What follows belongs to an exercise in optimizing a design on an open flow for small area and a short achievable clock period; a production flow would make more cautious choices.
RTL that was checked went through simulation tests only; none was proved equivalent to the original.
Not every run is shown, and edits may drop behaviour that the tests do not exercise.
No functional check of the RTL was part of runs 3 to 5.

**Run 1: cells coloured by class**

Bar = 100 microns. Fill, decap, tap and diode cells in grey.
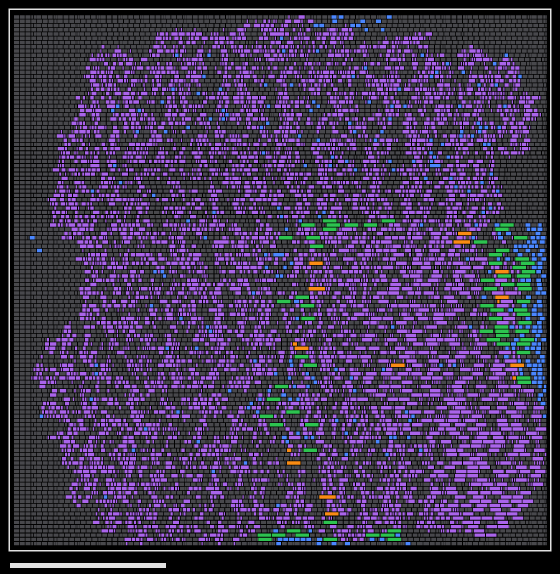
**Run 1: sequential cells grouped by signal name**

Bar = 100 microns.
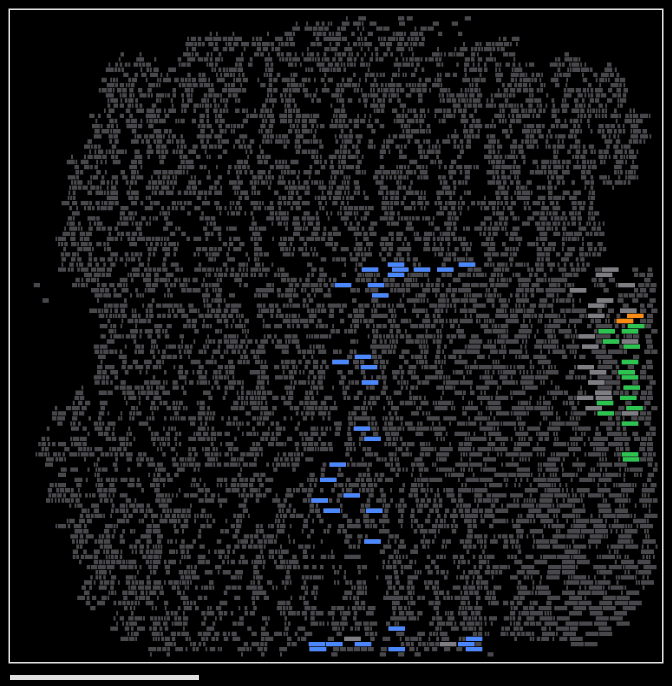
**Run 1: the worst timing path**

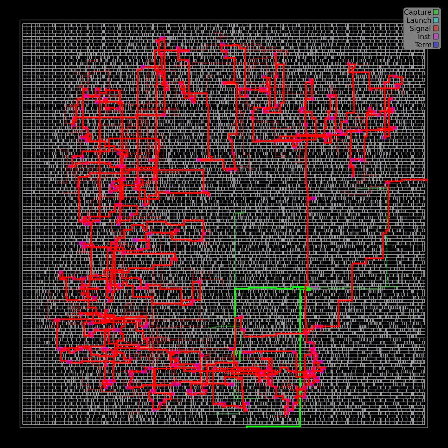
**Run 1: routing congestion**

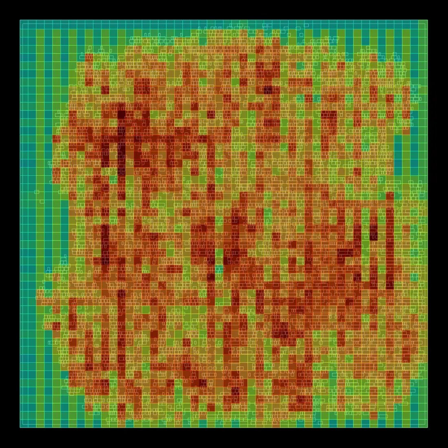
### flow/run.sh
#!/bin/bash
# synth_recipe.tcl (not shown) runs the flow's synth.tcl, then flattens the netlist and writes it again
# the make line also repeats each setting of config.mk as NAME=value (left out here)
make -C /OpenROAD-flow-scripts/flow DESIGN_CONFIG=/design/flow/config.mk WORK_HOME=/design/flow/orfs CLKGATE_MAP_FILE= SYNTH_SCRIPT=/design/flow/synth_recipe.tcl finish
### flow/config.mk
export PLATFORM = sky130hd
export DESIGN_NAME = ALU_TOP
export DESIGN_NICKNAME = ALU_TOP
export VERILOG_FILES = /design/flow/design.v
export SDC_FILE = /design/flow/constraint.sdc
export NUM_CORES = 4
export LEC_CHECK = 0
export CAP_MARGIN = 20
export CORE_MARGIN = 2
export CORE_UTILIZATION = 40
export SLEW_MARGIN = 20
### flow/constraint.sdc
create_clock -name core_clock -period 110.0 [get_ports {CLK}]
set_input_delay 22.0000 -clock core_clock [delete_from_list [all_inputs] [get_ports {CLK}]]
set_output_delay 22.0000 -clock core_clock [all_outputs]
set_load 0.01 [all_outputs]
### flow/design.v
module Decoder_Unit (
  input wire [1:0]ALU_FUN,
  output reg Arith_Enable,
  output reg Logic_Enable,
  output reg CMP_Enable,
  output reg Shift_Enable
  );
  always @(*)
    begin
      case(ALU_FUN)
        2'b00: {Arith_Enable, Logic_Enable, CMP_Enable, Shift_Enable} = 4'b1000;
        2'b01: {Arith_Enable, Logic_Enable, CMP_Enable, Shift_Enable} = 4'b0100;
        2'b10: {Arith_Enable, Logic_Enable, CMP_Enable, Shift_Enable} = 4'b0010;
        2'b11: {Arith_Enable, Logic_Enable, CMP_Enable, Shift_Enable} = 4'b0001;
        default: {Arith_Enable, Logic_Enable, CMP_Enable, Shift_Enable} = 4'b0000;
      endcase
    end
  endmodule
module ARITHMETIC_UNIT 
#(parameter WIDTH = 16) 
(
input wire signed [WIDTH - 1 : 0]A,
input wire signed [WIDTH - 1 : 0]B,
input wire [1:0]ALU_FUN,
input wire CLK,
input wire RST,
input wire Arith_Enable,
output reg signed [2*WIDTH - 1 : 0]Arith_OUT,
output reg Carry_OUT,
output reg Arith_flag
);
reg signed [2*WIDTH - 1 : 0] Arith_OUT_comb;
reg Arith_flag_comb;
reg Carry_OUT_comb;
always @(posedge CLK or negedge RST)
begin
  if(!RST)
    begin 
      Arith_OUT <= 'b0;
      Arith_flag <= 1'b0;
      Carry_OUT <= 1'b0;
    end
  else
    begin
      Arith_OUT <= Arith_OUT_comb;
      Arith_flag <= Arith_flag_comb;
      Carry_OUT <= Carry_OUT_comb;
    end
end
always @(*)
begin
  Arith_flag_comb = 1'b0;
  Arith_OUT_comb = 'b0;
  Carry_OUT_comb = 1'b0;
  if(Arith_Enable)
    begin
      case(ALU_FUN)
        2'b00: begin
                {Carry_OUT_comb,Arith_OUT_comb} = A + B;
                Arith_flag_comb = 1'b1;
              end
        2'b01: begin
                {Carry_OUT_comb,Arith_OUT_comb} = A - B;
                Arith_flag_comb = 1'b1;
              end
        2'b10: begin
                {Carry_OUT_comb,Arith_OUT_comb} = A * B;
                Arith_flag_comb = 1'b1;
              end
        2'b11: begin
                if (B == 0)
                  {Carry_OUT_comb,Arith_OUT_comb} = 'b0;
                else
                  {Carry_OUT_comb,Arith_OUT_comb} = A / B;
                Arith_flag_comb = 1'b1;
              end                  
        default: begin
                Arith_flag_comb = 1'b0;
                Arith_OUT_comb = 'b0;
                Carry_OUT_comb = 1'b0;
               end  
          endcase      
    end
    else
      begin
        Arith_flag_comb = 1'b0;
        Arith_OUT_comb = 'b0;
        Carry_OUT_comb = 1'b0;
        end
end
endmodule
module LOGIC_UNIT
  #(parameter WIDTH = 16) 
  (
  input wire signed [WIDTH - 1 : 0] A, B,
  input wire [1:0] ALU_FUN,
  input CLK,
  input RST,
  input Logic_Enable,
  output reg signed [WIDTH - 1 : 0] Logic_OUT,
  output reg  Logic_Flag
  );
reg signed [WIDTH - 1 : 0] Logic_OUT_comb;
reg Logic_Flag_comb;
always @(posedge CLK or negedge RST)
begin
  if (!RST)
    begin
      Logic_OUT <= 'b0;
      Logic_Flag <= 1'b0;
    end
  else
    begin
      Logic_OUT <= Logic_OUT_comb;
      Logic_Flag <= Logic_Flag_comb;
    end
end
always @(*)
begin
  Logic_Flag_comb = 1'b0;
  Logic_OUT_comb = 'b0;
  if(Logic_Enable)
    begin
      case(ALU_FUN)
        2'b00: 
            begin
                Logic_OUT_comb = A & B;
                Logic_Flag_comb = 1'b1;          
            end
        2'b01: 
            begin
                Logic_OUT_comb = A | B;
                Logic_Flag_comb = 1'b1; 
            end
        2'b10: 
            begin
                Logic_OUT_comb = ~(A & B);
                Logic_Flag_comb = 1'b1; 
            end
        2'b11: 
            begin
                Logic_OUT_comb = ~(A | B);
                Logic_Flag_comb = 1'b1;           
            end      
        default: 
                begin
                  Logic_Flag_comb = 1'b0;
                  Logic_OUT_comb = 'b0;
                end
      endcase
    end
    else
        begin
            Logic_Flag_comb = 1'b0;
            Logic_OUT_comb = 'b0;
        end
end
endmodule
module CMP_UNIT
#(parameter WIDTH = 16)
(
  input wire signed [WIDTH - 1 : 0] A, B,
  input wire [1:0] ALU_FUN,
  input wire CLK, RST,
  input wire CMP_Enable,
  output reg [1:0]CMP_OUT,
  output reg CMP_Flag
);
reg [1:0]CMP_OUT_comb;
reg CMP_Flag_comb;
always @(posedge CLK or negedge RST)
  begin
    if(!RST)
      begin
        CMP_OUT <= 1'b0;
        CMP_Flag <= 1'b0;
      end
    else
      begin
        CMP_OUT <= CMP_OUT_comb;
        CMP_Flag <= CMP_Flag_comb;
      end
  end
  always @(*)
    begin
      CMP_OUT_comb = 1'b0;
      CMP_Flag_comb = 1'b0;
      if (CMP_Enable)
        begin
          case(ALU_FUN)
            2'b00:
                begin
                  CMP_OUT_comb = 1'b0;
                  CMP_Flag_comb = 1'b1;            
                end
            2'b01:
                begin
                  CMP_OUT_comb = (A == B)? 1: 0 ;
                  CMP_Flag_comb = 1'b1;
                end
            2'b10:
                begin
                  CMP_OUT_comb = (A > B)? 2: 0 ;
                  CMP_Flag_comb = 1'b1;
                end
            2'b11:
                begin
                  CMP_OUT_comb = (A < B)? 3 : 0 ;
                  CMP_Flag_comb = 1'b1;                  
                end
            default: 
                begin
                  CMP_OUT_comb = 1'b0;
                  CMP_Flag_comb = 1'b0;                    
                end                              
          endcase
        end
      else
        begin
          CMP_OUT_comb = 1'b0;
          CMP_Flag_comb = 1'b0;
        end
    end
  endmodule
module SHIFT_UNIT 
#(parameter WIDTH = 16)
(
  input wire signed [WIDTH - 1 : 0] A, B,
  input wire [1:0] ALU_FUN,
  input CLK,
  input RST,
  input Shift_Enable,
  output reg signed [WIDTH - 1 : 0] SHIFT_OUT,
  output reg  SHIFT_Flag
);
reg signed [WIDTH - 1 : 0] SHIFT_OUT_comb;
reg SHIFT_Flag_comb;
always @(posedge CLK or negedge RST)
begin
  if (!RST)
    begin
      SHIFT_OUT <= 'b0;
      SHIFT_Flag <= 1'b0;
    end
  else
    begin
      SHIFT_OUT <= SHIFT_OUT_comb;
      SHIFT_Flag <= SHIFT_Flag_comb;
    end
end
always @(*)
begin
      SHIFT_OUT_comb = 'b0;
      SHIFT_Flag_comb = 1'b0;
  if(Shift_Enable)
    begin
      case(ALU_FUN)      
        2'b00:
             begin
                SHIFT_OUT_comb = A >> 1;
                SHIFT_Flag_comb = 1'b1;
             end
        2'b01:
             begin
                SHIFT_OUT_comb = A << 1;
                SHIFT_Flag_comb = 1'b1;            
             end
        2'b10:
             begin
                SHIFT_OUT_comb = B >> 1;
                SHIFT_Flag_comb = 1'b1;             
             end                    
        2'b11:
              begin
                SHIFT_OUT_comb = B << 1;
                SHIFT_Flag_comb = 1'b1;
              end   
        default:
              begin
                SHIFT_OUT_comb = 'b0;
                SHIFT_Flag_comb = 1'b0;
              end        
      endcase
    end
else
  begin
          SHIFT_OUT_comb = 'b0;
          SHIFT_Flag_comb = 1'b0;
  end
end
endmodule
module ALU_TOP 
#(parameter WIDTH = 16) 
(
  input wire [WIDTH - 1 : 0]A, B,
  input wire [3 : 0]ALU_FUN,
  input wire CLK, RST,
  output wire [2*WIDTH - 1 : 0]Arith_OUT,
  output wire Carry_OUT,
  output wire Arith_Flag,
  output wire [WIDTH - 1 : 0]Logic_OUT,
  output wire Logic_Flag,
  output wire [1:0]CMP_OUT,
  output wire CMP_Flag,
  output wire [WIDTH - 1 : 0]SHIFT_OUT,
  output wire SHIFT_Flag
);
wire Arth_enable, Logic_enable, CMP_enable, shft_enable;
Decoder_Unit decoder (
  .ALU_FUN(ALU_FUN[3:2]),
  .Arith_Enable(Arth_enable),
  .Logic_Enable(Logic_enable),
  .CMP_Enable(CMP_enable),
  .Shift_Enable(shft_enable)
  );
ARITHMETIC_UNIT #(.WIDTH(WIDTH)) arth_unit (
        .A(A),
        .B(B),
        .ALU_FUN(ALU_FUN[1:0]),
        .CLK(CLK),
        .RST(RST),
        .Arith_Enable(Arth_enable),
        .Arith_OUT(Arith_OUT),
        .Carry_OUT(Carry_OUT),
        .Arith_flag(Arith_Flag)
);
 LOGIC_UNIT #(.WIDTH(WIDTH)) logic_unit (
  .A(A), 
  .B(B),
  .ALU_FUN(ALU_FUN[1:0]),
  .CLK(CLK),
  .RST(RST),
  .Logic_Enable(Logic_enable),
  .Logic_OUT(Logic_OUT),
  .Logic_Flag(Logic_Flag)
);  
  CMP_UNIT #(.WIDTH(WIDTH)) cmp_unit(
  .A(A),
  .B(B),
  .ALU_FUN(ALU_FUN[1 : 0]),
  .CLK(CLK), 
  .RST(RST),
  .CMP_Enable(CMP_enable),
  .CMP_OUT(CMP_OUT),
  .CMP_Flag(CMP_Flag)
);
SHIFT_UNIT #(.WIDTH(WIDTH)) shft_unit (
  .A(A), 
  .B(B),
  .ALU_FUN(ALU_FUN[1:0]),
  .CLK(CLK),
  .RST(RST),
  .Shift_Enable(shft_enable),
  .SHIFT_OUT(SHIFT_OUT),
  .SHIFT_Flag(SHIFT_Flag)
);
endmodule
==> out/metrics.cfg, run 1 <==
[cells_and_area]
multiInputGateArea_sq_um = 43270
largest_reg_flops = 32
multi_input_cells = 5734
diodes = 0
clockNetworkAreaShare_pct = 0.6659
seq-cell-share_pct = 3.426
drive_gt1_share_pct = 7.332
buffers = 317
stdcell_count = 8166
top_regs = arth_unit.Arith_OUT (32), logic_unit.Logic_OUT (16), shft_unit.SHIFT_OUT (16)
fill_cells = 11934
multi_input_area_share_pct = 83.45
seq_cells = 71
areaGrowthSynthToFinish_pct = 10.94
nNetsFinal = 7634
top_register = arth_unit.Arith_OUT
clkbuf_count = 9
inv_count = 504
buf_share_pct = 5.125
largest_class = multi-input combinational cells

[sta]
max_slew_margin_pct = 30.34
max_freq_mhz = 9.426
slew_violations = 0
setup_viol_count_final = 0

[setup_path]
start_kind = input pin
slowest_stage = clkdlybuf4s50_1
crit_fanout = 36
worst-path-buf-inv = 32
worstPathArrival_ns = 106.35
cp-endpoint = arth_unit.Arith_OUT[30]$_DFF_PN0_
path_class = input pin to flop
required_ns = 110.26
crit_family = compound AO/OA/AOI/OAI gates
cp-end-kind = flop
path_depth = 308

[cts]
cts.clk_slew.worst_paths_ns = 0.07
clockBufferDepth = 2
cts_max_level = 3
cts_tree = yes
clock_sinks = 71
cts_root_buffer = clkbuf_16
post_cts_resize_count = 15

[grt]
grt_pass1_wl_microns = 301800
grt_max_degree = 59
grt_pass1_vias = 47831
antenna_found_initial = 6
grt_overflow = 0

[floorplan]
start_util_pct = 40.28
dieArea_sq_um = 119600
die_width_microns = 345.8
num_rows = 125
die_h_microns = 345.8
tapCellCount = 1524
io-pin-count = 109

[yosys]
async_reset_ff_share_pct = 100.0
muxShareOfSynthArea_pct = 2.594
synthXorXnorAreaFrac_pct = 8.470
synth_edf_count = 0
ys.flop_type = dfrtp_1
ys_seq_area_share_pct = 3.801
synthAdderAreaFrac_pct = 29.91
synth_top_family_by_area = adder cells
ys_warn_count = 5
synth_compound_area_share_pct = 28.03
syn_area_sq_um = 46740

[routing]
top_layer_used = met5
drtPass1Iterations = 6
num_vias = 50753
routed_wl_microns = 201900
ant_nets = 0
wl_met2_microns = 84110
drc = 0
wire_per_inst_microns = 24.72
m1WireLength_microns = 89370
wl_met3_microns = 19810

[place]
dp_hpwl_microns = 162600
dpl_worst_slack_ns = -3.470
port_buffers = 108

[outcome]
status = timing/DRC/antenna clean

[run]
max_cap_violations = 0

Notes on 'cells coloured by class' above:
- flip-flops: green (cells 71; share of their area 3.6%)
- clock drivers and dummy loads: orange (cells 16; share of their area 0.69%)
- other buffers and delay cells: blue (cells 317; share of their area 5.3%)
- all other logic: purple (cells 6238; share of their area 90%)

Notes on 'sequential cells grouped by signal name' above:
- arth_unit.Arith_OUT: blue (placed flops 32)
- shft_unit.SHIFT_OUT: green (placed flops 16; where right middle)
- cmp_unit.CMP_OUT: orange (placed flops 2)
- not coloured: 21

Notes on 'the worst timing path' above:
Min Clock Period, post-route: 106.09 ns
Worst Setup Slack, final: 3.913 ns

Notes on 'routing congestion' above:
Finished Core Util: 44.68%
gr usage total: 32.56%

[run 1: worst min path at each step]
stage	from	to	slack, ns	cells after the start
finish	RST	arth_unit.Arith_flag$_DFF_PN0_	21.47	1
global placement	RST	arth_unit.Arith_OUT[25]$_DFF_PN0_	21.88	1
floorplan	RST	arth_unit.Arith_OUT[0]$_DFF_PN0_	21.70	0
CTS	RST	arth_unit.Arith_flag$_DFF_PN0_	21.46	1
global route	RST	arth_unit.Arith_OUT[25]$_DFF_PN0_	21.47	1
detailed placement	RST	arth_unit.Arith_OUT[25]$_DFF_PN0_	21.89	1
[run 1: stage by stage]
stage	TNS [ns]	area (sq um)	hold slack (ns)
3_5_place_dp	-93.07	51210	21.89
4_1_cts	0	51610	21.46
6_report	0	51860	21.47
3_3_place_gp	-51.12	51210	21.88
5_1_grt	-0.1566	51860	21.47
2_1_floorplan	0	47370	21.70
[run 1: layer usage]
layer / vias up / GRT usage [%]
met5: - / 0
li1: 23507 / -
met4: 10 / 11.89
met1: 24350 / 46.38
met3: 427 / 5.475
met2: 2459 / 48.97
[run 1: synthesized netlist by cell type, drive strengths merged (53+ instances only)]
library cell | count | area [sq um]
a211oi | 93 | 713.2
a21o | 190 | 1426
a21oi | 500 | 2506
a31oi | 68 | 425.4
and3 | 59 | 369.1
buf | 62 | 260.3
clkbuf | 162 | 608.1
dfrtp | 71 | 1777
fa | 264 | 5285
ha | 695 | 8696
inv | 495 | 1858
mux2 | 53 | 596.8
nand2 | 650 | 2447
nand3 | 148 | 740.7
nand4 | 65 | 421.7
nor2 | 591 | 2218
nor2b | 79 | 494.2
nor3 | 177 | 900.9
o211ai | 88 | 660.6
o21a | 136 | 1021
o21ai | 312 | 1569
o31ai | 56 | 430.4
or3 | 78 | 488.0
xnor2 | 295 | 2584
xor2 | 157 | 1375
[run 1: cells in the final DEF (no fill, tap or decap), types with 78 or more instances in the layout]
cell             count
nor2_1             585
inv_1              491
fa_1               264
nor3_1             171
a21o_1             190
nand2_1            643
or3_1               78
clkdlybuf4s50_1    104
o21ai_0            294
xnor2_1            290
a21oi_1            493
conb_1             170
ha_1               695
o21a_1             135
nand3_1            147
xor2_1             157
buf_4              208
a211oi_1            86
o211ai_1            88
nor2b_1             78
--- run 2 (changed files replaced; the others as in run 1) ---
==> flow/design.v <==
module Decoder_Unit (
  input wire [1:0]ALU_FUN,
  output reg Arith_Enable,
  output reg Logic_Enable,
  output reg CMP_Enable,
  output reg Shift_Enable
  );
  always @(*)
    begin
      case(ALU_FUN)
        2'b00: {Arith_Enable, Logic_Enable, CMP_Enable, Shift_Enable} = 4'b1000;
        2'b01: {Arith_Enable, Logic_Enable, CMP_Enable, Shift_Enable} = 4'b0100;
        2'b10: {Arith_Enable, Logic_Enable, CMP_Enable, Shift_Enable} = 4'b0010;
        2'b11: {Arith_Enable, Logic_Enable, CMP_Enable, Shift_Enable} = 4'b0001;
        default: {Arith_Enable, Logic_Enable, CMP_Enable, Shift_Enable} = 4'b0000;
      endcase
    end
  endmodule
module ARITHMETIC_UNIT (
  input  wire [15:0] A,
  input  wire [15:0] B,
  input  wire [1:0]  ALU_FUN,
  input  wire        CLK,
  input  wire        RST,
  input  wire        Arith_Enable,
  output reg  [31:0] Arith_OUT,
  output reg         Carry_OUT,
  output reg         Arith_flag
);
wire [16:0] ax = {A[15], A};
wire bn0 = B[1];
wire bo0 = B[0] ^ 1'b0;
wire bt0 = (B[1] & ~B[0] & ~1'b0) | (~B[1] & B[0] & 1'b0);
wire [16:0] pp0;
assign pp0[0] = ((bo0 & ax[0]) | (bt0 & 1'b0)) ^ bn0;
assign pp0[1] = ((bo0 & ax[1]) | (bt0 & ax[0])) ^ bn0;
assign pp0[2] = ((bo0 & ax[2]) | (bt0 & ax[1])) ^ bn0;
assign pp0[3] = ((bo0 & ax[3]) | (bt0 & ax[2])) ^ bn0;
assign pp0[4] = ((bo0 & ax[4]) | (bt0 & ax[3])) ^ bn0;
assign pp0[5] = ((bo0 & ax[5]) | (bt0 & ax[4])) ^ bn0;
assign pp0[6] = ((bo0 & ax[6]) | (bt0 & ax[5])) ^ bn0;
assign pp0[7] = ((bo0 & ax[7]) | (bt0 & ax[6])) ^ bn0;
assign pp0[8] = ((bo0 & ax[8]) | (bt0 & ax[7])) ^ bn0;
assign pp0[9] = ((bo0 & ax[9]) | (bt0 & ax[8])) ^ bn0;
assign pp0[10] = ((bo0 & ax[10]) | (bt0 & ax[9])) ^ bn0;
assign pp0[11] = ((bo0 & ax[11]) | (bt0 & ax[10])) ^ bn0;
assign pp0[12] = ((bo0 & ax[12]) | (bt0 & ax[11])) ^ bn0;
assign pp0[13] = ((bo0 & ax[13]) | (bt0 & ax[12])) ^ bn0;
assign pp0[14] = ((bo0 & ax[14]) | (bt0 & ax[13])) ^ bn0;
assign pp0[15] = ((bo0 & ax[15]) | (bt0 & ax[14])) ^ bn0;
assign pp0[16] = ((bo0 & ax[16]) | (bt0 & ax[15])) ^ bn0;
wire bn1 = B[3];
wire bo1 = B[2] ^ B[1];
wire bt1 = (B[3] & ~B[2] & ~B[1]) | (~B[3] & B[2] & B[1]);
wire [16:0] pp1;
assign pp1[0] = ((bo1 & ax[0]) | (bt1 & 1'b0)) ^ bn1;
assign pp1[1] = ((bo1 & ax[1]) | (bt1 & ax[0])) ^ bn1;
assign pp1[2] = ((bo1 & ax[2]) | (bt1 & ax[1])) ^ bn1;
assign pp1[3] = ((bo1 & ax[3]) | (bt1 & ax[2])) ^ bn1;
assign pp1[4] = ((bo1 & ax[4]) | (bt1 & ax[3])) ^ bn1;
assign pp1[5] = ((bo1 & ax[5]) | (bt1 & ax[4])) ^ bn1;
assign pp1[6] = ((bo1 & ax[6]) | (bt1 & ax[5])) ^ bn1;
assign pp1[7] = ((bo1 & ax[7]) | (bt1 & ax[6])) ^ bn1;
assign pp1[8] = ((bo1 & ax[8]) | (bt1 & ax[7])) ^ bn1;
assign pp1[9] = ((bo1 & ax[9]) | (bt1 & ax[8])) ^ bn1;
assign pp1[10] = ((bo1 & ax[10]) | (bt1 & ax[9])) ^ bn1;
assign pp1[11] = ((bo1 & ax[11]) | (bt1 & ax[10])) ^ bn1;
assign pp1[12] = ((bo1 & ax[12]) | (bt1 & ax[11])) ^ bn1;
assign pp1[13] = ((bo1 & ax[13]) | (bt1 & ax[12])) ^ bn1;
assign pp1[14] = ((bo1 & ax[14]) | (bt1 & ax[13])) ^ bn1;
assign pp1[15] = ((bo1 & ax[15]) | (bt1 & ax[14])) ^ bn1;
assign pp1[16] = ((bo1 & ax[16]) | (bt1 & ax[15])) ^ bn1;
wire bn2 = B[5];
wire bo2 = B[4] ^ B[3];
wire bt2 = (B[5] & ~B[4] & ~B[3]) | (~B[5] & B[4] & B[3]);
wire [16:0] pp2;
assign pp2[0] = ((bo2 & ax[0]) | (bt2 & 1'b0)) ^ bn2;
assign pp2[1] = ((bo2 & ax[1]) | (bt2 & ax[0])) ^ bn2;
assign pp2[2] = ((bo2 & ax[2]) | (bt2 & ax[1])) ^ bn2;
assign pp2[3] = ((bo2 & ax[3]) | (bt2 & ax[2])) ^ bn2;
assign pp2[4] = ((bo2 & ax[4]) | (bt2 & ax[3])) ^ bn2;
assign pp2[5] = ((bo2 & ax[5]) | (bt2 & ax[4])) ^ bn2;
assign pp2[6] = ((bo2 & ax[6]) | (bt2 & ax[5])) ^ bn2;
assign pp2[7] = ((bo2 & ax[7]) | (bt2 & ax[6])) ^ bn2;
assign pp2[8] = ((bo2 & ax[8]) | (bt2 & ax[7])) ^ bn2;
assign pp2[9] = ((bo2 & ax[9]) | (bt2 & ax[8])) ^ bn2;
assign pp2[10] = ((bo2 & ax[10]) | (bt2 & ax[9])) ^ bn2;
assign pp2[11] = ((bo2 & ax[11]) | (bt2 & ax[10])) ^ bn2;
assign pp2[12] = ((bo2 & ax[12]) | (bt2 & ax[11])) ^ bn2;
assign pp2[13] = ((bo2 & ax[13]) | (bt2 & ax[12])) ^ bn2;
assign pp2[14] = ((bo2 & ax[14]) | (bt2 & ax[13])) ^ bn2;
assign pp2[15] = ((bo2 & ax[15]) | (bt2 & ax[14])) ^ bn2;
assign pp2[16] = ((bo2 & ax[16]) | (bt2 & ax[15])) ^ bn2;
wire bn3 = B[7];
wire bo3 = B[6] ^ B[5];
wire bt3 = (B[7] & ~B[6] & ~B[5]) | (~B[7] & B[6] & B[5]);
wire [16:0] pp3;
assign pp3[0] = ((bo3 & ax[0]) | (bt3 & 1'b0)) ^ bn3;
assign pp3[1] = ((bo3 & ax[1]) | (bt3 & ax[0])) ^ bn3;
assign pp3[2] = ((bo3 & ax[2]) | (bt3 & ax[1])) ^ bn3;
assign pp3[3] = ((bo3 & ax[3]) | (bt3 & ax[2])) ^ bn3;
assign pp3[4] = ((bo3 & ax[4]) | (bt3 & ax[3])) ^ bn3;
assign pp3[5] = ((bo3 & ax[5]) | (bt3 & ax[4])) ^ bn3;
assign pp3[6] = ((bo3 & ax[6]) | (bt3 & ax[5])) ^ bn3;
assign pp3[7] = ((bo3 & ax[7]) | (bt3 & ax[6])) ^ bn3;
assign pp3[8] = ((bo3 & ax[8]) | (bt3 & ax[7])) ^ bn3;
assign pp3[9] = ((bo3 & ax[9]) | (bt3 & ax[8])) ^ bn3;
assign pp3[10] = ((bo3 & ax[10]) | (bt3 & ax[9])) ^ bn3;
assign pp3[11] = ((bo3 & ax[11]) | (bt3 & ax[10])) ^ bn3;
assign pp3[12] = ((bo3 & ax[12]) | (bt3 & ax[11])) ^ bn3;
assign pp3[13] = ((bo3 & ax[13]) | (bt3 & ax[12])) ^ bn3;
assign pp3[14] = ((bo3 & ax[14]) | (bt3 & ax[13])) ^ bn3;
assign pp3[15] = ((bo3 & ax[15]) | (bt3 & ax[14])) ^ bn3;
assign pp3[16] = ((bo3 & ax[16]) | (bt3 & ax[15])) ^ bn3;
wire bn4 = B[9];
wire bo4 = B[8] ^ B[7];
wire bt4 = (B[9] & ~B[8] & ~B[7]) | (~B[9] & B[8] & B[7]);
wire [16:0] pp4;
assign pp4[0] = ((bo4 & ax[0]) | (bt4 & 1'b0)) ^ bn4;
assign pp4[1] = ((bo4 & ax[1]) | (bt4 & ax[0])) ^ bn4;
assign pp4[2] = ((bo4 & ax[2]) | (bt4 & ax[1])) ^ bn4;
assign pp4[3] = ((bo4 & ax[3]) | (bt4 & ax[2])) ^ bn4;
assign pp4[4] = ((bo4 & ax[4]) | (bt4 & ax[3])) ^ bn4;
assign pp4[5] = ((bo4 & ax[5]) | (bt4 & ax[4])) ^ bn4;
assign pp4[6] = ((bo4 & ax[6]) | (bt4 & ax[5])) ^ bn4;
assign pp4[7] = ((bo4 & ax[7]) | (bt4 & ax[6])) ^ bn4;
assign pp4[8] = ((bo4 & ax[8]) | (bt4 & ax[7])) ^ bn4;
assign pp4[9] = ((bo4 & ax[9]) | (bt4 & ax[8])) ^ bn4;
assign pp4[10] = ((bo4 & ax[10]) | (bt4 & ax[9])) ^ bn4;
assign pp4[11] = ((bo4 & ax[11]) | (bt4 & ax[10])) ^ bn4;
assign pp4[12] = ((bo4 & ax[12]) | (bt4 & ax[11])) ^ bn4;
assign pp4[13] = ((bo4 & ax[13]) | (bt4 & ax[12])) ^ bn4;
assign pp4[14] = ((bo4 & ax[14]) | (bt4 & ax[13])) ^ bn4;
assign pp4[15] = ((bo4 & ax[15]) | (bt4 & ax[14])) ^ bn4;
assign pp4[16] = ((bo4 & ax[16]) | (bt4 & ax[15])) ^ bn4;
wire bn5 = B[11];
wire bo5 = B[10] ^ B[9];
wire bt5 = (B[11] & ~B[10] & ~B[9]) | (~B[11] & B[10] & B[9]);
wire [16:0] pp5;
assign pp5[0] = ((bo5 & ax[0]) | (bt5 & 1'b0)) ^ bn5;
assign pp5[1] = ((bo5 & ax[1]) | (bt5 & ax[0])) ^ bn5;
assign pp5[2] = ((bo5 & ax[2]) | (bt5 & ax[1])) ^ bn5;
assign pp5[3] = ((bo5 & ax[3]) | (bt5 & ax[2])) ^ bn5;
assign pp5[4] = ((bo5 & ax[4]) | (bt5 & ax[3])) ^ bn5;
assign pp5[5] = ((bo5 & ax[5]) | (bt5 & ax[4])) ^ bn5;
assign pp5[6] = ((bo5 & ax[6]) | (bt5 & ax[5])) ^ bn5;
assign pp5[7] = ((bo5 & ax[7]) | (bt5 & ax[6])) ^ bn5;
assign pp5[8] = ((bo5 & ax[8]) | (bt5 & ax[7])) ^ bn5;
assign pp5[9] = ((bo5 & ax[9]) | (bt5 & ax[8])) ^ bn5;
assign pp5[10] = ((bo5 & ax[10]) | (bt5 & ax[9])) ^ bn5;
assign pp5[11] = ((bo5 & ax[11]) | (bt5 & ax[10])) ^ bn5;
assign pp5[12] = ((bo5 & ax[12]) | (bt5 & ax[11])) ^ bn5;
assign pp5[13] = ((bo5 & ax[13]) | (bt5 & ax[12])) ^ bn5;
assign pp5[14] = ((bo5 & ax[14]) | (bt5 & ax[13])) ^ bn5;
assign pp5[15] = ((bo5 & ax[15]) | (bt5 & ax[14])) ^ bn5;
assign pp5[16] = ((bo5 & ax[16]) | (bt5 & ax[15])) ^ bn5;
wire bn6 = B[13];
wire bo6 = B[12] ^ B[11];
wire bt6 = (B[13] & ~B[12] & ~B[11]) | (~B[13] & B[12] & B[11]);
wire [16:0] pp6;
assign pp6[0] = ((bo6 & ax[0]) | (bt6 & 1'b0)) ^ bn6;
assign pp6[1] = ((bo6 & ax[1]) | (bt6 & ax[0])) ^ bn6;
assign pp6[2] = ((bo6 & ax[2]) | (bt6 & ax[1])) ^ bn6;
assign pp6[3] = ((bo6 & ax[3]) | (bt6 & ax[2])) ^ bn6;
assign pp6[4] = ((bo6 & ax[4]) | (bt6 & ax[3])) ^ bn6;
assign pp6[5] = ((bo6 & ax[5]) | (bt6 & ax[4])) ^ bn6;
assign pp6[6] = ((bo6 & ax[6]) | (bt6 & ax[5])) ^ bn6;
assign pp6[7] = ((bo6 & ax[7]) | (bt6 & ax[6])) ^ bn6;
assign pp6[8] = ((bo6 & ax[8]) | (bt6 & ax[7])) ^ bn6;
assign pp6[9] = ((bo6 & ax[9]) | (bt6 & ax[8])) ^ bn6;
assign pp6[10] = ((bo6 & ax[10]) | (bt6 & ax[9])) ^ bn6;
assign pp6[11] = ((bo6 & ax[11]) | (bt6 & ax[10])) ^ bn6;
assign pp6[12] = ((bo6 & ax[12]) | (bt6 & ax[11])) ^ bn6;
assign pp6[13] = ((bo6 & ax[13]) | (bt6 & ax[12])) ^ bn6;
assign pp6[14] = ((bo6 & ax[14]) | (bt6 & ax[13])) ^ bn6;
assign pp6[15] = ((bo6 & ax[15]) | (bt6 & ax[14])) ^ bn6;
assign pp6[16] = ((bo6 & ax[16]) | (bt6 & ax[15])) ^ bn6;
wire bn7 = B[15];
wire bo7 = B[14] ^ B[13];
wire bt7 = (B[15] & ~B[14] & ~B[13]) | (~B[15] & B[14] & B[13]);
wire [16:0] pp7;
assign pp7[0] = ((bo7 & ax[0]) | (bt7 & 1'b0)) ^ bn7;
assign pp7[1] = ((bo7 & ax[1]) | (bt7 & ax[0])) ^ bn7;
assign pp7[2] = ((bo7 & ax[2]) | (bt7 & ax[1])) ^ bn7;
assign pp7[3] = ((bo7 & ax[3]) | (bt7 & ax[2])) ^ bn7;
assign pp7[4] = ((bo7 & ax[4]) | (bt7 & ax[3])) ^ bn7;
assign pp7[5] = ((bo7 & ax[5]) | (bt7 & ax[4])) ^ bn7;
assign pp7[6] = ((bo7 & ax[6]) | (bt7 & ax[5])) ^ bn7;
assign pp7[7] = ((bo7 & ax[7]) | (bt7 & ax[6])) ^ bn7;
assign pp7[8] = ((bo7 & ax[8]) | (bt7 & ax[7])) ^ bn7;
assign pp7[9] = ((bo7 & ax[9]) | (bt7 & ax[8])) ^ bn7;
assign pp7[10] = ((bo7 & ax[10]) | (bt7 & ax[9])) ^ bn7;
assign pp7[11] = ((bo7 & ax[11]) | (bt7 & ax[10])) ^ bn7;
assign pp7[12] = ((bo7 & ax[12]) | (bt7 & ax[11])) ^ bn7;
assign pp7[13] = ((bo7 & ax[13]) | (bt7 & ax[12])) ^ bn7;
assign pp7[14] = ((bo7 & ax[14]) | (bt7 & ax[13])) ^ bn7;
assign pp7[15] = ((bo7 & ax[15]) | (bt7 & ax[14])) ^ bn7;
assign pp7[16] = ((bo7 & ax[16]) | (bt7 & ax[15])) ^ bn7;
wire hs1 = pp0[10] ^ pp1[8];
wire hc2 = pp0[10] & pp1[8];
wire hs3 = pp0[11] ^ pp1[9];
wire hc4 = pp0[11] & pp1[9];
wire fs5 = pp0[12] ^ pp1[10] ^ pp2[8];
wire fc6 = (pp0[12] & pp1[10]) | (pp0[12] & pp2[8]) | (pp1[10] & pp2[8]);
wire hs7 = pp3[6] ^ pp4[4];
wire hc8 = pp3[6] & pp4[4];
wire fs9 = pp0[13] ^ pp1[11] ^ pp2[9];
wire fc10 = (pp0[13] & pp1[11]) | (pp0[13] & pp2[9]) | (pp1[11] & pp2[9]);
wire hs11 = pp3[7] ^ pp4[5];
wire hc12 = pp3[7] & pp4[5];
wire fs13 = pp0[14] ^ pp1[12] ^ pp2[10];
wire fc14 = (pp0[14] & pp1[12]) | (pp0[14] & pp2[10]) | (pp1[12] & pp2[10]);
wire fs15 = pp3[8] ^ pp4[6] ^ pp5[4];
wire fc16 = (pp3[8] & pp4[6]) | (pp3[8] & pp5[4]) | (pp4[6] & pp5[4]);
wire hs17 = pp6[2] ^ pp7[0];
wire hc18 = pp6[2] & pp7[0];
wire fs19 = pp0[15] ^ pp1[13] ^ pp2[11];
wire fc20 = (pp0[15] & pp1[13]) | (pp0[15] & pp2[11]) | (pp1[13] & pp2[11]);
wire fs21 = pp3[9] ^ pp4[7] ^ pp5[5];
wire fc22 = (pp3[9] & pp4[7]) | (pp3[9] & pp5[5]) | (pp4[7] & pp5[5]);
wire hs23 = pp6[3] ^ pp7[1];
wire hc24 = pp6[3] & pp7[1];
wire fs25 = ~pp0[16] ^ pp1[14] ^ pp2[12];
wire fc26 = (~pp0[16] & pp1[14]) | (~pp0[16] & pp2[12]) | (pp1[14] & pp2[12]);
wire fs27 = pp3[10] ^ pp4[8] ^ pp5[6];
wire fc28 = (pp3[10] & pp4[8]) | (pp3[10] & pp5[6]) | (pp4[8] & pp5[6]);
wire fs29 = pp6[4] ^ pp7[2] ^ 1'b1;
wire fc30 = (pp6[4] & pp7[2]) | (pp6[4] & 1'b1) | (pp7[2] & 1'b1);
wire fs31 = pp1[15] ^ pp2[13] ^ pp3[11];
wire fc32 = (pp1[15] & pp2[13]) | (pp1[15] & pp3[11]) | (pp2[13] & pp3[11]);
wire fs33 = pp4[9] ^ pp5[7] ^ pp6[5];
wire fc34 = (pp4[9] & pp5[7]) | (pp4[9] & pp6[5]) | (pp5[7] & pp6[5]);
wire hs35 = pp7[3] ^ 1'b1;
wire hc36 = pp7[3] & 1'b1;
wire fs37 = ~pp1[16] ^ pp2[14] ^ pp3[12];
wire fc38 = (~pp1[16] & pp2[14]) | (~pp1[16] & pp3[12]) | (pp2[14] & pp3[12]);
wire fs39 = pp4[10] ^ pp5[8] ^ pp6[6];
wire fc40 = (pp4[10] & pp5[8]) | (pp4[10] & pp6[6]) | (pp5[8] & pp6[6]);
wire fs41 = pp2[15] ^ pp3[13] ^ pp4[11];
wire fc42 = (pp2[15] & pp3[13]) | (pp2[15] & pp4[11]) | (pp3[13] & pp4[11]);
wire hs43 = pp5[9] ^ pp6[7];
wire hc44 = pp5[9] & pp6[7];
wire fs45 = ~pp2[16] ^ pp3[14] ^ pp4[12];
wire fc46 = (~pp2[16] & pp3[14]) | (~pp2[16] & pp4[12]) | (pp3[14] & pp4[12]);
wire hs47 = pp3[15] ^ pp4[13];
wire hc48 = pp3[15] & pp4[13];
wire hs49 = pp0[6] ^ pp1[4];
wire hc50 = pp0[6] & pp1[4];
wire hs51 = pp0[7] ^ pp1[5];
wire hc52 = pp0[7] & pp1[5];
wire fs53 = pp0[8] ^ pp1[6] ^ pp2[4];
wire fc54 = (pp0[8] & pp1[6]) | (pp0[8] & pp2[4]) | (pp1[6] & pp2[4]);
wire hs55 = pp3[2] ^ pp4[0];
wire hc56 = pp3[2] & pp4[0];
wire fs57 = pp0[9] ^ pp1[7] ^ pp2[5];
wire fc58 = (pp0[9] & pp1[7]) | (pp0[9] & pp2[5]) | (pp1[7] & pp2[5]);
wire hs59 = pp3[3] ^ pp4[1];
wire hc60 = pp3[3] & pp4[1];
wire fs61 = pp2[6] ^ pp3[4] ^ pp4[2];
wire fc62 = (pp2[6] & pp3[4]) | (pp2[6] & pp4[2]) | (pp3[4] & pp4[2]);
wire fs63 = pp5[0] ^ bn5 ^ hs1;
wire fc64 = (pp5[0] & bn5) | (pp5[0] & hs1) | (bn5 & hs1);
wire fs65 = pp2[7] ^ pp3[5] ^ pp4[3];
wire fc66 = (pp2[7] & pp3[5]) | (pp2[7] & pp4[3]) | (pp3[5] & pp4[3]);
wire fs67 = pp5[1] ^ hc2 ^ hs3;
wire fc68 = (pp5[1] & hc2) | (pp5[1] & hs3) | (hc2 & hs3);
wire fs69 = pp5[2] ^ pp6[0] ^ bn6;
wire fc70 = (pp5[2] & pp6[0]) | (pp5[2] & bn6) | (pp6[0] & bn6);
wire fs71 = hc4 ^ fs5 ^ hs7;
wire fc72 = (hc4 & fs5) | (hc4 & hs7) | (fs5 & hs7);
wire fs73 = pp5[3] ^ pp6[1] ^ fc6;
wire fc74 = (pp5[3] & pp6[1]) | (pp5[3] & fc6) | (pp6[1] & fc6);
wire fs75 = hc8 ^ fs9 ^ hs11;
wire fc76 = (hc8 & fs9) | (hc8 & hs11) | (fs9 & hs11);
wire fs77 = bn7 ^ fc10 ^ hc12;
wire fc78 = (bn7 & fc10) | (bn7 & hc12) | (fc10 & hc12);
wire fs79 = fs13 ^ fs15 ^ hs17;
wire fc80 = (fs13 & fs15) | (fs13 & hs17) | (fs15 & hs17);
wire fs81 = fc14 ^ fc16 ^ hc18;
wire fc82 = (fc14 & fc16) | (fc14 & hc18) | (fc16 & hc18);
wire fs83 = fs19 ^ fs21 ^ hs23;
wire fc84 = (fs19 & fs21) | (fs19 & hs23) | (fs21 & hs23);
wire fs85 = fc20 ^ fc22 ^ hc24;
wire fc86 = (fc20 & fc22) | (fc20 & hc24) | (fc22 & hc24);
wire fs87 = fs25 ^ fs27 ^ fs29;
wire fc88 = (fs25 & fs27) | (fs25 & fs29) | (fs27 & fs29);
wire fs89 = fc26 ^ fc28 ^ fc30;
wire fc90 = (fc26 & fc28) | (fc26 & fc30) | (fc28 & fc30);
wire fs91 = fs31 ^ fs33 ^ hs35;
wire fc92 = (fs31 & fs33) | (fs31 & hs35) | (fs33 & hs35);
wire fs93 = pp7[4] ^ fc32 ^ fc34;
wire fc94 = (pp7[4] & fc32) | (pp7[4] & fc34) | (fc32 & fc34);
wire fs95 = hc36 ^ fs37 ^ fs39;
wire fc96 = (hc36 & fs37) | (hc36 & fs39) | (fs37 & fs39);
wire fs97 = pp7[5] ^ 1'b1 ^ fc38;
wire fc98 = (pp7[5] & 1'b1) | (pp7[5] & fc38) | (1'b1 & fc38);
wire fs99 = fc40 ^ fs41 ^ hs43;
wire fc100 = (fc40 & fs41) | (fc40 & hs43) | (fs41 & hs43);
wire fs101 = pp5[10] ^ pp6[8] ^ pp7[6];
wire fc102 = (pp5[10] & pp6[8]) | (pp5[10] & pp7[6]) | (pp6[8] & pp7[6]);
wire fs103 = fc42 ^ hc44 ^ fs45;
wire fc104 = (fc42 & hc44) | (fc42 & fs45) | (hc44 & fs45);
wire fs105 = pp5[11] ^ pp6[9] ^ pp7[7];
wire fc106 = (pp5[11] & pp6[9]) | (pp5[11] & pp7[7]) | (pp6[9] & pp7[7]);
wire fs107 = 1'b1 ^ fc46 ^ hs47;
wire fc108 = (1'b1 & fc46) | (1'b1 & hs47) | (fc46 & hs47);
wire fs109 = ~pp3[16] ^ pp4[14] ^ pp5[12];
wire fc110 = (~pp3[16] & pp4[14]) | (~pp3[16] & pp5[12]) | (pp4[14] & pp5[12]);
wire fs111 = pp6[10] ^ pp7[8] ^ hc48;
wire fc112 = (pp6[10] & pp7[8]) | (pp6[10] & hc48) | (pp7[8] & hc48);
wire fs113 = pp4[15] ^ pp5[13] ^ pp6[11];
wire fc114 = (pp4[15] & pp5[13]) | (pp4[15] & pp6[11]) | (pp5[13] & pp6[11]);
wire hs115 = pp7[9] ^ 1'b1;
wire hc116 = pp7[9] & 1'b1;
wire fs117 = ~pp4[16] ^ pp5[14] ^ pp6[12];
wire fc118 = (~pp4[16] & pp5[14]) | (~pp4[16] & pp6[12]) | (pp5[14] & pp6[12]);
wire hs119 = pp5[15] ^ pp6[13];
wire hc120 = pp5[15] & pp6[13];
wire hs121 = pp0[4] ^ pp1[2];
wire hc122 = pp0[4] & pp1[2];
wire hs123 = pp0[5] ^ pp1[3];
wire hc124 = pp0[5] & pp1[3];
wire fs125 = pp2[2] ^ pp3[0] ^ bn3;
wire fc126 = (pp2[2] & pp3[0]) | (pp2[2] & bn3) | (pp3[0] & bn3);
wire fs127 = pp2[3] ^ pp3[1] ^ hc50;
wire fc128 = (pp2[3] & pp3[1]) | (pp2[3] & hc50) | (pp3[1] & hc50);
wire fs129 = bn4 ^ hc52 ^ fs53;
wire fc130 = (bn4 & hc52) | (bn4 & fs53) | (hc52 & fs53);
wire fs131 = fc54 ^ hc56 ^ fs57;
wire fc132 = (fc54 & hc56) | (fc54 & fs57) | (hc56 & fs57);
wire fs133 = fc58 ^ hc60 ^ fs61;
wire fc134 = (fc58 & hc60) | (fc58 & fs61) | (hc60 & fs61);
wire fs135 = fc62 ^ fc64 ^ fs65;
wire fc136 = (fc62 & fc64) | (fc62 & fs65) | (fc64 & fs65);
wire fs137 = fc66 ^ fc68 ^ fs69;
wire fc138 = (fc66 & fc68) | (fc66 & fs69) | (fc68 & fs69);
wire fs139 = fc70 ^ fc72 ^ fs73;
wire fc140 = (fc70 & fc72) | (fc70 & fs73) | (fc72 & fs73);
wire fs141 = fc74 ^ fc76 ^ fs77;
wire fc142 = (fc74 & fc76) | (fc74 & fs77) | (fc76 & fs77);
wire fs143 = fc78 ^ fc80 ^ fs81;
wire fc144 = (fc78 & fc80) | (fc78 & fs81) | (fc80 & fs81);
wire fs145 = fc82 ^ fc84 ^ fs85;
wire fc146 = (fc82 & fc84) | (fc82 & fs85) | (fc84 & fs85);
wire fs147 = fc86 ^ fc88 ^ fs89;
wire fc148 = (fc86 & fc88) | (fc86 & fs89) | (fc88 & fs89);
wire fs149 = fc90 ^ fc92 ^ fs93;
wire fc150 = (fc90 & fc92) | (fc90 & fs93) | (fc92 & fs93);
wire fs151 = fc94 ^ fc96 ^ fs97;
wire fc152 = (fc94 & fc96) | (fc94 & fs97) | (fc96 & fs97);
wire fs153 = fc98 ^ fc100 ^ fs101;
wire fc154 = (fc98 & fc100) | (fc98 & fs101) | (fc100 & fs101);
wire fs155 = fc102 ^ fc104 ^ fs105;
wire fc156 = (fc102 & fc104) | (fc102 & fs105) | (fc104 & fs105);
wire fs157 = fc106 ^ fc108 ^ fs109;
wire fc158 = (fc106 & fc108) | (fc106 & fs109) | (fc108 & fs109);
wire fs159 = fc110 ^ fc112 ^ fs113;
wire fc160 = (fc110 & fc112) | (fc110 & fs113) | (fc112 & fs113);
wire fs161 = pp7[10] ^ fc114 ^ hc116;
wire fc162 = (pp7[10] & fc114) | (pp7[10] & hc116) | (fc114 & hc116);
wire fs163 = pp7[11] ^ 1'b1 ^ fc118;
wire fc164 = (pp7[11] & 1'b1) | (pp7[11] & fc118) | (1'b1 & fc118);
wire fs165 = ~pp5[16] ^ pp6[14] ^ pp7[12];
wire fc166 = (~pp5[16] & pp6[14]) | (~pp5[16] & pp7[12]) | (pp6[14] & pp7[12]);
wire hs167 = pp6[15] ^ pp7[13];
wire hc168 = pp6[15] & pp7[13];
wire hs169 = pp0[2] ^ pp1[0];
wire hc170 = pp0[2] & pp1[0];
wire hs171 = pp0[3] ^ pp1[1];
wire hc172 = pp0[3] & pp1[1];
wire fs173 = pp2[0] ^ bn2 ^ hs121;
wire fc174 = (pp2[0] & bn2) | (pp2[0] & hs121) | (bn2 & hs121);
wire fs175 = pp2[1] ^ hc122 ^ hs123;
wire fc176 = (pp2[1] & hc122) | (pp2[1] & hs123) | (hc122 & hs123);
wire fs177 = hs49 ^ hc124 ^ fs125;
wire fc178 = (hs49 & hc124) | (hs49 & fs125) | (hc124 & fs125);
wire fs179 = hs51 ^ fc126 ^ fs127;
wire fc180 = (hs51 & fc126) | (hs51 & fs127) | (fc126 & fs127);
wire fs181 = hs55 ^ fc128 ^ fs129;
wire fc182 = (hs55 & fc128) | (hs55 & fs129) | (fc128 & fs129);
wire fs183 = hs59 ^ fc130 ^ fs131;
wire fc184 = (hs59 & fc130) | (hs59 & fs131) | (fc130 & fs131);
wire fs185 = fs63 ^ fc132 ^ fs133;
wire fc186 = (fs63 & fc132) | (fs63 & fs133) | (fc132 & fs133);
wire fs187 = fs67 ^ fc134 ^ fs135;
wire fc188 = (fs67 & fc134) | (fs67 & fs135) | (fc134 & fs135);
wire fs189 = fs71 ^ fc136 ^ fs137;
wire fc190 = (fs71 & fc136) | (fs71 & fs137) | (fc136 & fs137);
wire fs191 = fs75 ^ fc138 ^ fs139;
wire fc192 = (fs75 & fc138) | (fs75 & fs139) | (fc138 & fs139);
wire fs193 = fs79 ^ fc140 ^ fs141;
wire fc194 = (fs79 & fc140) | (fs79 & fs141) | (fc140 & fs141);
wire fs195 = fs83 ^ fc142 ^ fs143;
wire fc196 = (fs83 & fc142) | (fs83 & fs143) | (fc142 & fs143);
wire fs197 = fs87 ^ fc144 ^ fs145;
wire fc198 = (fs87 & fc144) | (fs87 & fs145) | (fc144 & fs145);
wire fs199 = fs91 ^ fc146 ^ fs147;
wire fc200 = (fs91 & fc146) | (fs91 & fs147) | (fc146 & fs147);
wire fs201 = fs95 ^ fc148 ^ fs149;
wire fc202 = (fs95 & fc148) | (fs95 & fs149) | (fc148 & fs149);
wire fs203 = fs99 ^ fc150 ^ fs151;
wire fc204 = (fs99 & fc150) | (fs99 & fs151) | (fc150 & fs151);
wire fs205 = fs103 ^ fc152 ^ fs153;
wire fc206 = (fs103 & fc152) | (fs103 & fs153) | (fc152 & fs153);
wire fs207 = fs107 ^ fc154 ^ fs155;
wire fc208 = (fs107 & fc154) | (fs107 & fs155) | (fc154 & fs155);
wire fs209 = fs111 ^ fc156 ^ fs157;
wire fc210 = (fs111 & fc156) | (fs111 & fs157) | (fc156 & fs157);
wire fs211 = hs115 ^ fc158 ^ fs159;
wire fc212 = (hs115 & fc158) | (hs115 & fs159) | (fc158 & fs159);
wire fs213 = fs117 ^ fc160 ^ fs161;
wire fc214 = (fs117 & fc160) | (fs117 & fs161) | (fc160 & fs161);
wire fs215 = hs119 ^ fc162 ^ fs163;
wire fc216 = (hs119 & fc162) | (hs119 & fs163) | (fc162 & fs163);
wire fs217 = hc120 ^ fc164 ^ fs165;
wire fc218 = (hc120 & fc164) | (hc120 & fs165) | (fc164 & fs165);
wire fs219 = 1'b1 ^ fc166 ^ hs167;
wire fc220 = (1'b1 & fc166) | (1'b1 & hs167) | (fc166 & hs167);
wire fs221 = ~pp6[16] ^ pp7[14] ^ hc168;
wire fc222 = (~pp6[16] & pp7[14]) | (~pp6[16] & hc168) | (pp7[14] & hc168);
wire hs223 = pp7[15] ^ 1'b1;
wire hc224 = pp7[15] & 1'b1;
wire [31:0] mx, my;
assign mx[0] = pp0[0]; assign my[0] = bn0;
assign mx[1] = pp0[1]; assign my[1] = 1'b0;
assign mx[2] = bn1; assign my[2] = hs169;
assign mx[3] = hc170; assign my[3] = hs171;
assign mx[4] = hc172; assign my[4] = fs173;
assign mx[5] = fc174; assign my[5] = fs175;
assign mx[6] = fc176; assign my[6] = fs177;
assign mx[7] = fc178; assign my[7] = fs179;
assign mx[8] = fc180; assign my[8] = fs181;
assign mx[9] = fc182; assign my[9] = fs183;
assign mx[10] = fc184; assign my[10] = fs185;
assign mx[11] = fc186; assign my[11] = fs187;
assign mx[12] = fc188; assign my[12] = fs189;
assign mx[13] = fc190; assign my[13] = fs191;
assign mx[14] = fc192; assign my[14] = fs193;
assign mx[15] = fc194; assign my[15] = fs195;
assign mx[16] = fc196; assign my[16] = fs197;
assign mx[17] = fc198; assign my[17] = fs199;
assign mx[18] = fc200; assign my[18] = fs201;
assign mx[19] = fc202; assign my[19] = fs203;
assign mx[20] = fc204; assign my[20] = fs205;
assign mx[21] = fc206; assign my[21] = fs207;
assign mx[22] = fc208; assign my[22] = fs209;
assign mx[23] = fc210; assign my[23] = fs211;
assign mx[24] = fc212; assign my[24] = fs213;
assign mx[25] = fc214; assign my[25] = fs215;
assign mx[26] = fc216; assign my[26] = fs217;
assign mx[27] = fc218; assign my[27] = fs219;
assign mx[28] = fc220; assign my[28] = fs221;
assign mx[29] = fc222; assign my[29] = hs223;
assign mx[30] = ~pp7[16]; assign my[30] = hc224;
assign mx[31] = 1'b1; assign my[31] = 1'b0;
wire [32:0] mc; assign mc[0] = 1'b0;
wire [31:0] prod;
assign prod[0] = mx[0] ^ my[0] ^ mc[0];
assign mc[1] = (mx[0] & my[0]) | (mx[0] & mc[0]) | (my[0] & mc[0]);
assign prod[1] = mx[1] ^ my[1] ^ mc[1];
assign mc[2] = (mx[1] & my[1]) | (mx[1] & mc[1]) | (my[1] & mc[1]);
assign prod[2] = mx[2] ^ my[2] ^ mc[2];
assign mc[3] = (mx[2] & my[2]) | (mx[2] & mc[2]) | (my[2] & mc[2]);
assign prod[3] = mx[3] ^ my[3] ^ mc[3];
assign mc[4] = (mx[3] & my[3]) | (mx[3] & mc[3]) | (my[3] & mc[3]);
assign prod[4] = mx[4] ^ my[4] ^ mc[4];
assign mc[5] = (mx[4] & my[4]) | (mx[4] & mc[4]) | (my[4] & mc[4]);
assign prod[5] = mx[5] ^ my[5] ^ mc[5];
assign mc[6] = (mx[5] & my[5]) | (mx[5] & mc[5]) | (my[5] & mc[5]);
assign prod[6] = mx[6] ^ my[6] ^ mc[6];
assign mc[7] = (mx[6] & my[6]) | (mx[6] & mc[6]) | (my[6] & mc[6]);
assign prod[7] = mx[7] ^ my[7] ^ mc[7];
assign mc[8] = (mx[7] & my[7]) | (mx[7] & mc[7]) | (my[7] & mc[7]);
assign prod[8] = mx[8] ^ my[8] ^ mc[8];
assign mc[9] = (mx[8] & my[8]) | (mx[8] & mc[8]) | (my[8] & mc[8]);
assign prod[9] = mx[9] ^ my[9] ^ mc[9];
assign mc[10] = (mx[9] & my[9]) | (mx[9] & mc[9]) | (my[9] & mc[9]);
assign prod[10] = mx[10] ^ my[10] ^ mc[10];
assign mc[11] = (mx[10] & my[10]) | (mx[10] & mc[10]) | (my[10] & mc[10]);
assign prod[11] = mx[11] ^ my[11] ^ mc[11];
assign mc[12] = (mx[11] & my[11]) | (mx[11] & mc[11]) | (my[11] & mc[11]);
assign prod[12] = mx[12] ^ my[12] ^ mc[12];
assign mc[13] = (mx[12] & my[12]) | (mx[12] & mc[12]) | (my[12] & mc[12]);
assign prod[13] = mx[13] ^ my[13] ^ mc[13];
assign mc[14] = (mx[13] & my[13]) | (mx[13] & mc[13]) | (my[13] & mc[13]);
assign prod[14] = mx[14] ^ my[14] ^ mc[14];
assign mc[15] = (mx[14] & my[14]) | (mx[14] & mc[14]) | (my[14] & mc[14]);
assign prod[15] = mx[15] ^ my[15] ^ mc[15];
assign mc[16] = (mx[15] & my[15]) | (mx[15] & mc[15]) | (my[15] & mc[15]);
assign prod[16] = mx[16] ^ my[16] ^ mc[16];
assign mc[17] = (mx[16] & my[16]) | (mx[16] & mc[16]) | (my[16] & mc[16]);
assign prod[17] = mx[17] ^ my[17] ^ mc[17];
assign mc[18] = (mx[17] & my[17]) | (mx[17] & mc[17]) | (my[17] & mc[17]);
assign prod[18] = mx[18] ^ my[18] ^ mc[18];
assign mc[19] = (mx[18] & my[18]) | (mx[18] & mc[18]) | (my[18] & mc[18]);
assign prod[19] = mx[19] ^ my[19] ^ mc[19];
assign mc[20] = (mx[19] & my[19]) | (mx[19] & mc[19]) | (my[19] & mc[19]);
assign prod[20] = mx[20] ^ my[20] ^ mc[20];
assign mc[21] = (mx[20] & my[20]) | (mx[20] & mc[20]) | (my[20] & mc[20]);
assign prod[21] = mx[21] ^ my[21] ^ mc[21];
assign mc[22] = (mx[21] & my[21]) | (mx[21] & mc[21]) | (my[21] & mc[21]);
assign prod[22] = mx[22] ^ my[22] ^ mc[22];
assign mc[23] = (mx[22] & my[22]) | (mx[22] & mc[22]) | (my[22] & mc[22]);
assign prod[23] = mx[23] ^ my[23] ^ mc[23];
assign mc[24] = (mx[23] & my[23]) | (mx[23] & mc[23]) | (my[23] & mc[23]);
assign prod[24] = mx[24] ^ my[24] ^ mc[24];
assign mc[25] = (mx[24] & my[24]) | (mx[24] & mc[24]) | (my[24] & mc[24]);
assign prod[25] = mx[25] ^ my[25] ^ mc[25];
assign mc[26] = (mx[25] & my[25]) | (mx[25] & mc[25]) | (my[25] & mc[25]);
assign prod[26] = mx[26] ^ my[26] ^ mc[26];
assign mc[27] = (mx[26] & my[26]) | (mx[26] & mc[26]) | (my[26] & mc[26]);
assign prod[27] = mx[27] ^ my[27] ^ mc[27];
assign mc[28] = (mx[27] & my[27]) | (mx[27] & mc[27]) | (my[27] & mc[27]);
assign prod[28] = mx[28] ^ my[28] ^ mc[28];
assign mc[29] = (mx[28] & my[28]) | (mx[28] & mc[28]) | (my[28] & mc[28]);
assign prod[29] = mx[29] ^ my[29] ^ mc[29];
assign mc[30] = (mx[29] & my[29]) | (mx[29] & mc[29]) | (my[29] & mc[29]);
assign prod[30] = mx[30] ^ my[30] ^ mc[30];
assign mc[31] = (mx[30] & my[30]) | (mx[30] & mc[30]) | (my[30] & mc[30]);
assign prod[31] = mx[31] ^ my[31] ^ mc[31];
assign mc[32] = (mx[31] & my[31]) | (mx[31] & mc[31]) | (my[31] & mc[31]);
wire sa = A[15];
wire sb = B[15];
wire [15:0] ua = sa ? (~A + 16'd1) : A;
wire [15:0] y = B ^ {16{~sb}};    
wire cin = ~sb;
wire [15:0] q;
wire [15:0] r16 = ua;
wire hz15 = sb ? ((&B[15:1]) & (|B[0:0])) : ~(|B[15:1]);
wire [1:0] d15 = {1'b0, r16[15:15]} + {1'b0, y[0:0]} + {1'd0, cin};
wire co15 = d15[1];
assign q[15] = hz15 & co15;
wire [15:0] r15 = {q[15] ? d15[0:0] : r16[15:15], r16[14:0]};
wire hz14 = sb ? ((&B[15:2]) & (|B[1:0])) : ~(|B[15:2]);
wire [2:0] d14 = {1'b0, r15[15:14]} + {1'b0, y[1:0]} + {2'd0, cin};
wire co14 = d14[2];
assign q[14] = hz14 & co14;
wire [15:0] r14 = {q[14] ? d14[1:0] : r15[15:14], r15[13:0]};
wire hz13 = sb ? ((&B[15:3]) & (|B[2:0])) : ~(|B[15:3]);
wire [3:0] d13 = {1'b0, r14[15:13]} + {1'b0, y[2:0]} + {3'd0, cin};
wire co13 = d13[3];
assign q[13] = hz13 & co13;
wire [15:0] r13 = {q[13] ? d13[2:0] : r14[15:13], r14[12:0]};
wire hz12 = sb ? ((&B[15:4]) & (|B[3:0])) : ~(|B[15:4]);
wire [4:0] d12 = {1'b0, r13[15:12]} + {1'b0, y[3:0]} + {4'd0, cin};
wire co12 = d12[4];
assign q[12] = hz12 & co12;
wire [15:0] r12 = {q[12] ? d12[3:0] : r13[15:12], r13[11:0]};
wire hz11 = sb ? ((&B[15:5]) & (|B[4:0])) : ~(|B[15:5]);
wire [5:0] d11 = {1'b0, r12[15:11]} + {1'b0, y[4:0]} + {5'd0, cin};
wire co11 = d11[5];
assign q[11] = hz11 & co11;
wire [15:0] r11 = {q[11] ? d11[4:0] : r12[15:11], r12[10:0]};
wire hz10 = sb ? ((&B[15:6]) & (|B[5:0])) : ~(|B[15:6]);
wire [6:0] d10 = {1'b0, r11[15:10]} + {1'b0, y[5:0]} + {6'd0, cin};
wire co10 = d10[6];
assign q[10] = hz10 & co10;
wire [15:0] r10 = {q[10] ? d10[5:0] : r11[15:10], r11[9:0]};
wire hz9 = sb ? ((&B[15:7]) & (|B[6:0])) : ~(|B[15:7]);
wire [7:0] d9 = {1'b0, r10[15:9]} + {1'b0, y[6:0]} + {7'd0, cin};
wire co9 = d9[7];
assign q[9] = hz9 & co9;
wire [15:0] r9 = {q[9] ? d9[6:0] : r10[15:9], r10[8:0]};
wire hz8 = sb ? ((&B[15:8]) & (|B[7:0])) : ~(|B[15:8]);
wire [8:0] d8 = {1'b0, r9[15:8]} + {1'b0, y[7:0]} + {8'd0, cin};
wire co8 = d8[8];
assign q[8] = hz8 & co8;
wire [15:0] r8 = {q[8] ? d8[7:0] : r9[15:8], r9[7:0]};
wire hz7 = sb ? ((&B[15:9]) & (|B[8:0])) : ~(|B[15:9]);
wire [9:0] d7 = {1'b0, r8[15:7]} + {1'b0, y[8:0]} + {9'd0, cin};
wire co7 = d7[9];
assign q[7] = hz7 & co7;
wire [15:0] r7 = {q[7] ? d7[8:0] : r8[15:7], r8[6:0]};
wire hz6 = sb ? ((&B[15:10]) & (|B[9:0])) : ~(|B[15:10]);
wire [10:0] d6 = {1'b0, r7[15:6]} + {1'b0, y[9:0]} + {10'd0, cin};
wire co6 = d6[10];
assign q[6] = hz6 & co6;
wire [15:0] r6 = {q[6] ? d6[9:0] : r7[15:6], r7[5:0]};
wire hz5 = sb ? ((&B[15:11]) & (|B[10:0])) : ~(|B[15:11]);
wire [11:0] d5 = {1'b0, r6[15:5]} + {1'b0, y[10:0]} + {11'd0, cin};
wire co5 = d5[11];
assign q[5] = hz5 & co5;
wire [15:0] r5 = {q[5] ? d5[10:0] : r6[15:5], r6[4:0]};
wire hz4 = sb ? ((&B[15:12]) & (|B[11:0])) : ~(|B[15:12]);
wire [12:0] d4 = {1'b0, r5[15:4]} + {1'b0, y[11:0]} + {12'd0, cin};
wire co4 = d4[12];
assign q[4] = hz4 & co4;
wire [15:0] r4 = {q[4] ? d4[11:0] : r5[15:4], r5[3:0]};
wire hz3 = sb ? ((&B[15:13]) & (|B[12:0])) : ~(|B[15:13]);
wire [13:0] d3 = {1'b0, r4[15:3]} + {1'b0, y[12:0]} + {13'd0, cin};
wire co3 = d3[13];
assign q[3] = hz3 & co3;
wire [15:0] r3 = {q[3] ? d3[12:0] : r4[15:3], r4[2:0]};
wire hz2 = sb ? ((&B[15:14]) & (|B[13:0])) : ~(|B[15:14]);
wire [14:0] d2 = {1'b0, r3[15:2]} + {1'b0, y[13:0]} + {14'd0, cin};
wire co2 = d2[14];
assign q[2] = hz2 & co2;
wire [15:0] r2 = {q[2] ? d2[13:0] : r3[15:2], r3[1:0]};
wire hz1 = sb ? ((&B[15:15]) & (|B[14:0])) : ~(|B[15:15]);
wire [15:0] d1 = {1'b0, r2[15:1]} + {1'b0, y[14:0]} + {15'd0, cin};
wire co1 = d1[15];
assign q[1] = hz1 & co1;
wire [15:0] r1 = {q[1] ? d1[14:0] : r2[15:1], r2[0:0]};
wire hz0 = 1'b1;
wire [16:0] d0 = {1'b0, r1[15:0]} + {1'b0, y[15:0]} + {16'd0, cin};
wire co0 = d0[16];
assign q[0] = hz0 & co0;
wire [15:0] r0 = q[0] ? d0[15:0] : r1;
wire bz = ~|B;
wire [16:0] quo = (sa ^ sb) ? (~{1'b0, q} + 17'd1) : {1'b0, q};
wire [16:0] as = {A[15], A} + ({B[15], B} ^ {17{ALU_FUN[0]}}) + {16'd0, ALU_FUN[0]};
wire [31:0] res = ALU_FUN[1] ? (ALU_FUN[0] ? ({{15{quo[16]}}, quo} & {32{~bz}}) : prod)
                            : {{15{as[16]}}, as};
always @(posedge CLK or negedge RST)
begin
  if (!RST)
    begin
      Arith_OUT  <= 32'd0;
      Arith_flag <= 1'b0;
      Carry_OUT  <= 1'b0;
    end
  else
    begin
      Arith_OUT  <= Arith_Enable ? res : 32'd0;
      Carry_OUT  <= Arith_Enable & res[31];
      Arith_flag <= Arith_Enable;
    end
end
endmodule
module LOGIC_UNIT
  #(parameter WIDTH = 16) 
  (
  input wire signed [WIDTH - 1 : 0] A, B,
  input wire [1:0] ALU_FUN,
  input CLK,
  input RST,
  input Logic_Enable,
  output reg signed [WIDTH - 1 : 0] Logic_OUT,
  output reg  Logic_Flag
  );
reg signed [WIDTH - 1 : 0] Logic_OUT_comb;
reg Logic_Flag_comb;
always @(posedge CLK or negedge RST)
begin
  if (!RST)
    begin
      Logic_OUT <= 'b0;
      Logic_Flag <= 1'b0;
    end
  else
    begin
      Logic_OUT <= Logic_OUT_comb;
      Logic_Flag <= Logic_Flag_comb;
    end
end
always @(*)
begin
  Logic_Flag_comb = 1'b0;
  Logic_OUT_comb = 'b0;
  if(Logic_Enable)
    begin
      case(ALU_FUN)
        2'b00: 
            begin
                Logic_OUT_comb = A & B;
                Logic_Flag_comb = 1'b1;          
            end
        2'b01: 
            begin
                Logic_OUT_comb = A | B;
                Logic_Flag_comb = 1'b1; 
            end
        2'b10: 
            begin
                Logic_OUT_comb = ~(A & B);
                Logic_Flag_comb = 1'b1; 
            end
        2'b11: 
            begin
                Logic_OUT_comb = ~(A | B);
                Logic_Flag_comb = 1'b1;           
            end      
        default: 
                begin
                  Logic_Flag_comb = 1'b0;
                  Logic_OUT_comb = 'b0;
                end
      endcase
    end
    else
        begin
            Logic_Flag_comb = 1'b0;
            Logic_OUT_comb = 'b0;
        end
end
endmodule
module CMP_UNIT
#(parameter WIDTH = 16)
(
  input wire signed [WIDTH - 1 : 0] A, B,
  input wire [1:0] ALU_FUN,
  input wire CLK, RST,
  input wire CMP_Enable,
  output reg [1:0]CMP_OUT,
  output reg CMP_Flag
);
reg [1:0]CMP_OUT_comb;
reg CMP_Flag_comb;
always @(posedge CLK or negedge RST)
  begin
    if(!RST)
      begin
        CMP_OUT <= 1'b0;
        CMP_Flag <= 1'b0;
      end
    else
      begin
        CMP_OUT <= CMP_OUT_comb;
        CMP_Flag <= CMP_Flag_comb;
      end
  end
  always @(*)
    begin
      CMP_OUT_comb = 1'b0;
      CMP_Flag_comb = 1'b0;
      if (CMP_Enable)
        begin
          case(ALU_FUN)
            2'b00:
                begin
                  CMP_OUT_comb = 1'b0;
                  CMP_Flag_comb = 1'b1;            
                end
            2'b01:
                begin
                  CMP_OUT_comb = (A == B)? 1: 0 ;
                  CMP_Flag_comb = 1'b1;
                end
            2'b10:
                begin
                  CMP_OUT_comb = (A > B)? 2: 0 ;
                  CMP_Flag_comb = 1'b1;
                end
            2'b11:
                begin
                  CMP_OUT_comb = (A < B)? 3 : 0 ;
                  CMP_Flag_comb = 1'b1;                  
                end
            default: 
                begin
                  CMP_OUT_comb = 1'b0;
                  CMP_Flag_comb = 1'b0;                    
                end                              
          endcase
        end
      else
        begin
          CMP_OUT_comb = 1'b0;
          CMP_Flag_comb = 1'b0;
        end
    end
  endmodule
module SHIFT_UNIT 
#(parameter WIDTH = 16)
(
  input wire signed [WIDTH - 1 : 0] A, B,
  input wire [1:0] ALU_FUN,
  input CLK,
  input RST,
  input Shift_Enable,
  output reg signed [WIDTH - 1 : 0] SHIFT_OUT,
  output reg  SHIFT_Flag
);
reg signed [WIDTH - 1 : 0] SHIFT_OUT_comb;
reg SHIFT_Flag_comb;
always @(posedge CLK or negedge RST)
begin
  if (!RST)
    begin
      SHIFT_OUT <= 'b0;
      SHIFT_Flag <= 1'b0;
    end
  else
    begin
      SHIFT_OUT <= SHIFT_OUT_comb;
      SHIFT_Flag <= SHIFT_Flag_comb;
    end
end
always @(*)
begin
      SHIFT_OUT_comb = 'b0;
      SHIFT_Flag_comb = 1'b0;
  if(Shift_Enable)
    begin
      case(ALU_FUN)      
        2'b00:
             begin
                SHIFT_OUT_comb = A >> 1;
                SHIFT_Flag_comb = 1'b1;
             end
        2'b01:
             begin
                SHIFT_OUT_comb = A << 1;
                SHIFT_Flag_comb = 1'b1;            
             end
        2'b10:
             begin
                SHIFT_OUT_comb = B >> 1;
                SHIFT_Flag_comb = 1'b1;             
             end                    
        2'b11:
              begin
                SHIFT_OUT_comb = B << 1;
                SHIFT_Flag_comb = 1'b1;
              end   
        default:
              begin
                SHIFT_OUT_comb = 'b0;
                SHIFT_Flag_comb = 1'b0;
              end        
      endcase
    end
else
  begin
          SHIFT_OUT_comb = 'b0;
          SHIFT_Flag_comb = 1'b0;
  end
end
endmodule
module ALU_TOP
#(parameter WIDTH = 16)
(
  input wire [WIDTH - 1 : 0]A, B,
  input wire [3 : 0]ALU_FUN,
  input wire CLK, RST,
  output wire [2*WIDTH - 1 : 0]Arith_OUT,
  output wire Carry_OUT,
  output wire Arith_Flag,
  output wire [WIDTH - 1 : 0]Logic_OUT,
  output wire Logic_Flag,
  output wire [1:0]CMP_OUT,
  output wire CMP_Flag,
  output wire [WIDTH - 1 : 0]SHIFT_OUT,
  output wire SHIFT_Flag
);
wire Arth_enable, Logic_enable, CMP_enable, shft_enable;
Decoder_Unit decoder (
  .ALU_FUN(ALU_FUN[3:2]),
  .Arith_Enable(Arth_enable),
  .Logic_Enable(Logic_enable),
  .CMP_Enable(CMP_enable),
  .Shift_Enable(shft_enable)
  );
ARITHMETIC_UNIT arth_unit (
        .A(A),
        .B(B),
        .ALU_FUN(ALU_FUN[1:0]),
        .CLK(CLK),
        .RST(RST),
        .Arith_Enable(Arth_enable),
        .Arith_OUT(Arith_OUT),
        .Carry_OUT(Carry_OUT),
        .Arith_flag(Arith_Flag)
);
LOGIC_UNIT #(.WIDTH(WIDTH)) logic_unit (
  .A(A),
  .B(B),
  .ALU_FUN(ALU_FUN[1:0]),
  .CLK(CLK),
  .RST(RST),
  .Logic_Enable(Logic_enable),
  .Logic_OUT(Logic_OUT),
  .Logic_Flag(Logic_Flag)
);
CMP_UNIT #(.WIDTH(WIDTH)) cmp_unit(
  .A(A),
  .B(B),
  .ALU_FUN(ALU_FUN[1 : 0]),
  .CLK(CLK),
  .RST(RST),
  .CMP_Enable(CMP_enable),
  .CMP_OUT(CMP_OUT),
  .CMP_Flag(CMP_Flag)
);
SHIFT_UNIT #(.WIDTH(WIDTH)) shft_unit (
  .A(A),
  .B(B),
  .ALU_FUN(ALU_FUN[1:0]),
  .CLK(CLK),
  .RST(RST),
  .Shift_Enable(shft_enable),
  .SHIFT_OUT(SHIFT_OUT),
  .SHIFT_Flag(SHIFT_Flag)
);
endmodule
**Run 2: cells coloured by class**

Bar = 50 microns. Fill, decap, tap and diode cells in grey.
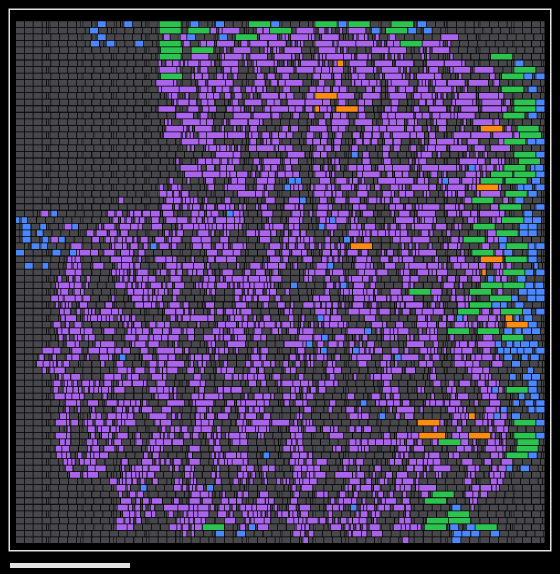
- other buffers and delay cells: blue (cells 172; share of their area 7.4%)
- clock drivers and dummy loads: orange (cells 15; share of their area 1.4%)
- all other logic: purple (cells 2234; share of their area 83%)
- flip-flops: green (cells 70; share of their area 8.4%)
design area: 21530 sq um
std cell rows: 80

**Run 2: routing congestion**

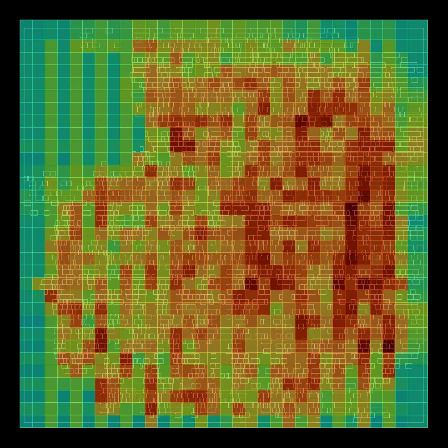
GR Layer Usage met3: 3.893%
met1 Track Usage GR: 39.77%

==> run 2 against run 1 <==
Effect of this change: critical path depth is 177 lower; design area is 58% lower; clock-buffer cell count stayed put; flip-flop and latch count is 1 lower; critical path type unchanged; highest routed layer is now met4; global-route usage is 3.7 points lower; setup slack better by 48 ns.
==> out/metrics.cfg, run 2 <==
[outcome]
status = timing/DRC/antenna clean

[routing]
drtPass1Iterations = 5  ; -1
wire_per_inst_microns = 23.55  ; -4.7%
ant_nets = 0  ; unchanged
num_vias = 18994  ; -63%
wl_met2_microns = 32700  ; -61%
m1WireLength_microns = 31440  ; -65%
drc = 0  ; unchanged
vias_per_cell = 6.115
wl_met3_microns = 6198  ; -69%
routed_wl_microns = 73130  ; -64%
top_layer_used = met4
drt_iter0_drc = 2118

[cts]
clock_sinks = 70  ; -1.4%
cts_root_buffer = clkbuf_16
cts_max_level = 3  ; unchanged
post_cts_resize_count = 0  ; -15
cts_tree = yes
clockBufferDepth = 2  ; unchanged
cts.clk_slew.worst_paths_ns = 0.07  ; about the same

[cells_and_area]
top_regs = arth_unit.Arith_OUT (32), logic_unit.Logic_OUT (16), shft_unit.SHIFT_OUT (16)
multiInputGateArea_sq_um = 16180  ; -63%
nNetsFinal = 2877  ; -62%
drive_gt1_share_pct = 7.146  ; -0.19 points
fill_cells = 4794  ; -60%
layout_commonest_cell = inv_1
areaGrowthSynthToFinish_pct = 10.41
diodes = 0  ; unchanged
final_cell_mix = inv_1, ha_1, xnor2_1, nand2_1, nor2_1
top_register = arth_unit.Arith_OUT
largest_reg_flops = 32  ; unchanged

[sta]
fin_crit_ns = 58.32  ; -47.77 ns
max_slew_margin_pct = 33.54  ; +3.2 points
slew_violations = 0  ; unchanged
setup_viol_count_final = 0  ; unchanged
setup_slack_ns = 51.68  ; +47.77 ns
max_freq_mhz = 17.15  ; +82%
finalHoldViolations = 0
setup_tns_ns = 0  ; unchanged

[setup_path]
crit_fanout = 24  ; -33%
slowest_stage = a2111oi_1
required_ns = 110.22  ; -0.04 ns
worstPathArrival_ns = 58.54  ; -47.81 ns
path_class = input pin to flop
start_kind = input pin
cp-end-kind = flop

[grt]
grt_max_degree = 82  ; +39%
antenna_found_initial = 0  ; -6
grt_pass1_wl_microns = 111400  ; -63%
grt_overflow = 0  ; unchanged
grt_pass1_vias = 18330  ; -62%
grt_usage_pct = 28.84  ; -3.7 points

[run]
max_cap_violations = 0  ; unchanged

[yosys]
ys.flop_type = dfrtp_1
ys_warn_count = 5  ; unchanged
synthTopCellsByArea = ha_1, fa_1, xnor2_1
async_reset_ff_share_pct = 100.0  ; unchanged
ys_seq_area_share_pct = 8.981  ; +5.2 points
synth_top_area_share_pct = 14.50  ; -4.1 points
synth_top_area_cell = ha_1
syn_area_sq_um = 19500  ; -58%
synth_edf_count = 0  ; unchanged
synth_commonest_cells = inv_1, ha_1, xnor2_1, nand2_1, nor2_1
synth_most_common_cell = inv_1

[floorplan]
die_width_microns = 224.8  ; -35%
dieArea_sq_um = 50540  ; -58%
start_util_pct = 40.68  ; +0.40 points
die_h_microns = 224.8  ; -35%
io-pin-count = 109  ; unchanged

[place]
port_buffers = 108  ; unchanged
dpl_worst_slack_ns = 51.76  ; +55.23 ns
dp_hpwl_microns = 55200  ; -66%
placed_cell_area_sq_um = 21240  ; -59%

[run 2: cell types whose count changed after synthesis, moves of 124 or more]
cell,delta
inv_1,-232
a21oi_1,-376
nor3_1,-124
nand2_1,-471
fa_1,-138
nor2_1,-456
a21o_1,-155
o21ai_0,-185
ha_1,-469
[run 2: routing by layer]
metal / vias to the layer above / GRT usage, %
met3: 131 / 3.893
met4: 0 / 11.26
met2: 939 / 45.62
met1: 9234 / 39.77
met5: - / 0
li1: 8690 / -
[run 2: worst max-delay path, delay by kind of cell]
kind / cells / cell delay, ns
AOI/OAI and AO/OA: 66 / 18.37
and+or+nand+nor: 27 / 6.02
adders and majority gates: 17 / 5.83
buffers and inverters: 10 / 2.71
muxes: 5 / 1.97
xor gates and xnor gates: 6 / 1.52
[run 2: layout make-up]
class,count,area share [%]
tap,615,3.573
inverter,268,4.671
multi-input combinational,1966,75.13
clock buffer,9,1.046
timing repair buffer,172,7.147
sequential,70,8.134
clock inverter,6,0.2963
[run 2: worst paths after layout]
path	start	to	slack (ns)	cells after the start
min in group core_clock	ALU_FUN[1]	arth_unit.Arith_OUT[10]$_DFF_PN0_	22.04	3
worst min-delay path	RST	arth_unit.Arith_OUT[14]$_DFF_PN0_	21.53	1
worst max-delay path	B[5]	arth_unit.Arith_OUT[30]$_DFF_PN0_	51.68	131
max in group asynchronous	RST	arth_unit.Arith_OUT[23]$_DFF_PN0_	87.49	2
[run 2: kinds of logic (layout without fill, tap and decap cells)]
group                    Yosys count  count (layout)  synth area share [%]
flip-flops                        70              70                 8.981
multiplexers                      65              65                 4.234
AO/OA/AOI/OAI                    673             673                 23.71
AND/OR/NAND/NOR                  605             605                 15.33
buffers and inverters            412             455                 8.141
XOR/XNOR                         271             271                 12.17
adder cells (fa/ha/maj)          352             352                 27.43
[run 2: metrics by stage]
step	hold slack [ns]	std cells	utilization, %
floorplan	21.70	2448	-
global placement	21.91	3090	44.29
detailed placement	21.92	3090	44.29
CTS	21.52	3105	44.90
global route	21.54	3106	44.91
finish	21.53	3106	44.91
--- run 3: outline of the changes from run 2 ---
flow/design.v: 895 -> 1693 lines; modules unchanged: 3
  ARITHMETIC_UNIT: edited, 611 -> 1447 lines
  CMP_UNIT: edited, 66 -> 26 lines
  ALU_TOP: edited, 66 -> 68 lines
==> module CMP_UNIT as of run 3 <==
module CMP_UNIT (
  input  wire [16:0] Diff,
  input  wire [1:0]  ALU_FUN,
  input  wire        CLK, RST,
  input  wire        CMP_Enable,
  output reg  [1:0]  CMP_OUT,
  output reg         CMP_Flag
);
wire lt = Diff[16];
wire eq = ~|Diff[15:0];
wire gt = ~lt & ~eq;
always @(posedge CLK or negedge RST)
  begin
    if (!RST)
      begin
        CMP_OUT  <= 2'b00;
        CMP_Flag <= 1'b0;
      end
    else
      begin
        CMP_OUT[1] <= CMP_Enable & ALU_FUN[1] & (ALU_FUN[0] ? lt : gt);
        CMP_OUT[0] <= CMP_Enable & ALU_FUN[0] & (ALU_FUN[1] ? lt : eq);
        CMP_Flag   <= CMP_Enable;
      end
  end
endmodule
==> module ALU_TOP as of run 3 <==
module ALU_TOP
#(parameter WIDTH = 16)
(
  input wire [WIDTH - 1 : 0]A, B,
  input wire [3 : 0]ALU_FUN,
  input wire CLK, RST,
  output wire [2*WIDTH - 1 : 0]Arith_OUT,
  output wire Carry_OUT,
  output wire Arith_Flag,
  output wire [WIDTH - 1 : 0]Logic_OUT,
  output wire Logic_Flag,
  output wire [1:0]CMP_OUT,
  output wire CMP_Flag,
  output wire [WIDTH - 1 : 0]SHIFT_OUT,
  output wire SHIFT_Flag
);
wire Arth_enable, Logic_enable, CMP_enable, shft_enable;
wire [16:0] diff;
Decoder_Unit decoder (
  .ALU_FUN(ALU_FUN[3:2]),
  .Arith_Enable(Arth_enable),
  .Logic_Enable(Logic_enable),
  .CMP_Enable(CMP_enable),
  .Shift_Enable(shft_enable)
  );
ARITHMETIC_UNIT arth_unit (
        .A(A),
        .B(B),
        .ALU_FUN(ALU_FUN[1:0]),
        .CLK(CLK),
        .RST(RST),
        .Arith_Enable(Arth_enable),
        .CMP_Enable(CMP_enable),
        .Diff(diff),
        .Arith_OUT(Arith_OUT),
        .Carry_OUT(Carry_OUT),
        .Arith_flag(Arith_Flag)
);
LOGIC_UNIT #(.WIDTH(WIDTH)) logic_unit (
  .A(A),
  .B(B),
  .ALU_FUN(ALU_FUN[1:0]),
  .CLK(CLK),
  .RST(RST),
  .Logic_Enable(Logic_enable),
  .Logic_OUT(Logic_OUT),
  .Logic_Flag(Logic_Flag)
);
CMP_UNIT cmp_unit(
  .Diff(diff),
  .ALU_FUN(ALU_FUN[1 : 0]),
  .CLK(CLK),
  .RST(RST),
  .CMP_Enable(CMP_enable),
  .CMP_OUT(CMP_OUT),
  .CMP_Flag(CMP_Flag)
);
SHIFT_UNIT #(.WIDTH(WIDTH)) shft_unit (
  .A(A),
  .B(B),
  .ALU_FUN(ALU_FUN[1:0]),
  .CLK(CLK),
  .RST(RST),
  .Shift_Enable(shft_enable),
  .SHIFT_OUT(SHIFT_OUT),
  .SHIFT_Flag(SHIFT_Flag)
);
endmodule
--- a/flow/config.mk
+++ b/flow/config.mk
@@ -6,6 +6,8 @@
 export NUM_CORES = 4
 export LEC_CHECK = 0
+export ABC_AREA = 1
 export CAP_MARGIN = 20
 export CORE_MARGIN = 2
-export CORE_UTILIZATION = 40
+export CORE_UTILIZATION = 60
+export PLACE_DENSITY = 0.7
 export SLEW_MARGIN = 20
**Run 3: sizing map**

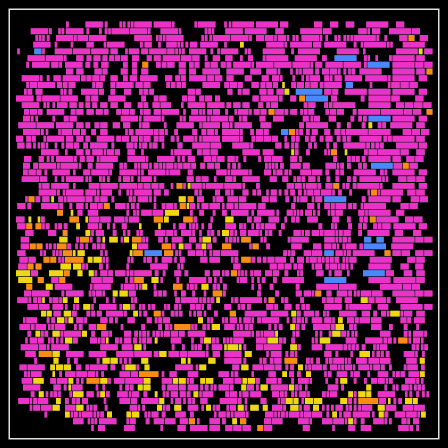
- drive 3 to 4: orange (cells 66)
- drive 6 and up: blue (cells 17)
- drive 1 or less: magenta (cells 1985)
- drive 2: yellow (cells 165)
design area: 18610 sq um
Worst Setup Slack, final: 53.80 ns
Layout area overhead: 8.397%
nonclk buf count: 146

**Run 3: sequential cells grouped by signal name**

Bar = 50 microns.
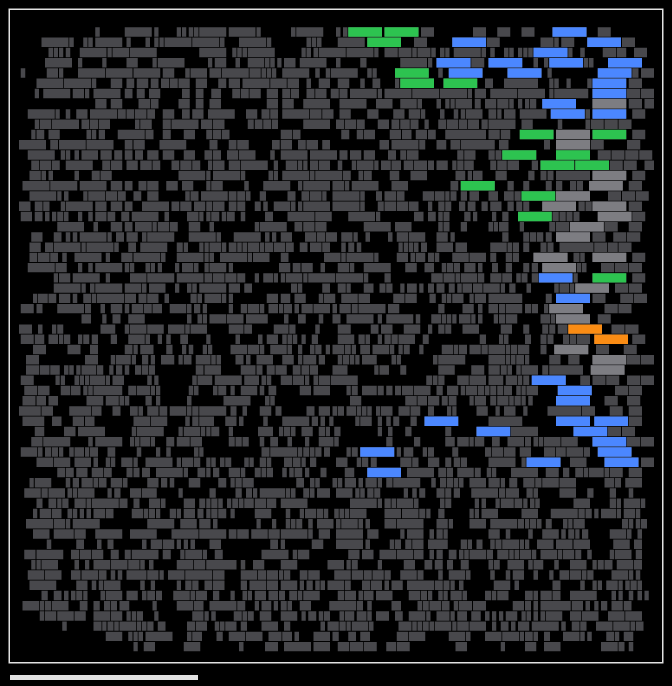
- cmp_unit.CMP_OUT: orange (placed flops 2)
- shft_unit.SHIFT_OUT: green (placed flops 16; where top right)
- arth_unit.Arith_OUT: blue (placed flops 32; where a vertical strip on the right)
Finished Core Util: 66.42%
register share of the cell area: 9.415%

==> run 3 against run 2 <==
Effect of this change: utilization up 22 points; die area down 41%; largest cell class unchanged; highest routed layer unchanged; cell count decreased by 16%; still clean on timing, DRC and antenna; non-clock buffer count is 26 lower; flip-flop and latch count is the same; clock-buffer cell count did not move; setup slack better by 2.1 ns.
==> out/metrics.cfg, run 3 <==
[grt]
grt_usage_pct = 36.51  ; +7.7 points
grt_pass1_wl_microns = 86520  ; -22%
use_met1_pct = 55.85  ; +16 points
grt_pass1_vias = 15139  ; -17%
grt_use_met3_pct = 6.948  ; +3.1 points
grt_max_degree = 71  ; -13%

[place]
dp_cells = 2595  ; -16%
dpl_worst_slack_ns = 54.08  ; +2.320 ns

[routing]
routed_wl_microns = 55130  ; -25%
ant_nets = 0  ; unchanged
num_vias = 15988  ; -16%
drt_iter0_drc = 1791  ; -15%
drc = 0  ; unchanged
drtPass1Iterations = 6  ; +1
vias_per_cell = 6.119  ; about the same

[cts]
cts_tree = yes
cts_root_buffer = clkbuf_16
post_cts_resize_count = 0  ; unchanged
cts.clk_slew.worst_paths_ns = 0.06  ; about the same
cts_max_level = 3  ; unchanged

[yosys]
ys_seq_area_share_pct = 10.21  ; +1.2 points
ys_warn_count = 5  ; unchanged
syn_area_sq_um = 17160  ; -12%
async_reset_ff_share_pct = 100.0  ; unchanged
synth_commonest_cells = inv_1, nand2_1, xor2_1, ha_1, fa_1
synth_top_area_share_pct = 18.31  ; +3.8 points
ys.flop_type = dfrtp_1
synth_edf_count = 0  ; unchanged

[setup_path]
worstPathArrival_ns = 56.41  ; -2.13 ns
crit_family = simple AND/OR/NAND/NOR gates
worst-path-buf-inv = 24  ; +14
path_class = input pin to flop
cp-end-kind = flop
path_depth = 210  ; +60%
slowest_stage = inv_1
crit_fanout = 28  ; +17%

[sta]
whs_ns = 21.86  ; +0.3332 ns
max_freq_mhz = 17.79  ; +3.8%
fin_crit_ns = 56.20  ; -2.116 ns
setup_tns_ns = 0  ; unchanged
slew_violations = 0  ; unchanged
finalHoldViolations = 0  ; unchanged
max_slew_margin_pct = 30.94  ; -2.6 points

[cells_and_area]
nNetsFinal = 2589  ; -10%
drive_gt1_share_pct = 11.11  ; +4.0 points
top_regs = arth_unit.Arith_OUT (32), logic_unit.Logic_OUT (16), shft_unit.SHIFT_OUT (16)
stdcell_count = 2613  ; -16%
largest_reg_flops = 32  ; unchanged
final_cell_mix = inv_1, nand2_1, xor2_1, ha_1, fa_1
layout_commonest_cell = inv_1

[floorplan]
num_rows = 61  ; -24%
io-pin-count = 109  ; unchanged
dieArea_sq_um = 29980  ; -41%
start_util_pct = 61.28  ; +21 points

[outcome]
status = timing/DRC/antenna clean

[run]
max_cap_violations = 0  ; unchanged

## run 3: cell types whose count changed after synthesis, sizes merged, moves of 34 or more
cell / before / now
o21ai: 126 / 166
a22oi: 107 / 1
o21a: 42 / 8
xnor2: 225 / 41
o22ai: 9 / 127
nand2: 178 / 329
inv: 265 / 343
nor3: 50 / 9
xor2: 46 / 209
ha: 226 / 166
## run 3: final timing paths
path                                                     end  slack (ns)        from
max in group asynchronous   arth_unit.Arith_OUT[7]$_DFF_PN0_       87.57         RST
min in group core_clock          cmp_unit.CMP_Flag$_DFF_PN0_       22.38  ALU_FUN[3]
hold / removal             arth_unit.Arith_OUT[25]$_DFF_PN0_       21.86         RST
setup / recovery           arth_unit.Arith_OUT[30]$_DFF_PN0_       53.80        A[1]
## run 3: per-layer routing
layer  share of wire, %  wire (microns)
met4                2.8            1526
met5                  0               0
met3                 12            6650
met1                 44           24400
met2                 41           22550
## run 3: layout make-up
| class | instances | area, sq um |
|---|---|---|
| Timing Repair Buffer | 146 | 1356 |
| Sequential cell | 70 | 1752 |
| Clock inverter | 7 | 80.08 |
| Tap cell | 378 | 473.0 |
| Inverter | 354 | 1349 |
| Multi-Input combinational cell | 1647 | 13370 |
| Clock buffer | 9 | 225.2 |
| Fill cell | 2500 | 9405 |
| Antenna cell | 2 | 5.005 |
## run 3: through the flow
step	utilization (%)	cell area, sq um
2_1_floorplan	-	17160
3_3_place_gp	65.31	18300
3_5_place_dp	65.31	18300
4_1_cts	66.40	18600
5_1_grt	66.40	18600
6_report	66.42	18610
## run 3: cells by family (layout without fill, tap and decap cells)
logic type | after synthesis | count (layout) | share of synthesized area (%)
simple gates | 568 | 568 | 15.69
xor+xnor | 250 | 250 | 12.80
fa+ha+maj | 323 | 323 | 30.41
mux | 4 | 4 | 0.3791
compound gates | 502 | 502 | 18.46
flops | 70 | 70 | 10.21
buf+inv | 475 | 516 | 12.06
other cells | 0 | 2 | 0
==> run 4, diff against run 3 <==
--- a/flow/config.mk
+++ b/flow/config.mk
@@ -10,4 +10,3 @@
 export CORE_MARGIN = 2
-export CORE_UTILIZATION = 60
-export PLACE_DENSITY = 0.7
+export CORE_UTILIZATION = 40
 export SLEW_MARGIN = 20
**Run 4: sizing map**

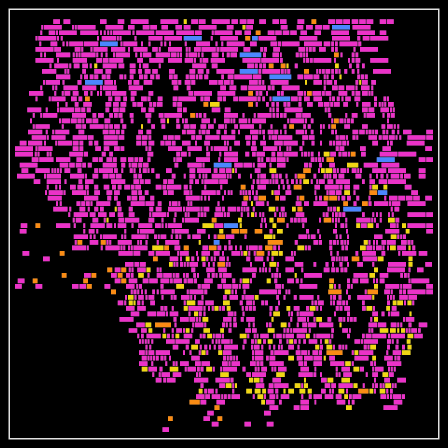
- drive 1 or less: magenta (cells 1985)
- drive 3 to 4: orange (cells 72)
- drive 6 and up: blue (cells 15)
- drive 2: yellow (cells 165)
Worst Setup Slack, final: 53.79 ns
nonclk buf count: 150

**Run 4: sequential cells grouped by signal name**

Bar = 50 microns.
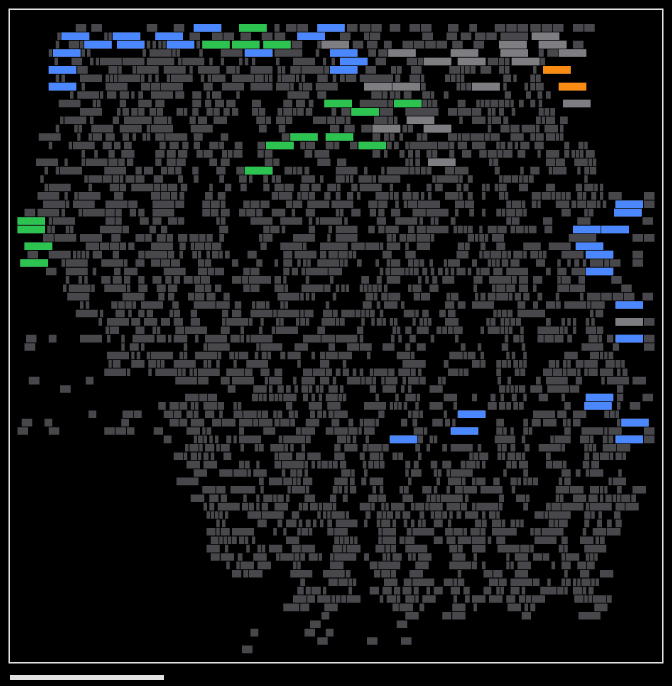
- shft_unit.SHIFT_OUT: green (placed flops 16)
- arth_unit.Arith_OUT: blue (placed flops 32)
- cmp_unit.CMP_OUT: orange (placed flops 2)
- not coloured: 20

==> run 4 against run 3 <==
Effect of this change: still clean; area after synthesis unchanged; synthesized cell count unchanged; routed wire length increased by 7.8%; critical endpoint is now arth_unit.Arith_OUT[27]$_DFF_PN0_.
==> out/metrics.cfg, run 4 <==
[routing]
vias_per_cell = 5.638  ; -7.9%
routed_wl_microns = 59430  ; +7.8%
drtPass1Iterations = 7  ; +1
drt_iter0_drc = 1418  ; -21%
drc = 0  ; unchanged
ant_nets = 0  ; unchanged
num_vias = 15668  ; -2.0%
wire_per_inst_microns = 21.38

[floorplan]
start_util_pct = 40.74  ; -21 points
io-pin-count = 109  ; unchanged
dieArea_sq_um = 44580  ; +49%
die_width_microns = 211.1
num_rows = 75  ; +23%
coreArea_sq_um = 42130
die_h_microns = 211.1

[cts]
clockBufferDepth = 2
cts_tree = yes
cts_root_buffer = clkbuf_16
cts.clk_slew.worst_paths_ns = 0.07  ; about the same
cts_buffers = 9
post_cts_resize_count = 0  ; unchanged
post_cts_buffers = 0
cts_max_level = 3  ; unchanged

[grt]
grt_usage_pct = 27.16  ; -9.4 points
grt_pass1_wl_microns = 92530  ; +6.9%
grt_max_degree = 71  ; unchanged
grt_pass1_vias = 15912  ; +5.1%
grt_overflow = 0
antenna_found_initial = 4

[yosys]
yosys.area_share.simple_pct = 15.69  ; unchanged
avgSynthCellArea_sq_um = 7.830
synthAdderAreaFrac_pct = 30.41  ; unchanged
synth_top_area_share_pct = 18.31  ; unchanged
muxShareOfSynthArea_pct = 0.3791  ; unchanged
synth_top_family_by_area = adder cells
ys_seq_area_share_pct = 10.21  ; unchanged
async_reset_ff_share_pct = 100.0  ; unchanged
syn_area_sq_um = 17160  ; unchanged
synth_compound_area_share_pct = 18.46  ; unchanged
synthTopCellsByArea = fa_1, ha_1, xor2_1
synthXorXnorAreaFrac_pct = 12.80  ; unchanged
synth_top_area_cell = fa_1
netlist_instances = 2192
synth_most_common_cell = inv_1
ys.flop_type = dfrtp_1
synth_edf_count = 0  ; unchanged
synth_commonest_cells = inv_1, nand2_1, xor2_1, ha_1, fa_1
ys_warn_count = 5  ; unchanged

[sta]
slew_violations = 0  ; unchanged
setup_viol_count_final = 0
max_slew_margin_pct = 33.68  ; +2.7 points
fin_crit_ns = 56.21  ; +0.008800 ns
whs_ns = 21.79  ; -0.07230 ns
finalHoldViolations = 0  ; unchanged
max_freq_mhz = 17.79  ; about the same
setup_tns_ns = 0  ; unchanged

[cells_and_area]
areaGrowthSynthToFinish_pct = 9.863
drive_gt1_share_pct = 11.27  ; +0.16 points
nNetsFinal = 2593  ; +0.15%
final_util_pct = 44.75  ; -22 points
fill_cells = 4202  ; +68%
largest_reg_flops = 32  ; unchanged
layout_commonest_cell = inv_1
top_register = arth_unit.Arith_OUT
final_cell_mix = inv_1, nand2_1, xor2_1, ha_1, fa_1
top_regs = arth_unit.Arith_OUT (32), logic_unit.Logic_OUT (16), shft_unit.SHIFT_OUT (16)
stdcell_count = 2779  ; +6.4%

[setup_path]
cp-end-kind = flop
required_ns = 110.24
worstPathArrival_ns = 56.45  ; +0.04 ns
cpPeakStageDelay_ns = 0.60
path_class = input pin to flop
slowest_stage = inv_1
crit_fanout = 28  ; unchanged

[place]
dp_cells = 2760  ; +6.4%

[run]
max_cap_violations = 0  ; unchanged

[min_path]
hold_path_class = input pin to asynchronous set/reset pin

[outcome]
status = timing/DRC/antenna clean

[run 4: routing by layer]
layer,global-route usage [%],part of all wire (%),vias to the layer above
li1,-,-,7247
met3,5.129,8.1,136
met5,0,0.035,-
met2,43.83,46,695
met4,8.524,3.2,4
met1,36.74,43,7586
[run 4: per-stage QoR]
step / instance area [sq um] / setup slack, ns
2_1_floorplan: 17160 / 60.27
3_3_place_gp: 18530 / 55.17
3_5_place_dp: 18530 / 53.80
4_1_cts: 18850 / 54.14
5_1_grt: 18850 / 50.52
6_report: 18860 / 53.79
[run 4: kinds of logic after synthesis]
kind of cell,Yosys count
and+or+nand+nor,568
AOI/OAI and AO/OA,502
adders and majority gates,323
xor gates and xnor gates,250
DFF,70
muxes,4
buffers and inverters,475
[run 4: critical path, delay by kind of cell]
kind	cells	cell delay, ns
simple gates	105	13.11
compound gates	54	9.79
fa+ha+maj	20	6.33
buf+inv	24	3.80
xor+xnor	7	1.38
[run 4: final timing paths]
| path | startpoint | to | slack (ns) | depth (start not counted) |
|---|---|---|---|---|
| setup / recovery | A[1] | arth_unit.Arith_OUT[27]$_DFF_PN0_ | 53.79 | 210 |
| hold / removal | RST | shft_unit.SHIFT_OUT[2]$_DFF_PN0_ | 21.79 | 1 |
| max in group asynchronous | RST | arth_unit.Arith_OUT[7]$_DFF_PN0_ | 87.62 | 1 |
| min in group core_clock | ALU_FUN[3] | cmp_unit.CMP_Flag$_DFF_PN0_ | 22.35 | 3 |
[run 4: cell type report]
type	instances	area, sq um	area share, %
antenna	3	7.507	0.03981
clock buffer	10	239.0	1.267
clock inverter	6	85.08	0.4512
inverter	354	1349	7.153
multi-input combinational	1647	13360	70.86
sequential	70	1752	9.289
tap	539	674.4	3.576
timing repair buffer	150	1389	7.365
==> run 5, diff against run 4 <==
==> flow/flow/run.sh (new file) <==
#!/bin/bash
# Layout flow: the standard synthesis and layout, with the resizer's setup
# margin raised so that repair_timing shortens the longest (divider) paths even
# though the clock period is met. Constraints (constraint.sdc) are unchanged.
set -uo pipefail
MARGIN=62
bash standard.sh synth > synth.log 2>&1 || exit 1
bash standard.sh SETUP_SLACK_MARGIN=$MARGIN finish > layout.log 2>&1 || exit 1
==> flow/standard.sh (new file) <==
#!/bin/bash
# synth_recipe.tcl (not shown) runs the flow's synth.tcl, then flattens the netlist and writes it again
# the make line also repeats each setting of config.mk as NAME=value (left out here)
make -C /OpenROAD-flow-scripts/flow DESIGN_CONFIG=/design/flow/config.mk WORK_HOME=/design/flow/orfs CLKGATE_MAP_FILE= SYNTH_SCRIPT=/design/flow/synth_recipe.tcl "${@:-finish}"
removed: flow/run.sh
**Run 5: the worst timing path**

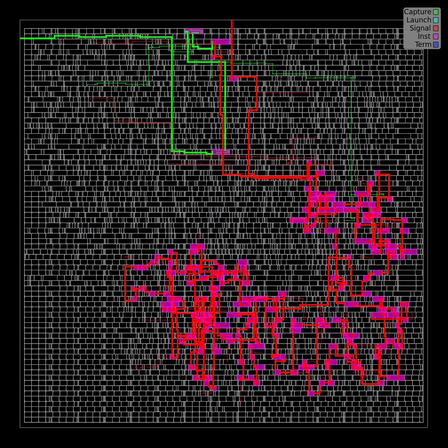
Final TNS setup: 0 ns
Worst Setup Slack, final: 61.70 ns

**Run 5: sizing map**

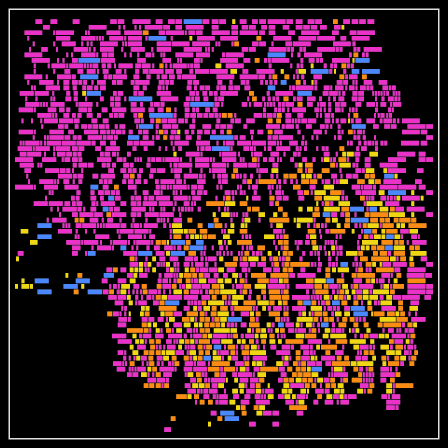
- drive 2: yellow (cells 304)
- drive 1 or less: magenta (cells 1749)
- drive 6 and up: blue (cells 64)
- drive 3 to 4: orange (cells 372)

==> run 5 against run 4 <==
Effect of this change: setup slack gained 7.9 ns; non-clock buffer count grew 243; critical path depth shrank 15; sequential share of layout area shrank 1.5 points; clock-buffer cell count is the same.
==> out/metrics.cfg, run 5 <==
[grt]
grt_pass1_vias = 17415  ; +9.4%
grt_overflow = 0  ; unchanged
grt_max_degree = 71  ; unchanged
grt_usage_pct = 30.30  ; +3.1 points
antenna_found_initial = 2  ; -2
grt_pass1_wl_microns = 102200  ; +10%

[cells_and_area]
drive_gt1_share_pct = 29.73  ; +18 points
areaGrowthSynthToFinish_pct = 30.23
stdcell_count = 3029  ; +9.0%
layout_commonest_cell = inv_1
largest_reg_flops = 32  ; unchanged
final_util_pct = 53.05  ; +8.3 points
nNetsFinal = 2845  ; +9.7%
top_regs = arth_unit.Arith_OUT (32), logic_unit.Logic_OUT (16), shft_unit.SHIFT_OUT (16)
final_area_sq_um = 22350  ; +19%
final_cell_mix = inv_1, buf_4, nand2_1, xor2_1, ha_1
top_register = arth_unit.Arith_OUT

[sta]
finalHoldViolations = 0  ; unchanged
whs_ns = 21.80  ; +0.01280 ns
fin_crit_ns = 48.30  ; -7.910 ns
rsz0062_at_grt = true
slew_violations = 0  ; unchanged
setup_viol_count_final = 0  ; unchanged
max_slew_margin_pct = 29.07  ; -4.6 points
max_freq_mhz = 20.70  ; +16%

[place]
place_congestion = 0.9774
placed_cell_area_sq_um = 18610  ; +0.48%
dp_cells = 2759  ; -0.036%
dp_hpwl_microns = 45120
dpl_worst_slack_ns = 55.28  ; +1.479 ns

[min_path]
hold_path_class = input pin to asynchronous set/reset pin

[setup_path]
required_ns = 110.24  ; about the same
cpPeakStageDelay_ns = 0.48  ; -0.12 ns
worstPathArrival_ns = 48.54  ; -7.91 ns
path_class = input pin to flop
crit_fanout = 14  ; -50%
slowest_stage = clkdlybuf4s18_2
cp-end-kind = flop
crit_path_start = A[15]

[routing]
routed_wl_microns = 68120  ; +15%
drtPass1Iterations = 6  ; -1
wire_per_inst_microns = 22.49  ; +5.2%
ant_nets = 0  ; unchanged
drc = 0  ; unchanged
drt_iter0_drc = 1833  ; +29%
vias_per_cell = 5.754  ; +2.1%
num_vias = 17429  ; +11%

[yosys]
synth_top_area_cell = fa_1
synth_top_area_share_pct = 18.31  ; unchanged
syn_area_sq_um = 17160  ; unchanged
ys_seq_area_share_pct = 10.21  ; unchanged
avgSynthCellArea_sq_um = 7.830  ; unchanged
ys.flop_type = dfrtp_1
synthTopCellsByArea = fa_1, ha_1, xor2_1
synth_most_common_cell = inv_1
synth_edf_count = 0  ; unchanged
synth_commonest_cells = inv_1, nand2_1, xor2_1, ha_1, fa_1
netlist_instances = 2192  ; unchanged
ys_warn_count = 5  ; unchanged
async_reset_ff_share_pct = 100.0  ; unchanged

[floorplan]
coreArea_sq_um = 42130  ; unchanged
start_util_pct = 40.74  ; unchanged
die_width_microns = 211.1  ; unchanged
num_rows = 75  ; unchanged
dieArea_sq_um = 44580  ; unchanged
die_h_microns = 211.1  ; unchanged
io-pin-count = 109  ; unchanged

[cts]
cts_tree = yes
clockBufferDepth = 2  ; unchanged
cts_buffers = 9  ; unchanged
cts_max_level = 3  ; unchanged
cts_root_buffer = clkbuf_16
cts.clk_slew.worst_paths_ns = 0.06  ; about the same

[outcome]
status = timing/DRC/antenna clean

[run]
max_cap_violations = 0  ; unchanged

-- run 5: kinds of logic after synthesis --
group                      share of synthesized area [%]
adders and majority gates                          30.41
DFF                                                10.21
xor gates and xnor gates                           12.80
and+or+nand+nor                                    15.69
AOI/OAI and AO/OA                                  18.46
muxes                                             0.3791
buffers and inverters                              12.06
-- run 5: metal layers --
metal | track usage (%) | vias to the layer above | wire length, microns
met3 | 6.750 | 214 | 6879
met1 | 40.54 | 8466 | 27210
met4 | 14.04 | 4 | 3498
met2 | 46.54 | 977 | 30510
met5 | 0 | - | 15
li1 | - | 7768 | -
-- run 5: timing repair --
item / CTS / global route
resized for setup: 309 / 150
hold buffers: 0 / 0
setup endpoints to repair: 32 / 32
buffers inserted: 173 / 67
pin swaps: 100 / 139
cloned: 13 / 0
-- run 5: final cells by class --
type,count,area (sq um)
Antenna cell,1,2.502
Clock buffer,10,239.0
Clock inverter,6,61.31
Fill cell,3907,19780
Inverter,354,1451
Multi-Input combinational cell,1653,14630
Sequential cell,70,1752
Tap cell,539,674.4
Timing Repair Buffer,393,3527
Timing Repair inverter,3,16.27
-- run 5: final timing paths --
kind / to / depth (start not counted)
max: arth_unit.Arith_OUT[27]$_DFF_PN0_ / 195
min: logic_unit.Logic_Flag$_DFF_PN0_ / 1
max in group asynchronous: arth_unit.Arith_OUT[0]$_DFF_PN0_ / 1
min in group core_clock: shft_unit.SHIFT_OUT[0]$_DFF_PN0_ / 4
-- run 5: worst max-delay path, delay by kind of cell --
kind | cells | cell delay (ns)
AO/OA/AOI/OAI | 48 | 7.11
buffers and inverters | 34 | 3.86
adder cells (fa/ha/maj) | 20 | 6.25
XOR/XNOR | 8 | 1.38
AND/OR/NAND/NOR | 85 | 7.84
==> run 6, diff against run 5 <==
--- a/flow/design.v
+++ b/flow/design.v
@@ -525,3 +525,47 @@
 wire sb = B[15];
-wire [15:0] ua = sa ? (~A + 16'd1) : A;
+wire aor1_1 = A[1] | A[0];
+wire aor1_3 = A[3] | A[2];
+wire aor1_5 = A[5] | A[4];
+wire aor1_7 = A[7] | A[6];
+wire aor1_9 = A[9] | A[8];
+wire aor1_11 = A[11] | A[10];
+wire aor1_13 = A[13] | A[12];
+wire aor2_2 = A[2] | aor1_1;
+wire aor2_3 = aor1_3 | aor1_1;
+wire aor2_6 = A[6] | aor1_5;
+wire aor2_7 = aor1_7 | aor1_5;
+wire aor2_10 = A[10] | aor1_9;
+wire aor2_11 = aor1_11 | aor1_9;
+wire aor2_14 = A[14] | aor1_13;
+wire aor3_4 = A[4] | aor2_3;
+wire aor3_5 = aor1_5 | aor2_3;
+wire aor3_6 = aor2_6 | aor2_3;
+wire aor3_7 = aor2_7 | aor2_3;
+wire aor3_12 = A[12] | aor2_11;
+wire aor3_13 = aor1_13 | aor2_11;
+wire aor3_14 = aor2_14 | aor2_11;
+wire aor4_8 = A[8] | aor3_7;
+wire aor4_9 = aor1_9 | aor3_7;
+wire aor4_10 = aor2_10 | aor3_7;
+wire aor4_11 = aor2_11 | aor3_7;
+wire aor4_12 = aor3_12 | aor3_7;
+wire aor4_13 = aor3_13 | aor3_7;
+wire aor4_14 = aor3_14 | aor3_7;
+wire [15:0] ua;
+assign ua[0] = A[0];
+assign ua[1] = A[1] ^ (sa & A[0]);
+assign ua[2] = A[2] ^ (sa & aor1_1);
+assign ua[3] = A[3] ^ (sa & aor2_2);
+assign ua[4] = A[4] ^ (sa & aor2_3);
+assign ua[5] = A[5] ^ (sa & aor3_4);
+assign ua[6] = A[6] ^ (sa & aor3_5);
+assign ua[7] = A[7] ^ (sa & aor3_6);
+assign ua[8] = A[8] ^ (sa & aor3_7);
+assign ua[9] = A[9] ^ (sa & aor4_8);
+assign ua[10] = A[10] ^ (sa & aor4_9);
+assign ua[11] = A[11] ^ (sa & aor4_10);
+assign ua[12] = A[12] ^ (sa & aor4_11);
+assign ua[13] = A[13] ^ (sa & aor4_12);
+assign ua[14] = A[14] ^ (sa & aor4_13);
+assign ua[15] = A[15] ^ (sa & aor4_14);
 wire [15:0] y = B ^ {16{~sb}};    
@@ -1443,3 +1487,46 @@
 wire bz = ~|B;
-wire [16:0] quo = (sa ^ sb) ? (~{1'b0, q} + 17'd1) : {1'b0, q};
+wire qor1_1 = q[3] | q[2];
+wire qor1_3 = q[5] | q[4];
+wire qor1_5 = q[7] | q[6];
+wire qor1_7 = q[9] | q[8];
+wire qor1_9 = q[11] | q[10];
+wire qor1_11 = q[13] | q[12];
+wire qor1_13 = q[15] | q[14];
+wire qor2_2 = q[4] | qor1_1;
+wire qor2_3 = qor1_3 | qor1_1;
+wire qor2_6 = q[8] | qor1_5;
+wire qor2_7 = qor1_7 | qor1_5;
+wire qor2_10 = q[12] | qor1_9;
+wire qor2_11 = qor1_11 | qor1_9;
+wire qor3_4 = q[6] | qor2_3;
+wire qor3_5 = qor1_5 | qor2_3;
+wire qor3_6 = qor2_6 | qor2_3;
+wire qor3_7 = qor2_7 | qor2_3;
+wire qor3_12 = q[14] | qor2_11;
+wire qor3_13 = qor1_13 | qor2_11;
+wire qor4_8 = q[10] | qor3_7;
+wire qor4_9 = qor1_9 | qor3_7;
+wire qor4_10 = qor2_10 | qor3_7;
+wire qor4_11 = qor2_11 | qor3_7;
+wire qor4_12 = qor3_12 | qor3_7;
+wire qor4_13 = qor3_13 | qor3_7;
+wire qneg = sa ^ sb;
+wire [16:0] quo;
+assign quo[0] = q[0];
+assign quo[1] = q[1] ^ (qneg & q[0]);
+assign quo[2] = q[2] ^ (qneg & (q[1] | q[0]));
+assign quo[3] = q[3] ^ (qneg & (q[2] | q[1] | q[0]));
+assign quo[4] = q[4] ^ (qneg & (qor1_1 | q[1] | q[0]));
+assign quo[5] = q[5] ^ (qneg & (qor2_2 | q[1] | q[0]));
+assign quo[6] = q[6] ^ (qneg & (qor2_3 | q[1] | q[0]));
+assign quo[7] = q[7] ^ (qneg & (qor3_4 | q[1] | q[0]));
+assign quo[8] = q[8] ^ (qneg & (qor3_5 | q[1] | q[0]));
+assign quo[9] = q[9] ^ (qneg & (qor3_6 | q[1] | q[0]));
+assign quo[10] = q[10] ^ (qneg & (qor3_7 | q[1] | q[0]));
+assign quo[11] = q[11] ^ (qneg & (qor4_8 | q[1] | q[0]));
+assign quo[12] = q[12] ^ (qneg & (qor4_9 | q[1] | q[0]));
+assign quo[13] = q[13] ^ (qneg & (qor4_10 | q[1] | q[0]));
+assign quo[14] = q[14] ^ (qneg & (qor4_11 | q[1] | q[0]));
+assign quo[15] = q[15] ^ (qneg & (qor4_12 | q[1] | q[0]));
+assign quo[16] = 1'b0 ^ (qneg & (qor4_13 | q[1] | q[0]));
 wire sub = ALU_FUN[0] | CMP_Enable;
==> flow/run.sh (new file) <==
#!/bin/bash
# synth_recipe.tcl (not shown) runs the flow's synth.tcl, then flattens the netlist and writes it again
# the make line also repeats each setting of config.mk as NAME=value (left out here)
make -C /OpenROAD-flow-scripts/flow DESIGN_CONFIG=/design/flow/config.mk WORK_HOME=/design/flow/orfs CLKGATE_MAP_FILE= SYNTH_SCRIPT=/design/flow/synth_recipe.tcl finish
removed: flow/flow/run.sh
removed: flow/standard.sh
**Run 6: sizing map**

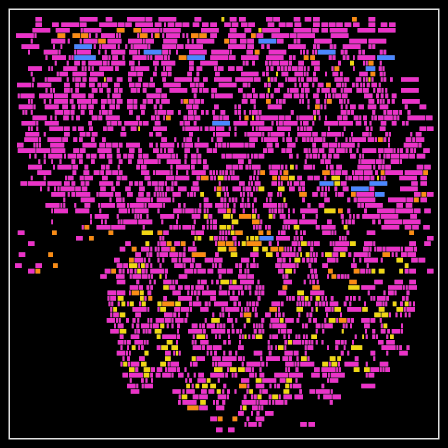
- drive 1 or less: magenta (cells 2040)
- drive 6 and up: blue (cells 14)
- drive 3 to 4: orange (cells 87)
- drive 2: yellow (cells 152)

**Run 6: cells coloured by class**

Bar = 50 microns. Fill, decap, tap and diode cells in grey.
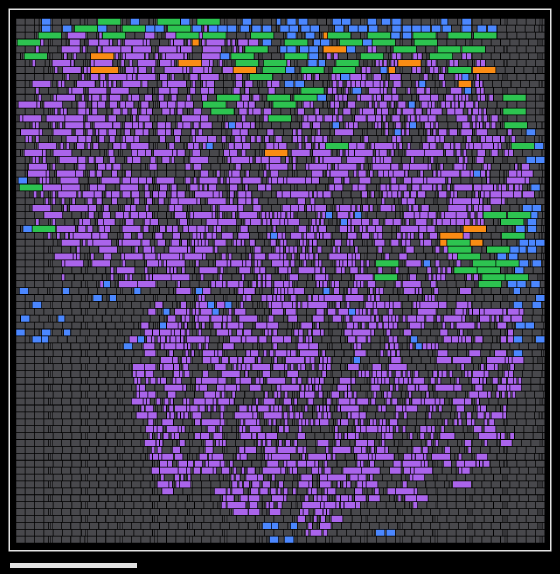
- flip-flops: green (cells 70; share of their area 9.5%)
- other buffers and delay cells: blue (cells 152; share of their area 7.6%)
- clock drivers and dummy loads: orange (cells 16; share of their area 1.7%)
- all other logic: purple (cells 2055; share of their area 81%)
std cell rows: 76
total core area: 43080 sq um
Finished Core Util: 44.47%
design area: 19160 sq um
register share of the cell area: 9.144%

==> run 6 against run 5 <==
Effect of this change: sequential share of layout area increased by 1.3 points; largest cell class unchanged; via count decreased by 8.4%; flip-flop and latch count unchanged; clock-buffer cell count increased by 1; utilization decreased by 8.6 points; setup slack got worse by 5.4 ns; area after synthesis increased by 1.5%; critical path depth increased by 6; hold slack got worse by 0.024 ns.
==> out/metrics.cfg, run 6 <==
[sta]
rsz0062_at_grt = false
fin_crit_ns = 53.67  ; +5.366 ns
setup_slack_ns = 56.33  ; -5.366 ns
finalHoldViolations = 0  ; unchanged
max_freq_mhz = 18.63  ; -10%
slew_violations = 0  ; unchanged
setup_tns_ns = 0  ; unchanged

[outcome]
status = timing/DRC/antenna clean

[cells_and_area]
layout_commonest_cell = nand2_1
largest_reg_flops = 32  ; unchanged
final_cell_mix = nand2_1, inv_1, xor2_1, ha_1, fa_1
areaGrowthSynthToFinish_pct = 9.961
top_register = arth_unit.Arith_OUT
nNetsFinal = 2647  ; -7.0%

[grt]
grt_pass1_wl_microns = 92180  ; -9.8%
grt_usage_pct = 26.68  ; -3.6 points
grt_overflow = 0  ; unchanged
grt_max_degree = 71  ; unchanged
grt_use_met3_pct = 4.854  ; -1.9 points
grt_pass1_vias = 16106  ; -7.5%
busiest_layer = met2

[cts]
cts_max_level = 3  ; unchanged
clockBufferDepth = 2  ; unchanged
post_cts_resize_count = 0  ; -100%
cts_tree = yes
cts_root_buffer = clkbuf_16
cts_hold_buffers = 0  ; unchanged
cts.clk_slew.worst_paths_ns = 0.06  ; about the same

[routing]
vias_per_cell = 5.546  ; -3.6%
drt_iter0_drc = 1630  ; -11%
drc = 0  ; unchanged
num_vias = 15962  ; -8.4%
drtPass1Iterations = 6  ; unchanged
wire_per_inst_microns = 20.71  ; -7.9%

[place]
dp_hpwl_microns = 44730  ; -0.86%
dpl_worst_slack_ns = 56.17  ; +0.8866 ns
place_congestion = 0.9516  ; -2.6%

[setup_path]
path_class = input pin to flop
cpPeakStageDelay_ns = 0.67  ; +0.19 ns
worstPathArrival_ns = 53.90  ; +5.36 ns
required_ns = 110.23  ; about the same
crit_fanout = 29  ; +15

[floorplan]
start_util_pct = 40.44  ; -0.29 points
dieArea_sq_um = 45240  ; +1.5%
io-pin-count = 109  ; unchanged
die_width_microns = 212.7  ; +0.73%

[yosys]
synth_most_common_cell = nand2_1
synthTopCellsByArea = fa_1, ha_1, xor2_1
synth_commonest_cells = nand2_1, inv_1, xor2_1, ha_1, fa_1
ys_warn_count = 5  ; unchanged
syn_area_sq_um = 17420  ; +1.5%
avgSynthCellArea_sq_um = 7.746  ; -1.1%
synth_top_area_share_pct = 18.04  ; -0.27 points
synth_top_area_cell = fa_1
async_reset_ff_share_pct = 100.0  ; unchanged

[min_path]
hold_path_class = input pin to asynchronous set/reset pin

-- run 6: changes by cell type after synthesis, sizes merged, moves of 6 or more --
cell,before,now
nand2,329,377
nand3,74,113
o211ai,4,10
a21oi,117,126
o22ai,127,121
a211oi,35,26
buf,36,51
o21ai,166,139
clkbuf,85,72
-- run 6: critical path, delay by kind of cell --
kind,cells,cell delay [ns]
muxes,1,0.25
and+or+nand+nor,95,10.32
xor gates and xnor gates,9,1.56
AOI/OAI and AO/OA,46,7.74
buffers and inverters,31,4.88
adders and majority gates,19,6.95
-- run 6: final timing paths --
path | depth (start not counted) | from | slack [ns] | to
max in group asynchronous | 1 | RST | 87.63 | arth_unit.Arith_OUT[24]$_DFF_PN0_
hold / removal | 1 | RST | 21.78 | logic_unit.Logic_OUT[2]$_DFF_PN0_
setup / recovery | 201 | B[3] | 56.33 | arth_unit.Arith_OUT[18]$_DFF_PN0_
min in group core_clock | 4 | B[15] | 22.37 | shft_unit.SHIFT_OUT[14]$_DFF_PN0_
-- run 6: cell type report --
type	instances	area, sq um
Fill cell	4329	23920
Inverter	354	1346
Timing Repair Buffer	152	1404
Clock inverter	5	57.56
Multi-Input combinational cell	1701	13610
Sequential cell	70	1752
Clock buffer	11	252.7
Tap cell	585	732.0
-- run 6: per-stage QoR --
stage,hold slack (ns),cells,utilization (%)
finish,21.78,2878,44.47
floorplan,21.70,2249,-
global placement,22.18,2862,43.75
detailed placement,22.20,2862,43.75
global route,21.85,2878,44.47
CTS,21.81,2878,44.47
-- run 6: layer usage --
| layer | up-vias | share of wire [%] |
|---|---|---|
| li1 | 7409 | - |
| met1 | 7650 | 44 |
| met2 | 753 | 44 |
| met3 | 150 | 8.4 |
| met4 | 0 | 4.2 |
| met5 | - | 0 |
-- run 6: cell families (layout without fill, tap and decap cells) --
logic type,count (synthesis),in the layout,share of synthesized area (%)
compound gates,474,474,17.15
xor+xnor,246,246,12.45
fa+ha+maj,321,321,29.82
buf+inv,478,522,11.89
flops,70,70,10.05
mux,2,2,0.1149
simple gates,658,658,18.51

==> screenshots <==
The worst timing path.
shot_01.png
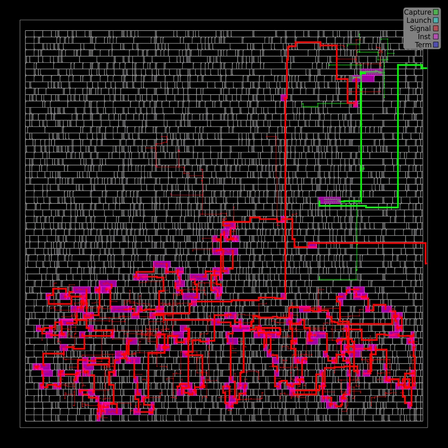
shot_02.png
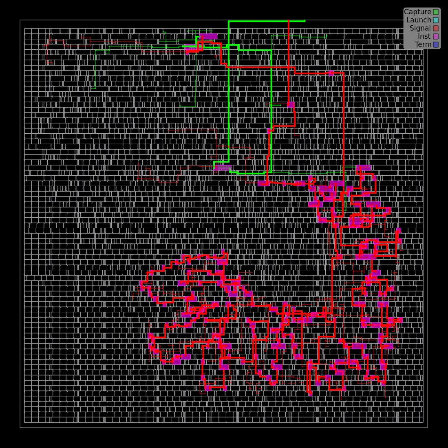
- shot_02.png = run 4
- shot_01.png = run 3
Of these, highest utilization: shot_01.png


==> gallery <==
Routing congestion.
Plate I
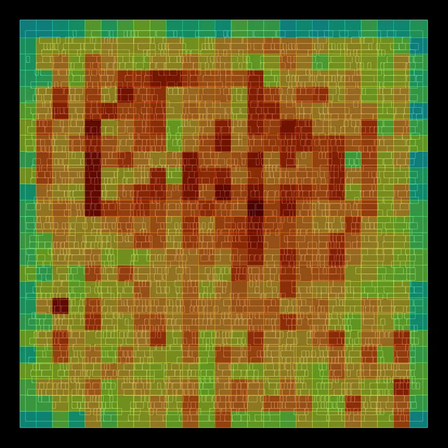
Plate II
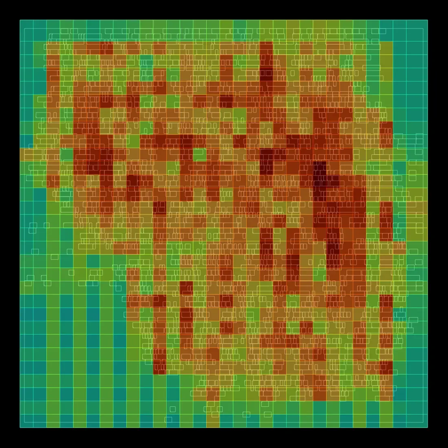
run 4: Plate II
run 3: Plate I
The one with the highest utilization is Plate I.

[what the ideal ports hide]
How much do the figures lean on ideal ports? The routed layouts below were timed once more, with nothing changed but the port constraints. Step 1, drivers: a clkbuf_16 drives CLK and a buf_2 each remaining input, both assumed. Step 2 also shifts input and output timing later by t, the mid clock arrival at the registers, as if the neighbouring blocks saw the same clock. a / b / c = ideal / step 1 / step 2; a / b = the first two.
| run | t (ns) | slack for setup (ns) | latest minus earliest clock arrival (ns) | cell pins on the clock port's net |
|---|---|---|---|---|
| run 1 | 0.445 | 3.913 / 3.928 / 3.484 | 0.018 / 0.017 | 1 |
| run 2 | 0.408 | 51.679 / 51.705 / 51.297 | 0.017 / 0.017 | 1 |
| run 3 | 0.371 | 53.795 / 53.779 / 53.408 | 0.011 / 0.010 | 1 |
| run 4 | 0.411 | 53.787 / 53.791 / 53.380 | 0.015 / 0.016 | 1 |
| run 5 | 0.413 | 61.697 / 61.692 / 61.278 | 0.015 / 0.015 | 1 |
| run 6 | 0.406 | 56.330 / 56.355 / 55.949 | 0.008 / 0.008 | 1 |
After both steps setup and hold are still met in every run listed. The setup slack of run 1, which loses most, moves by +0.015 ns with the drivers and by -0.429 ns with both steps.
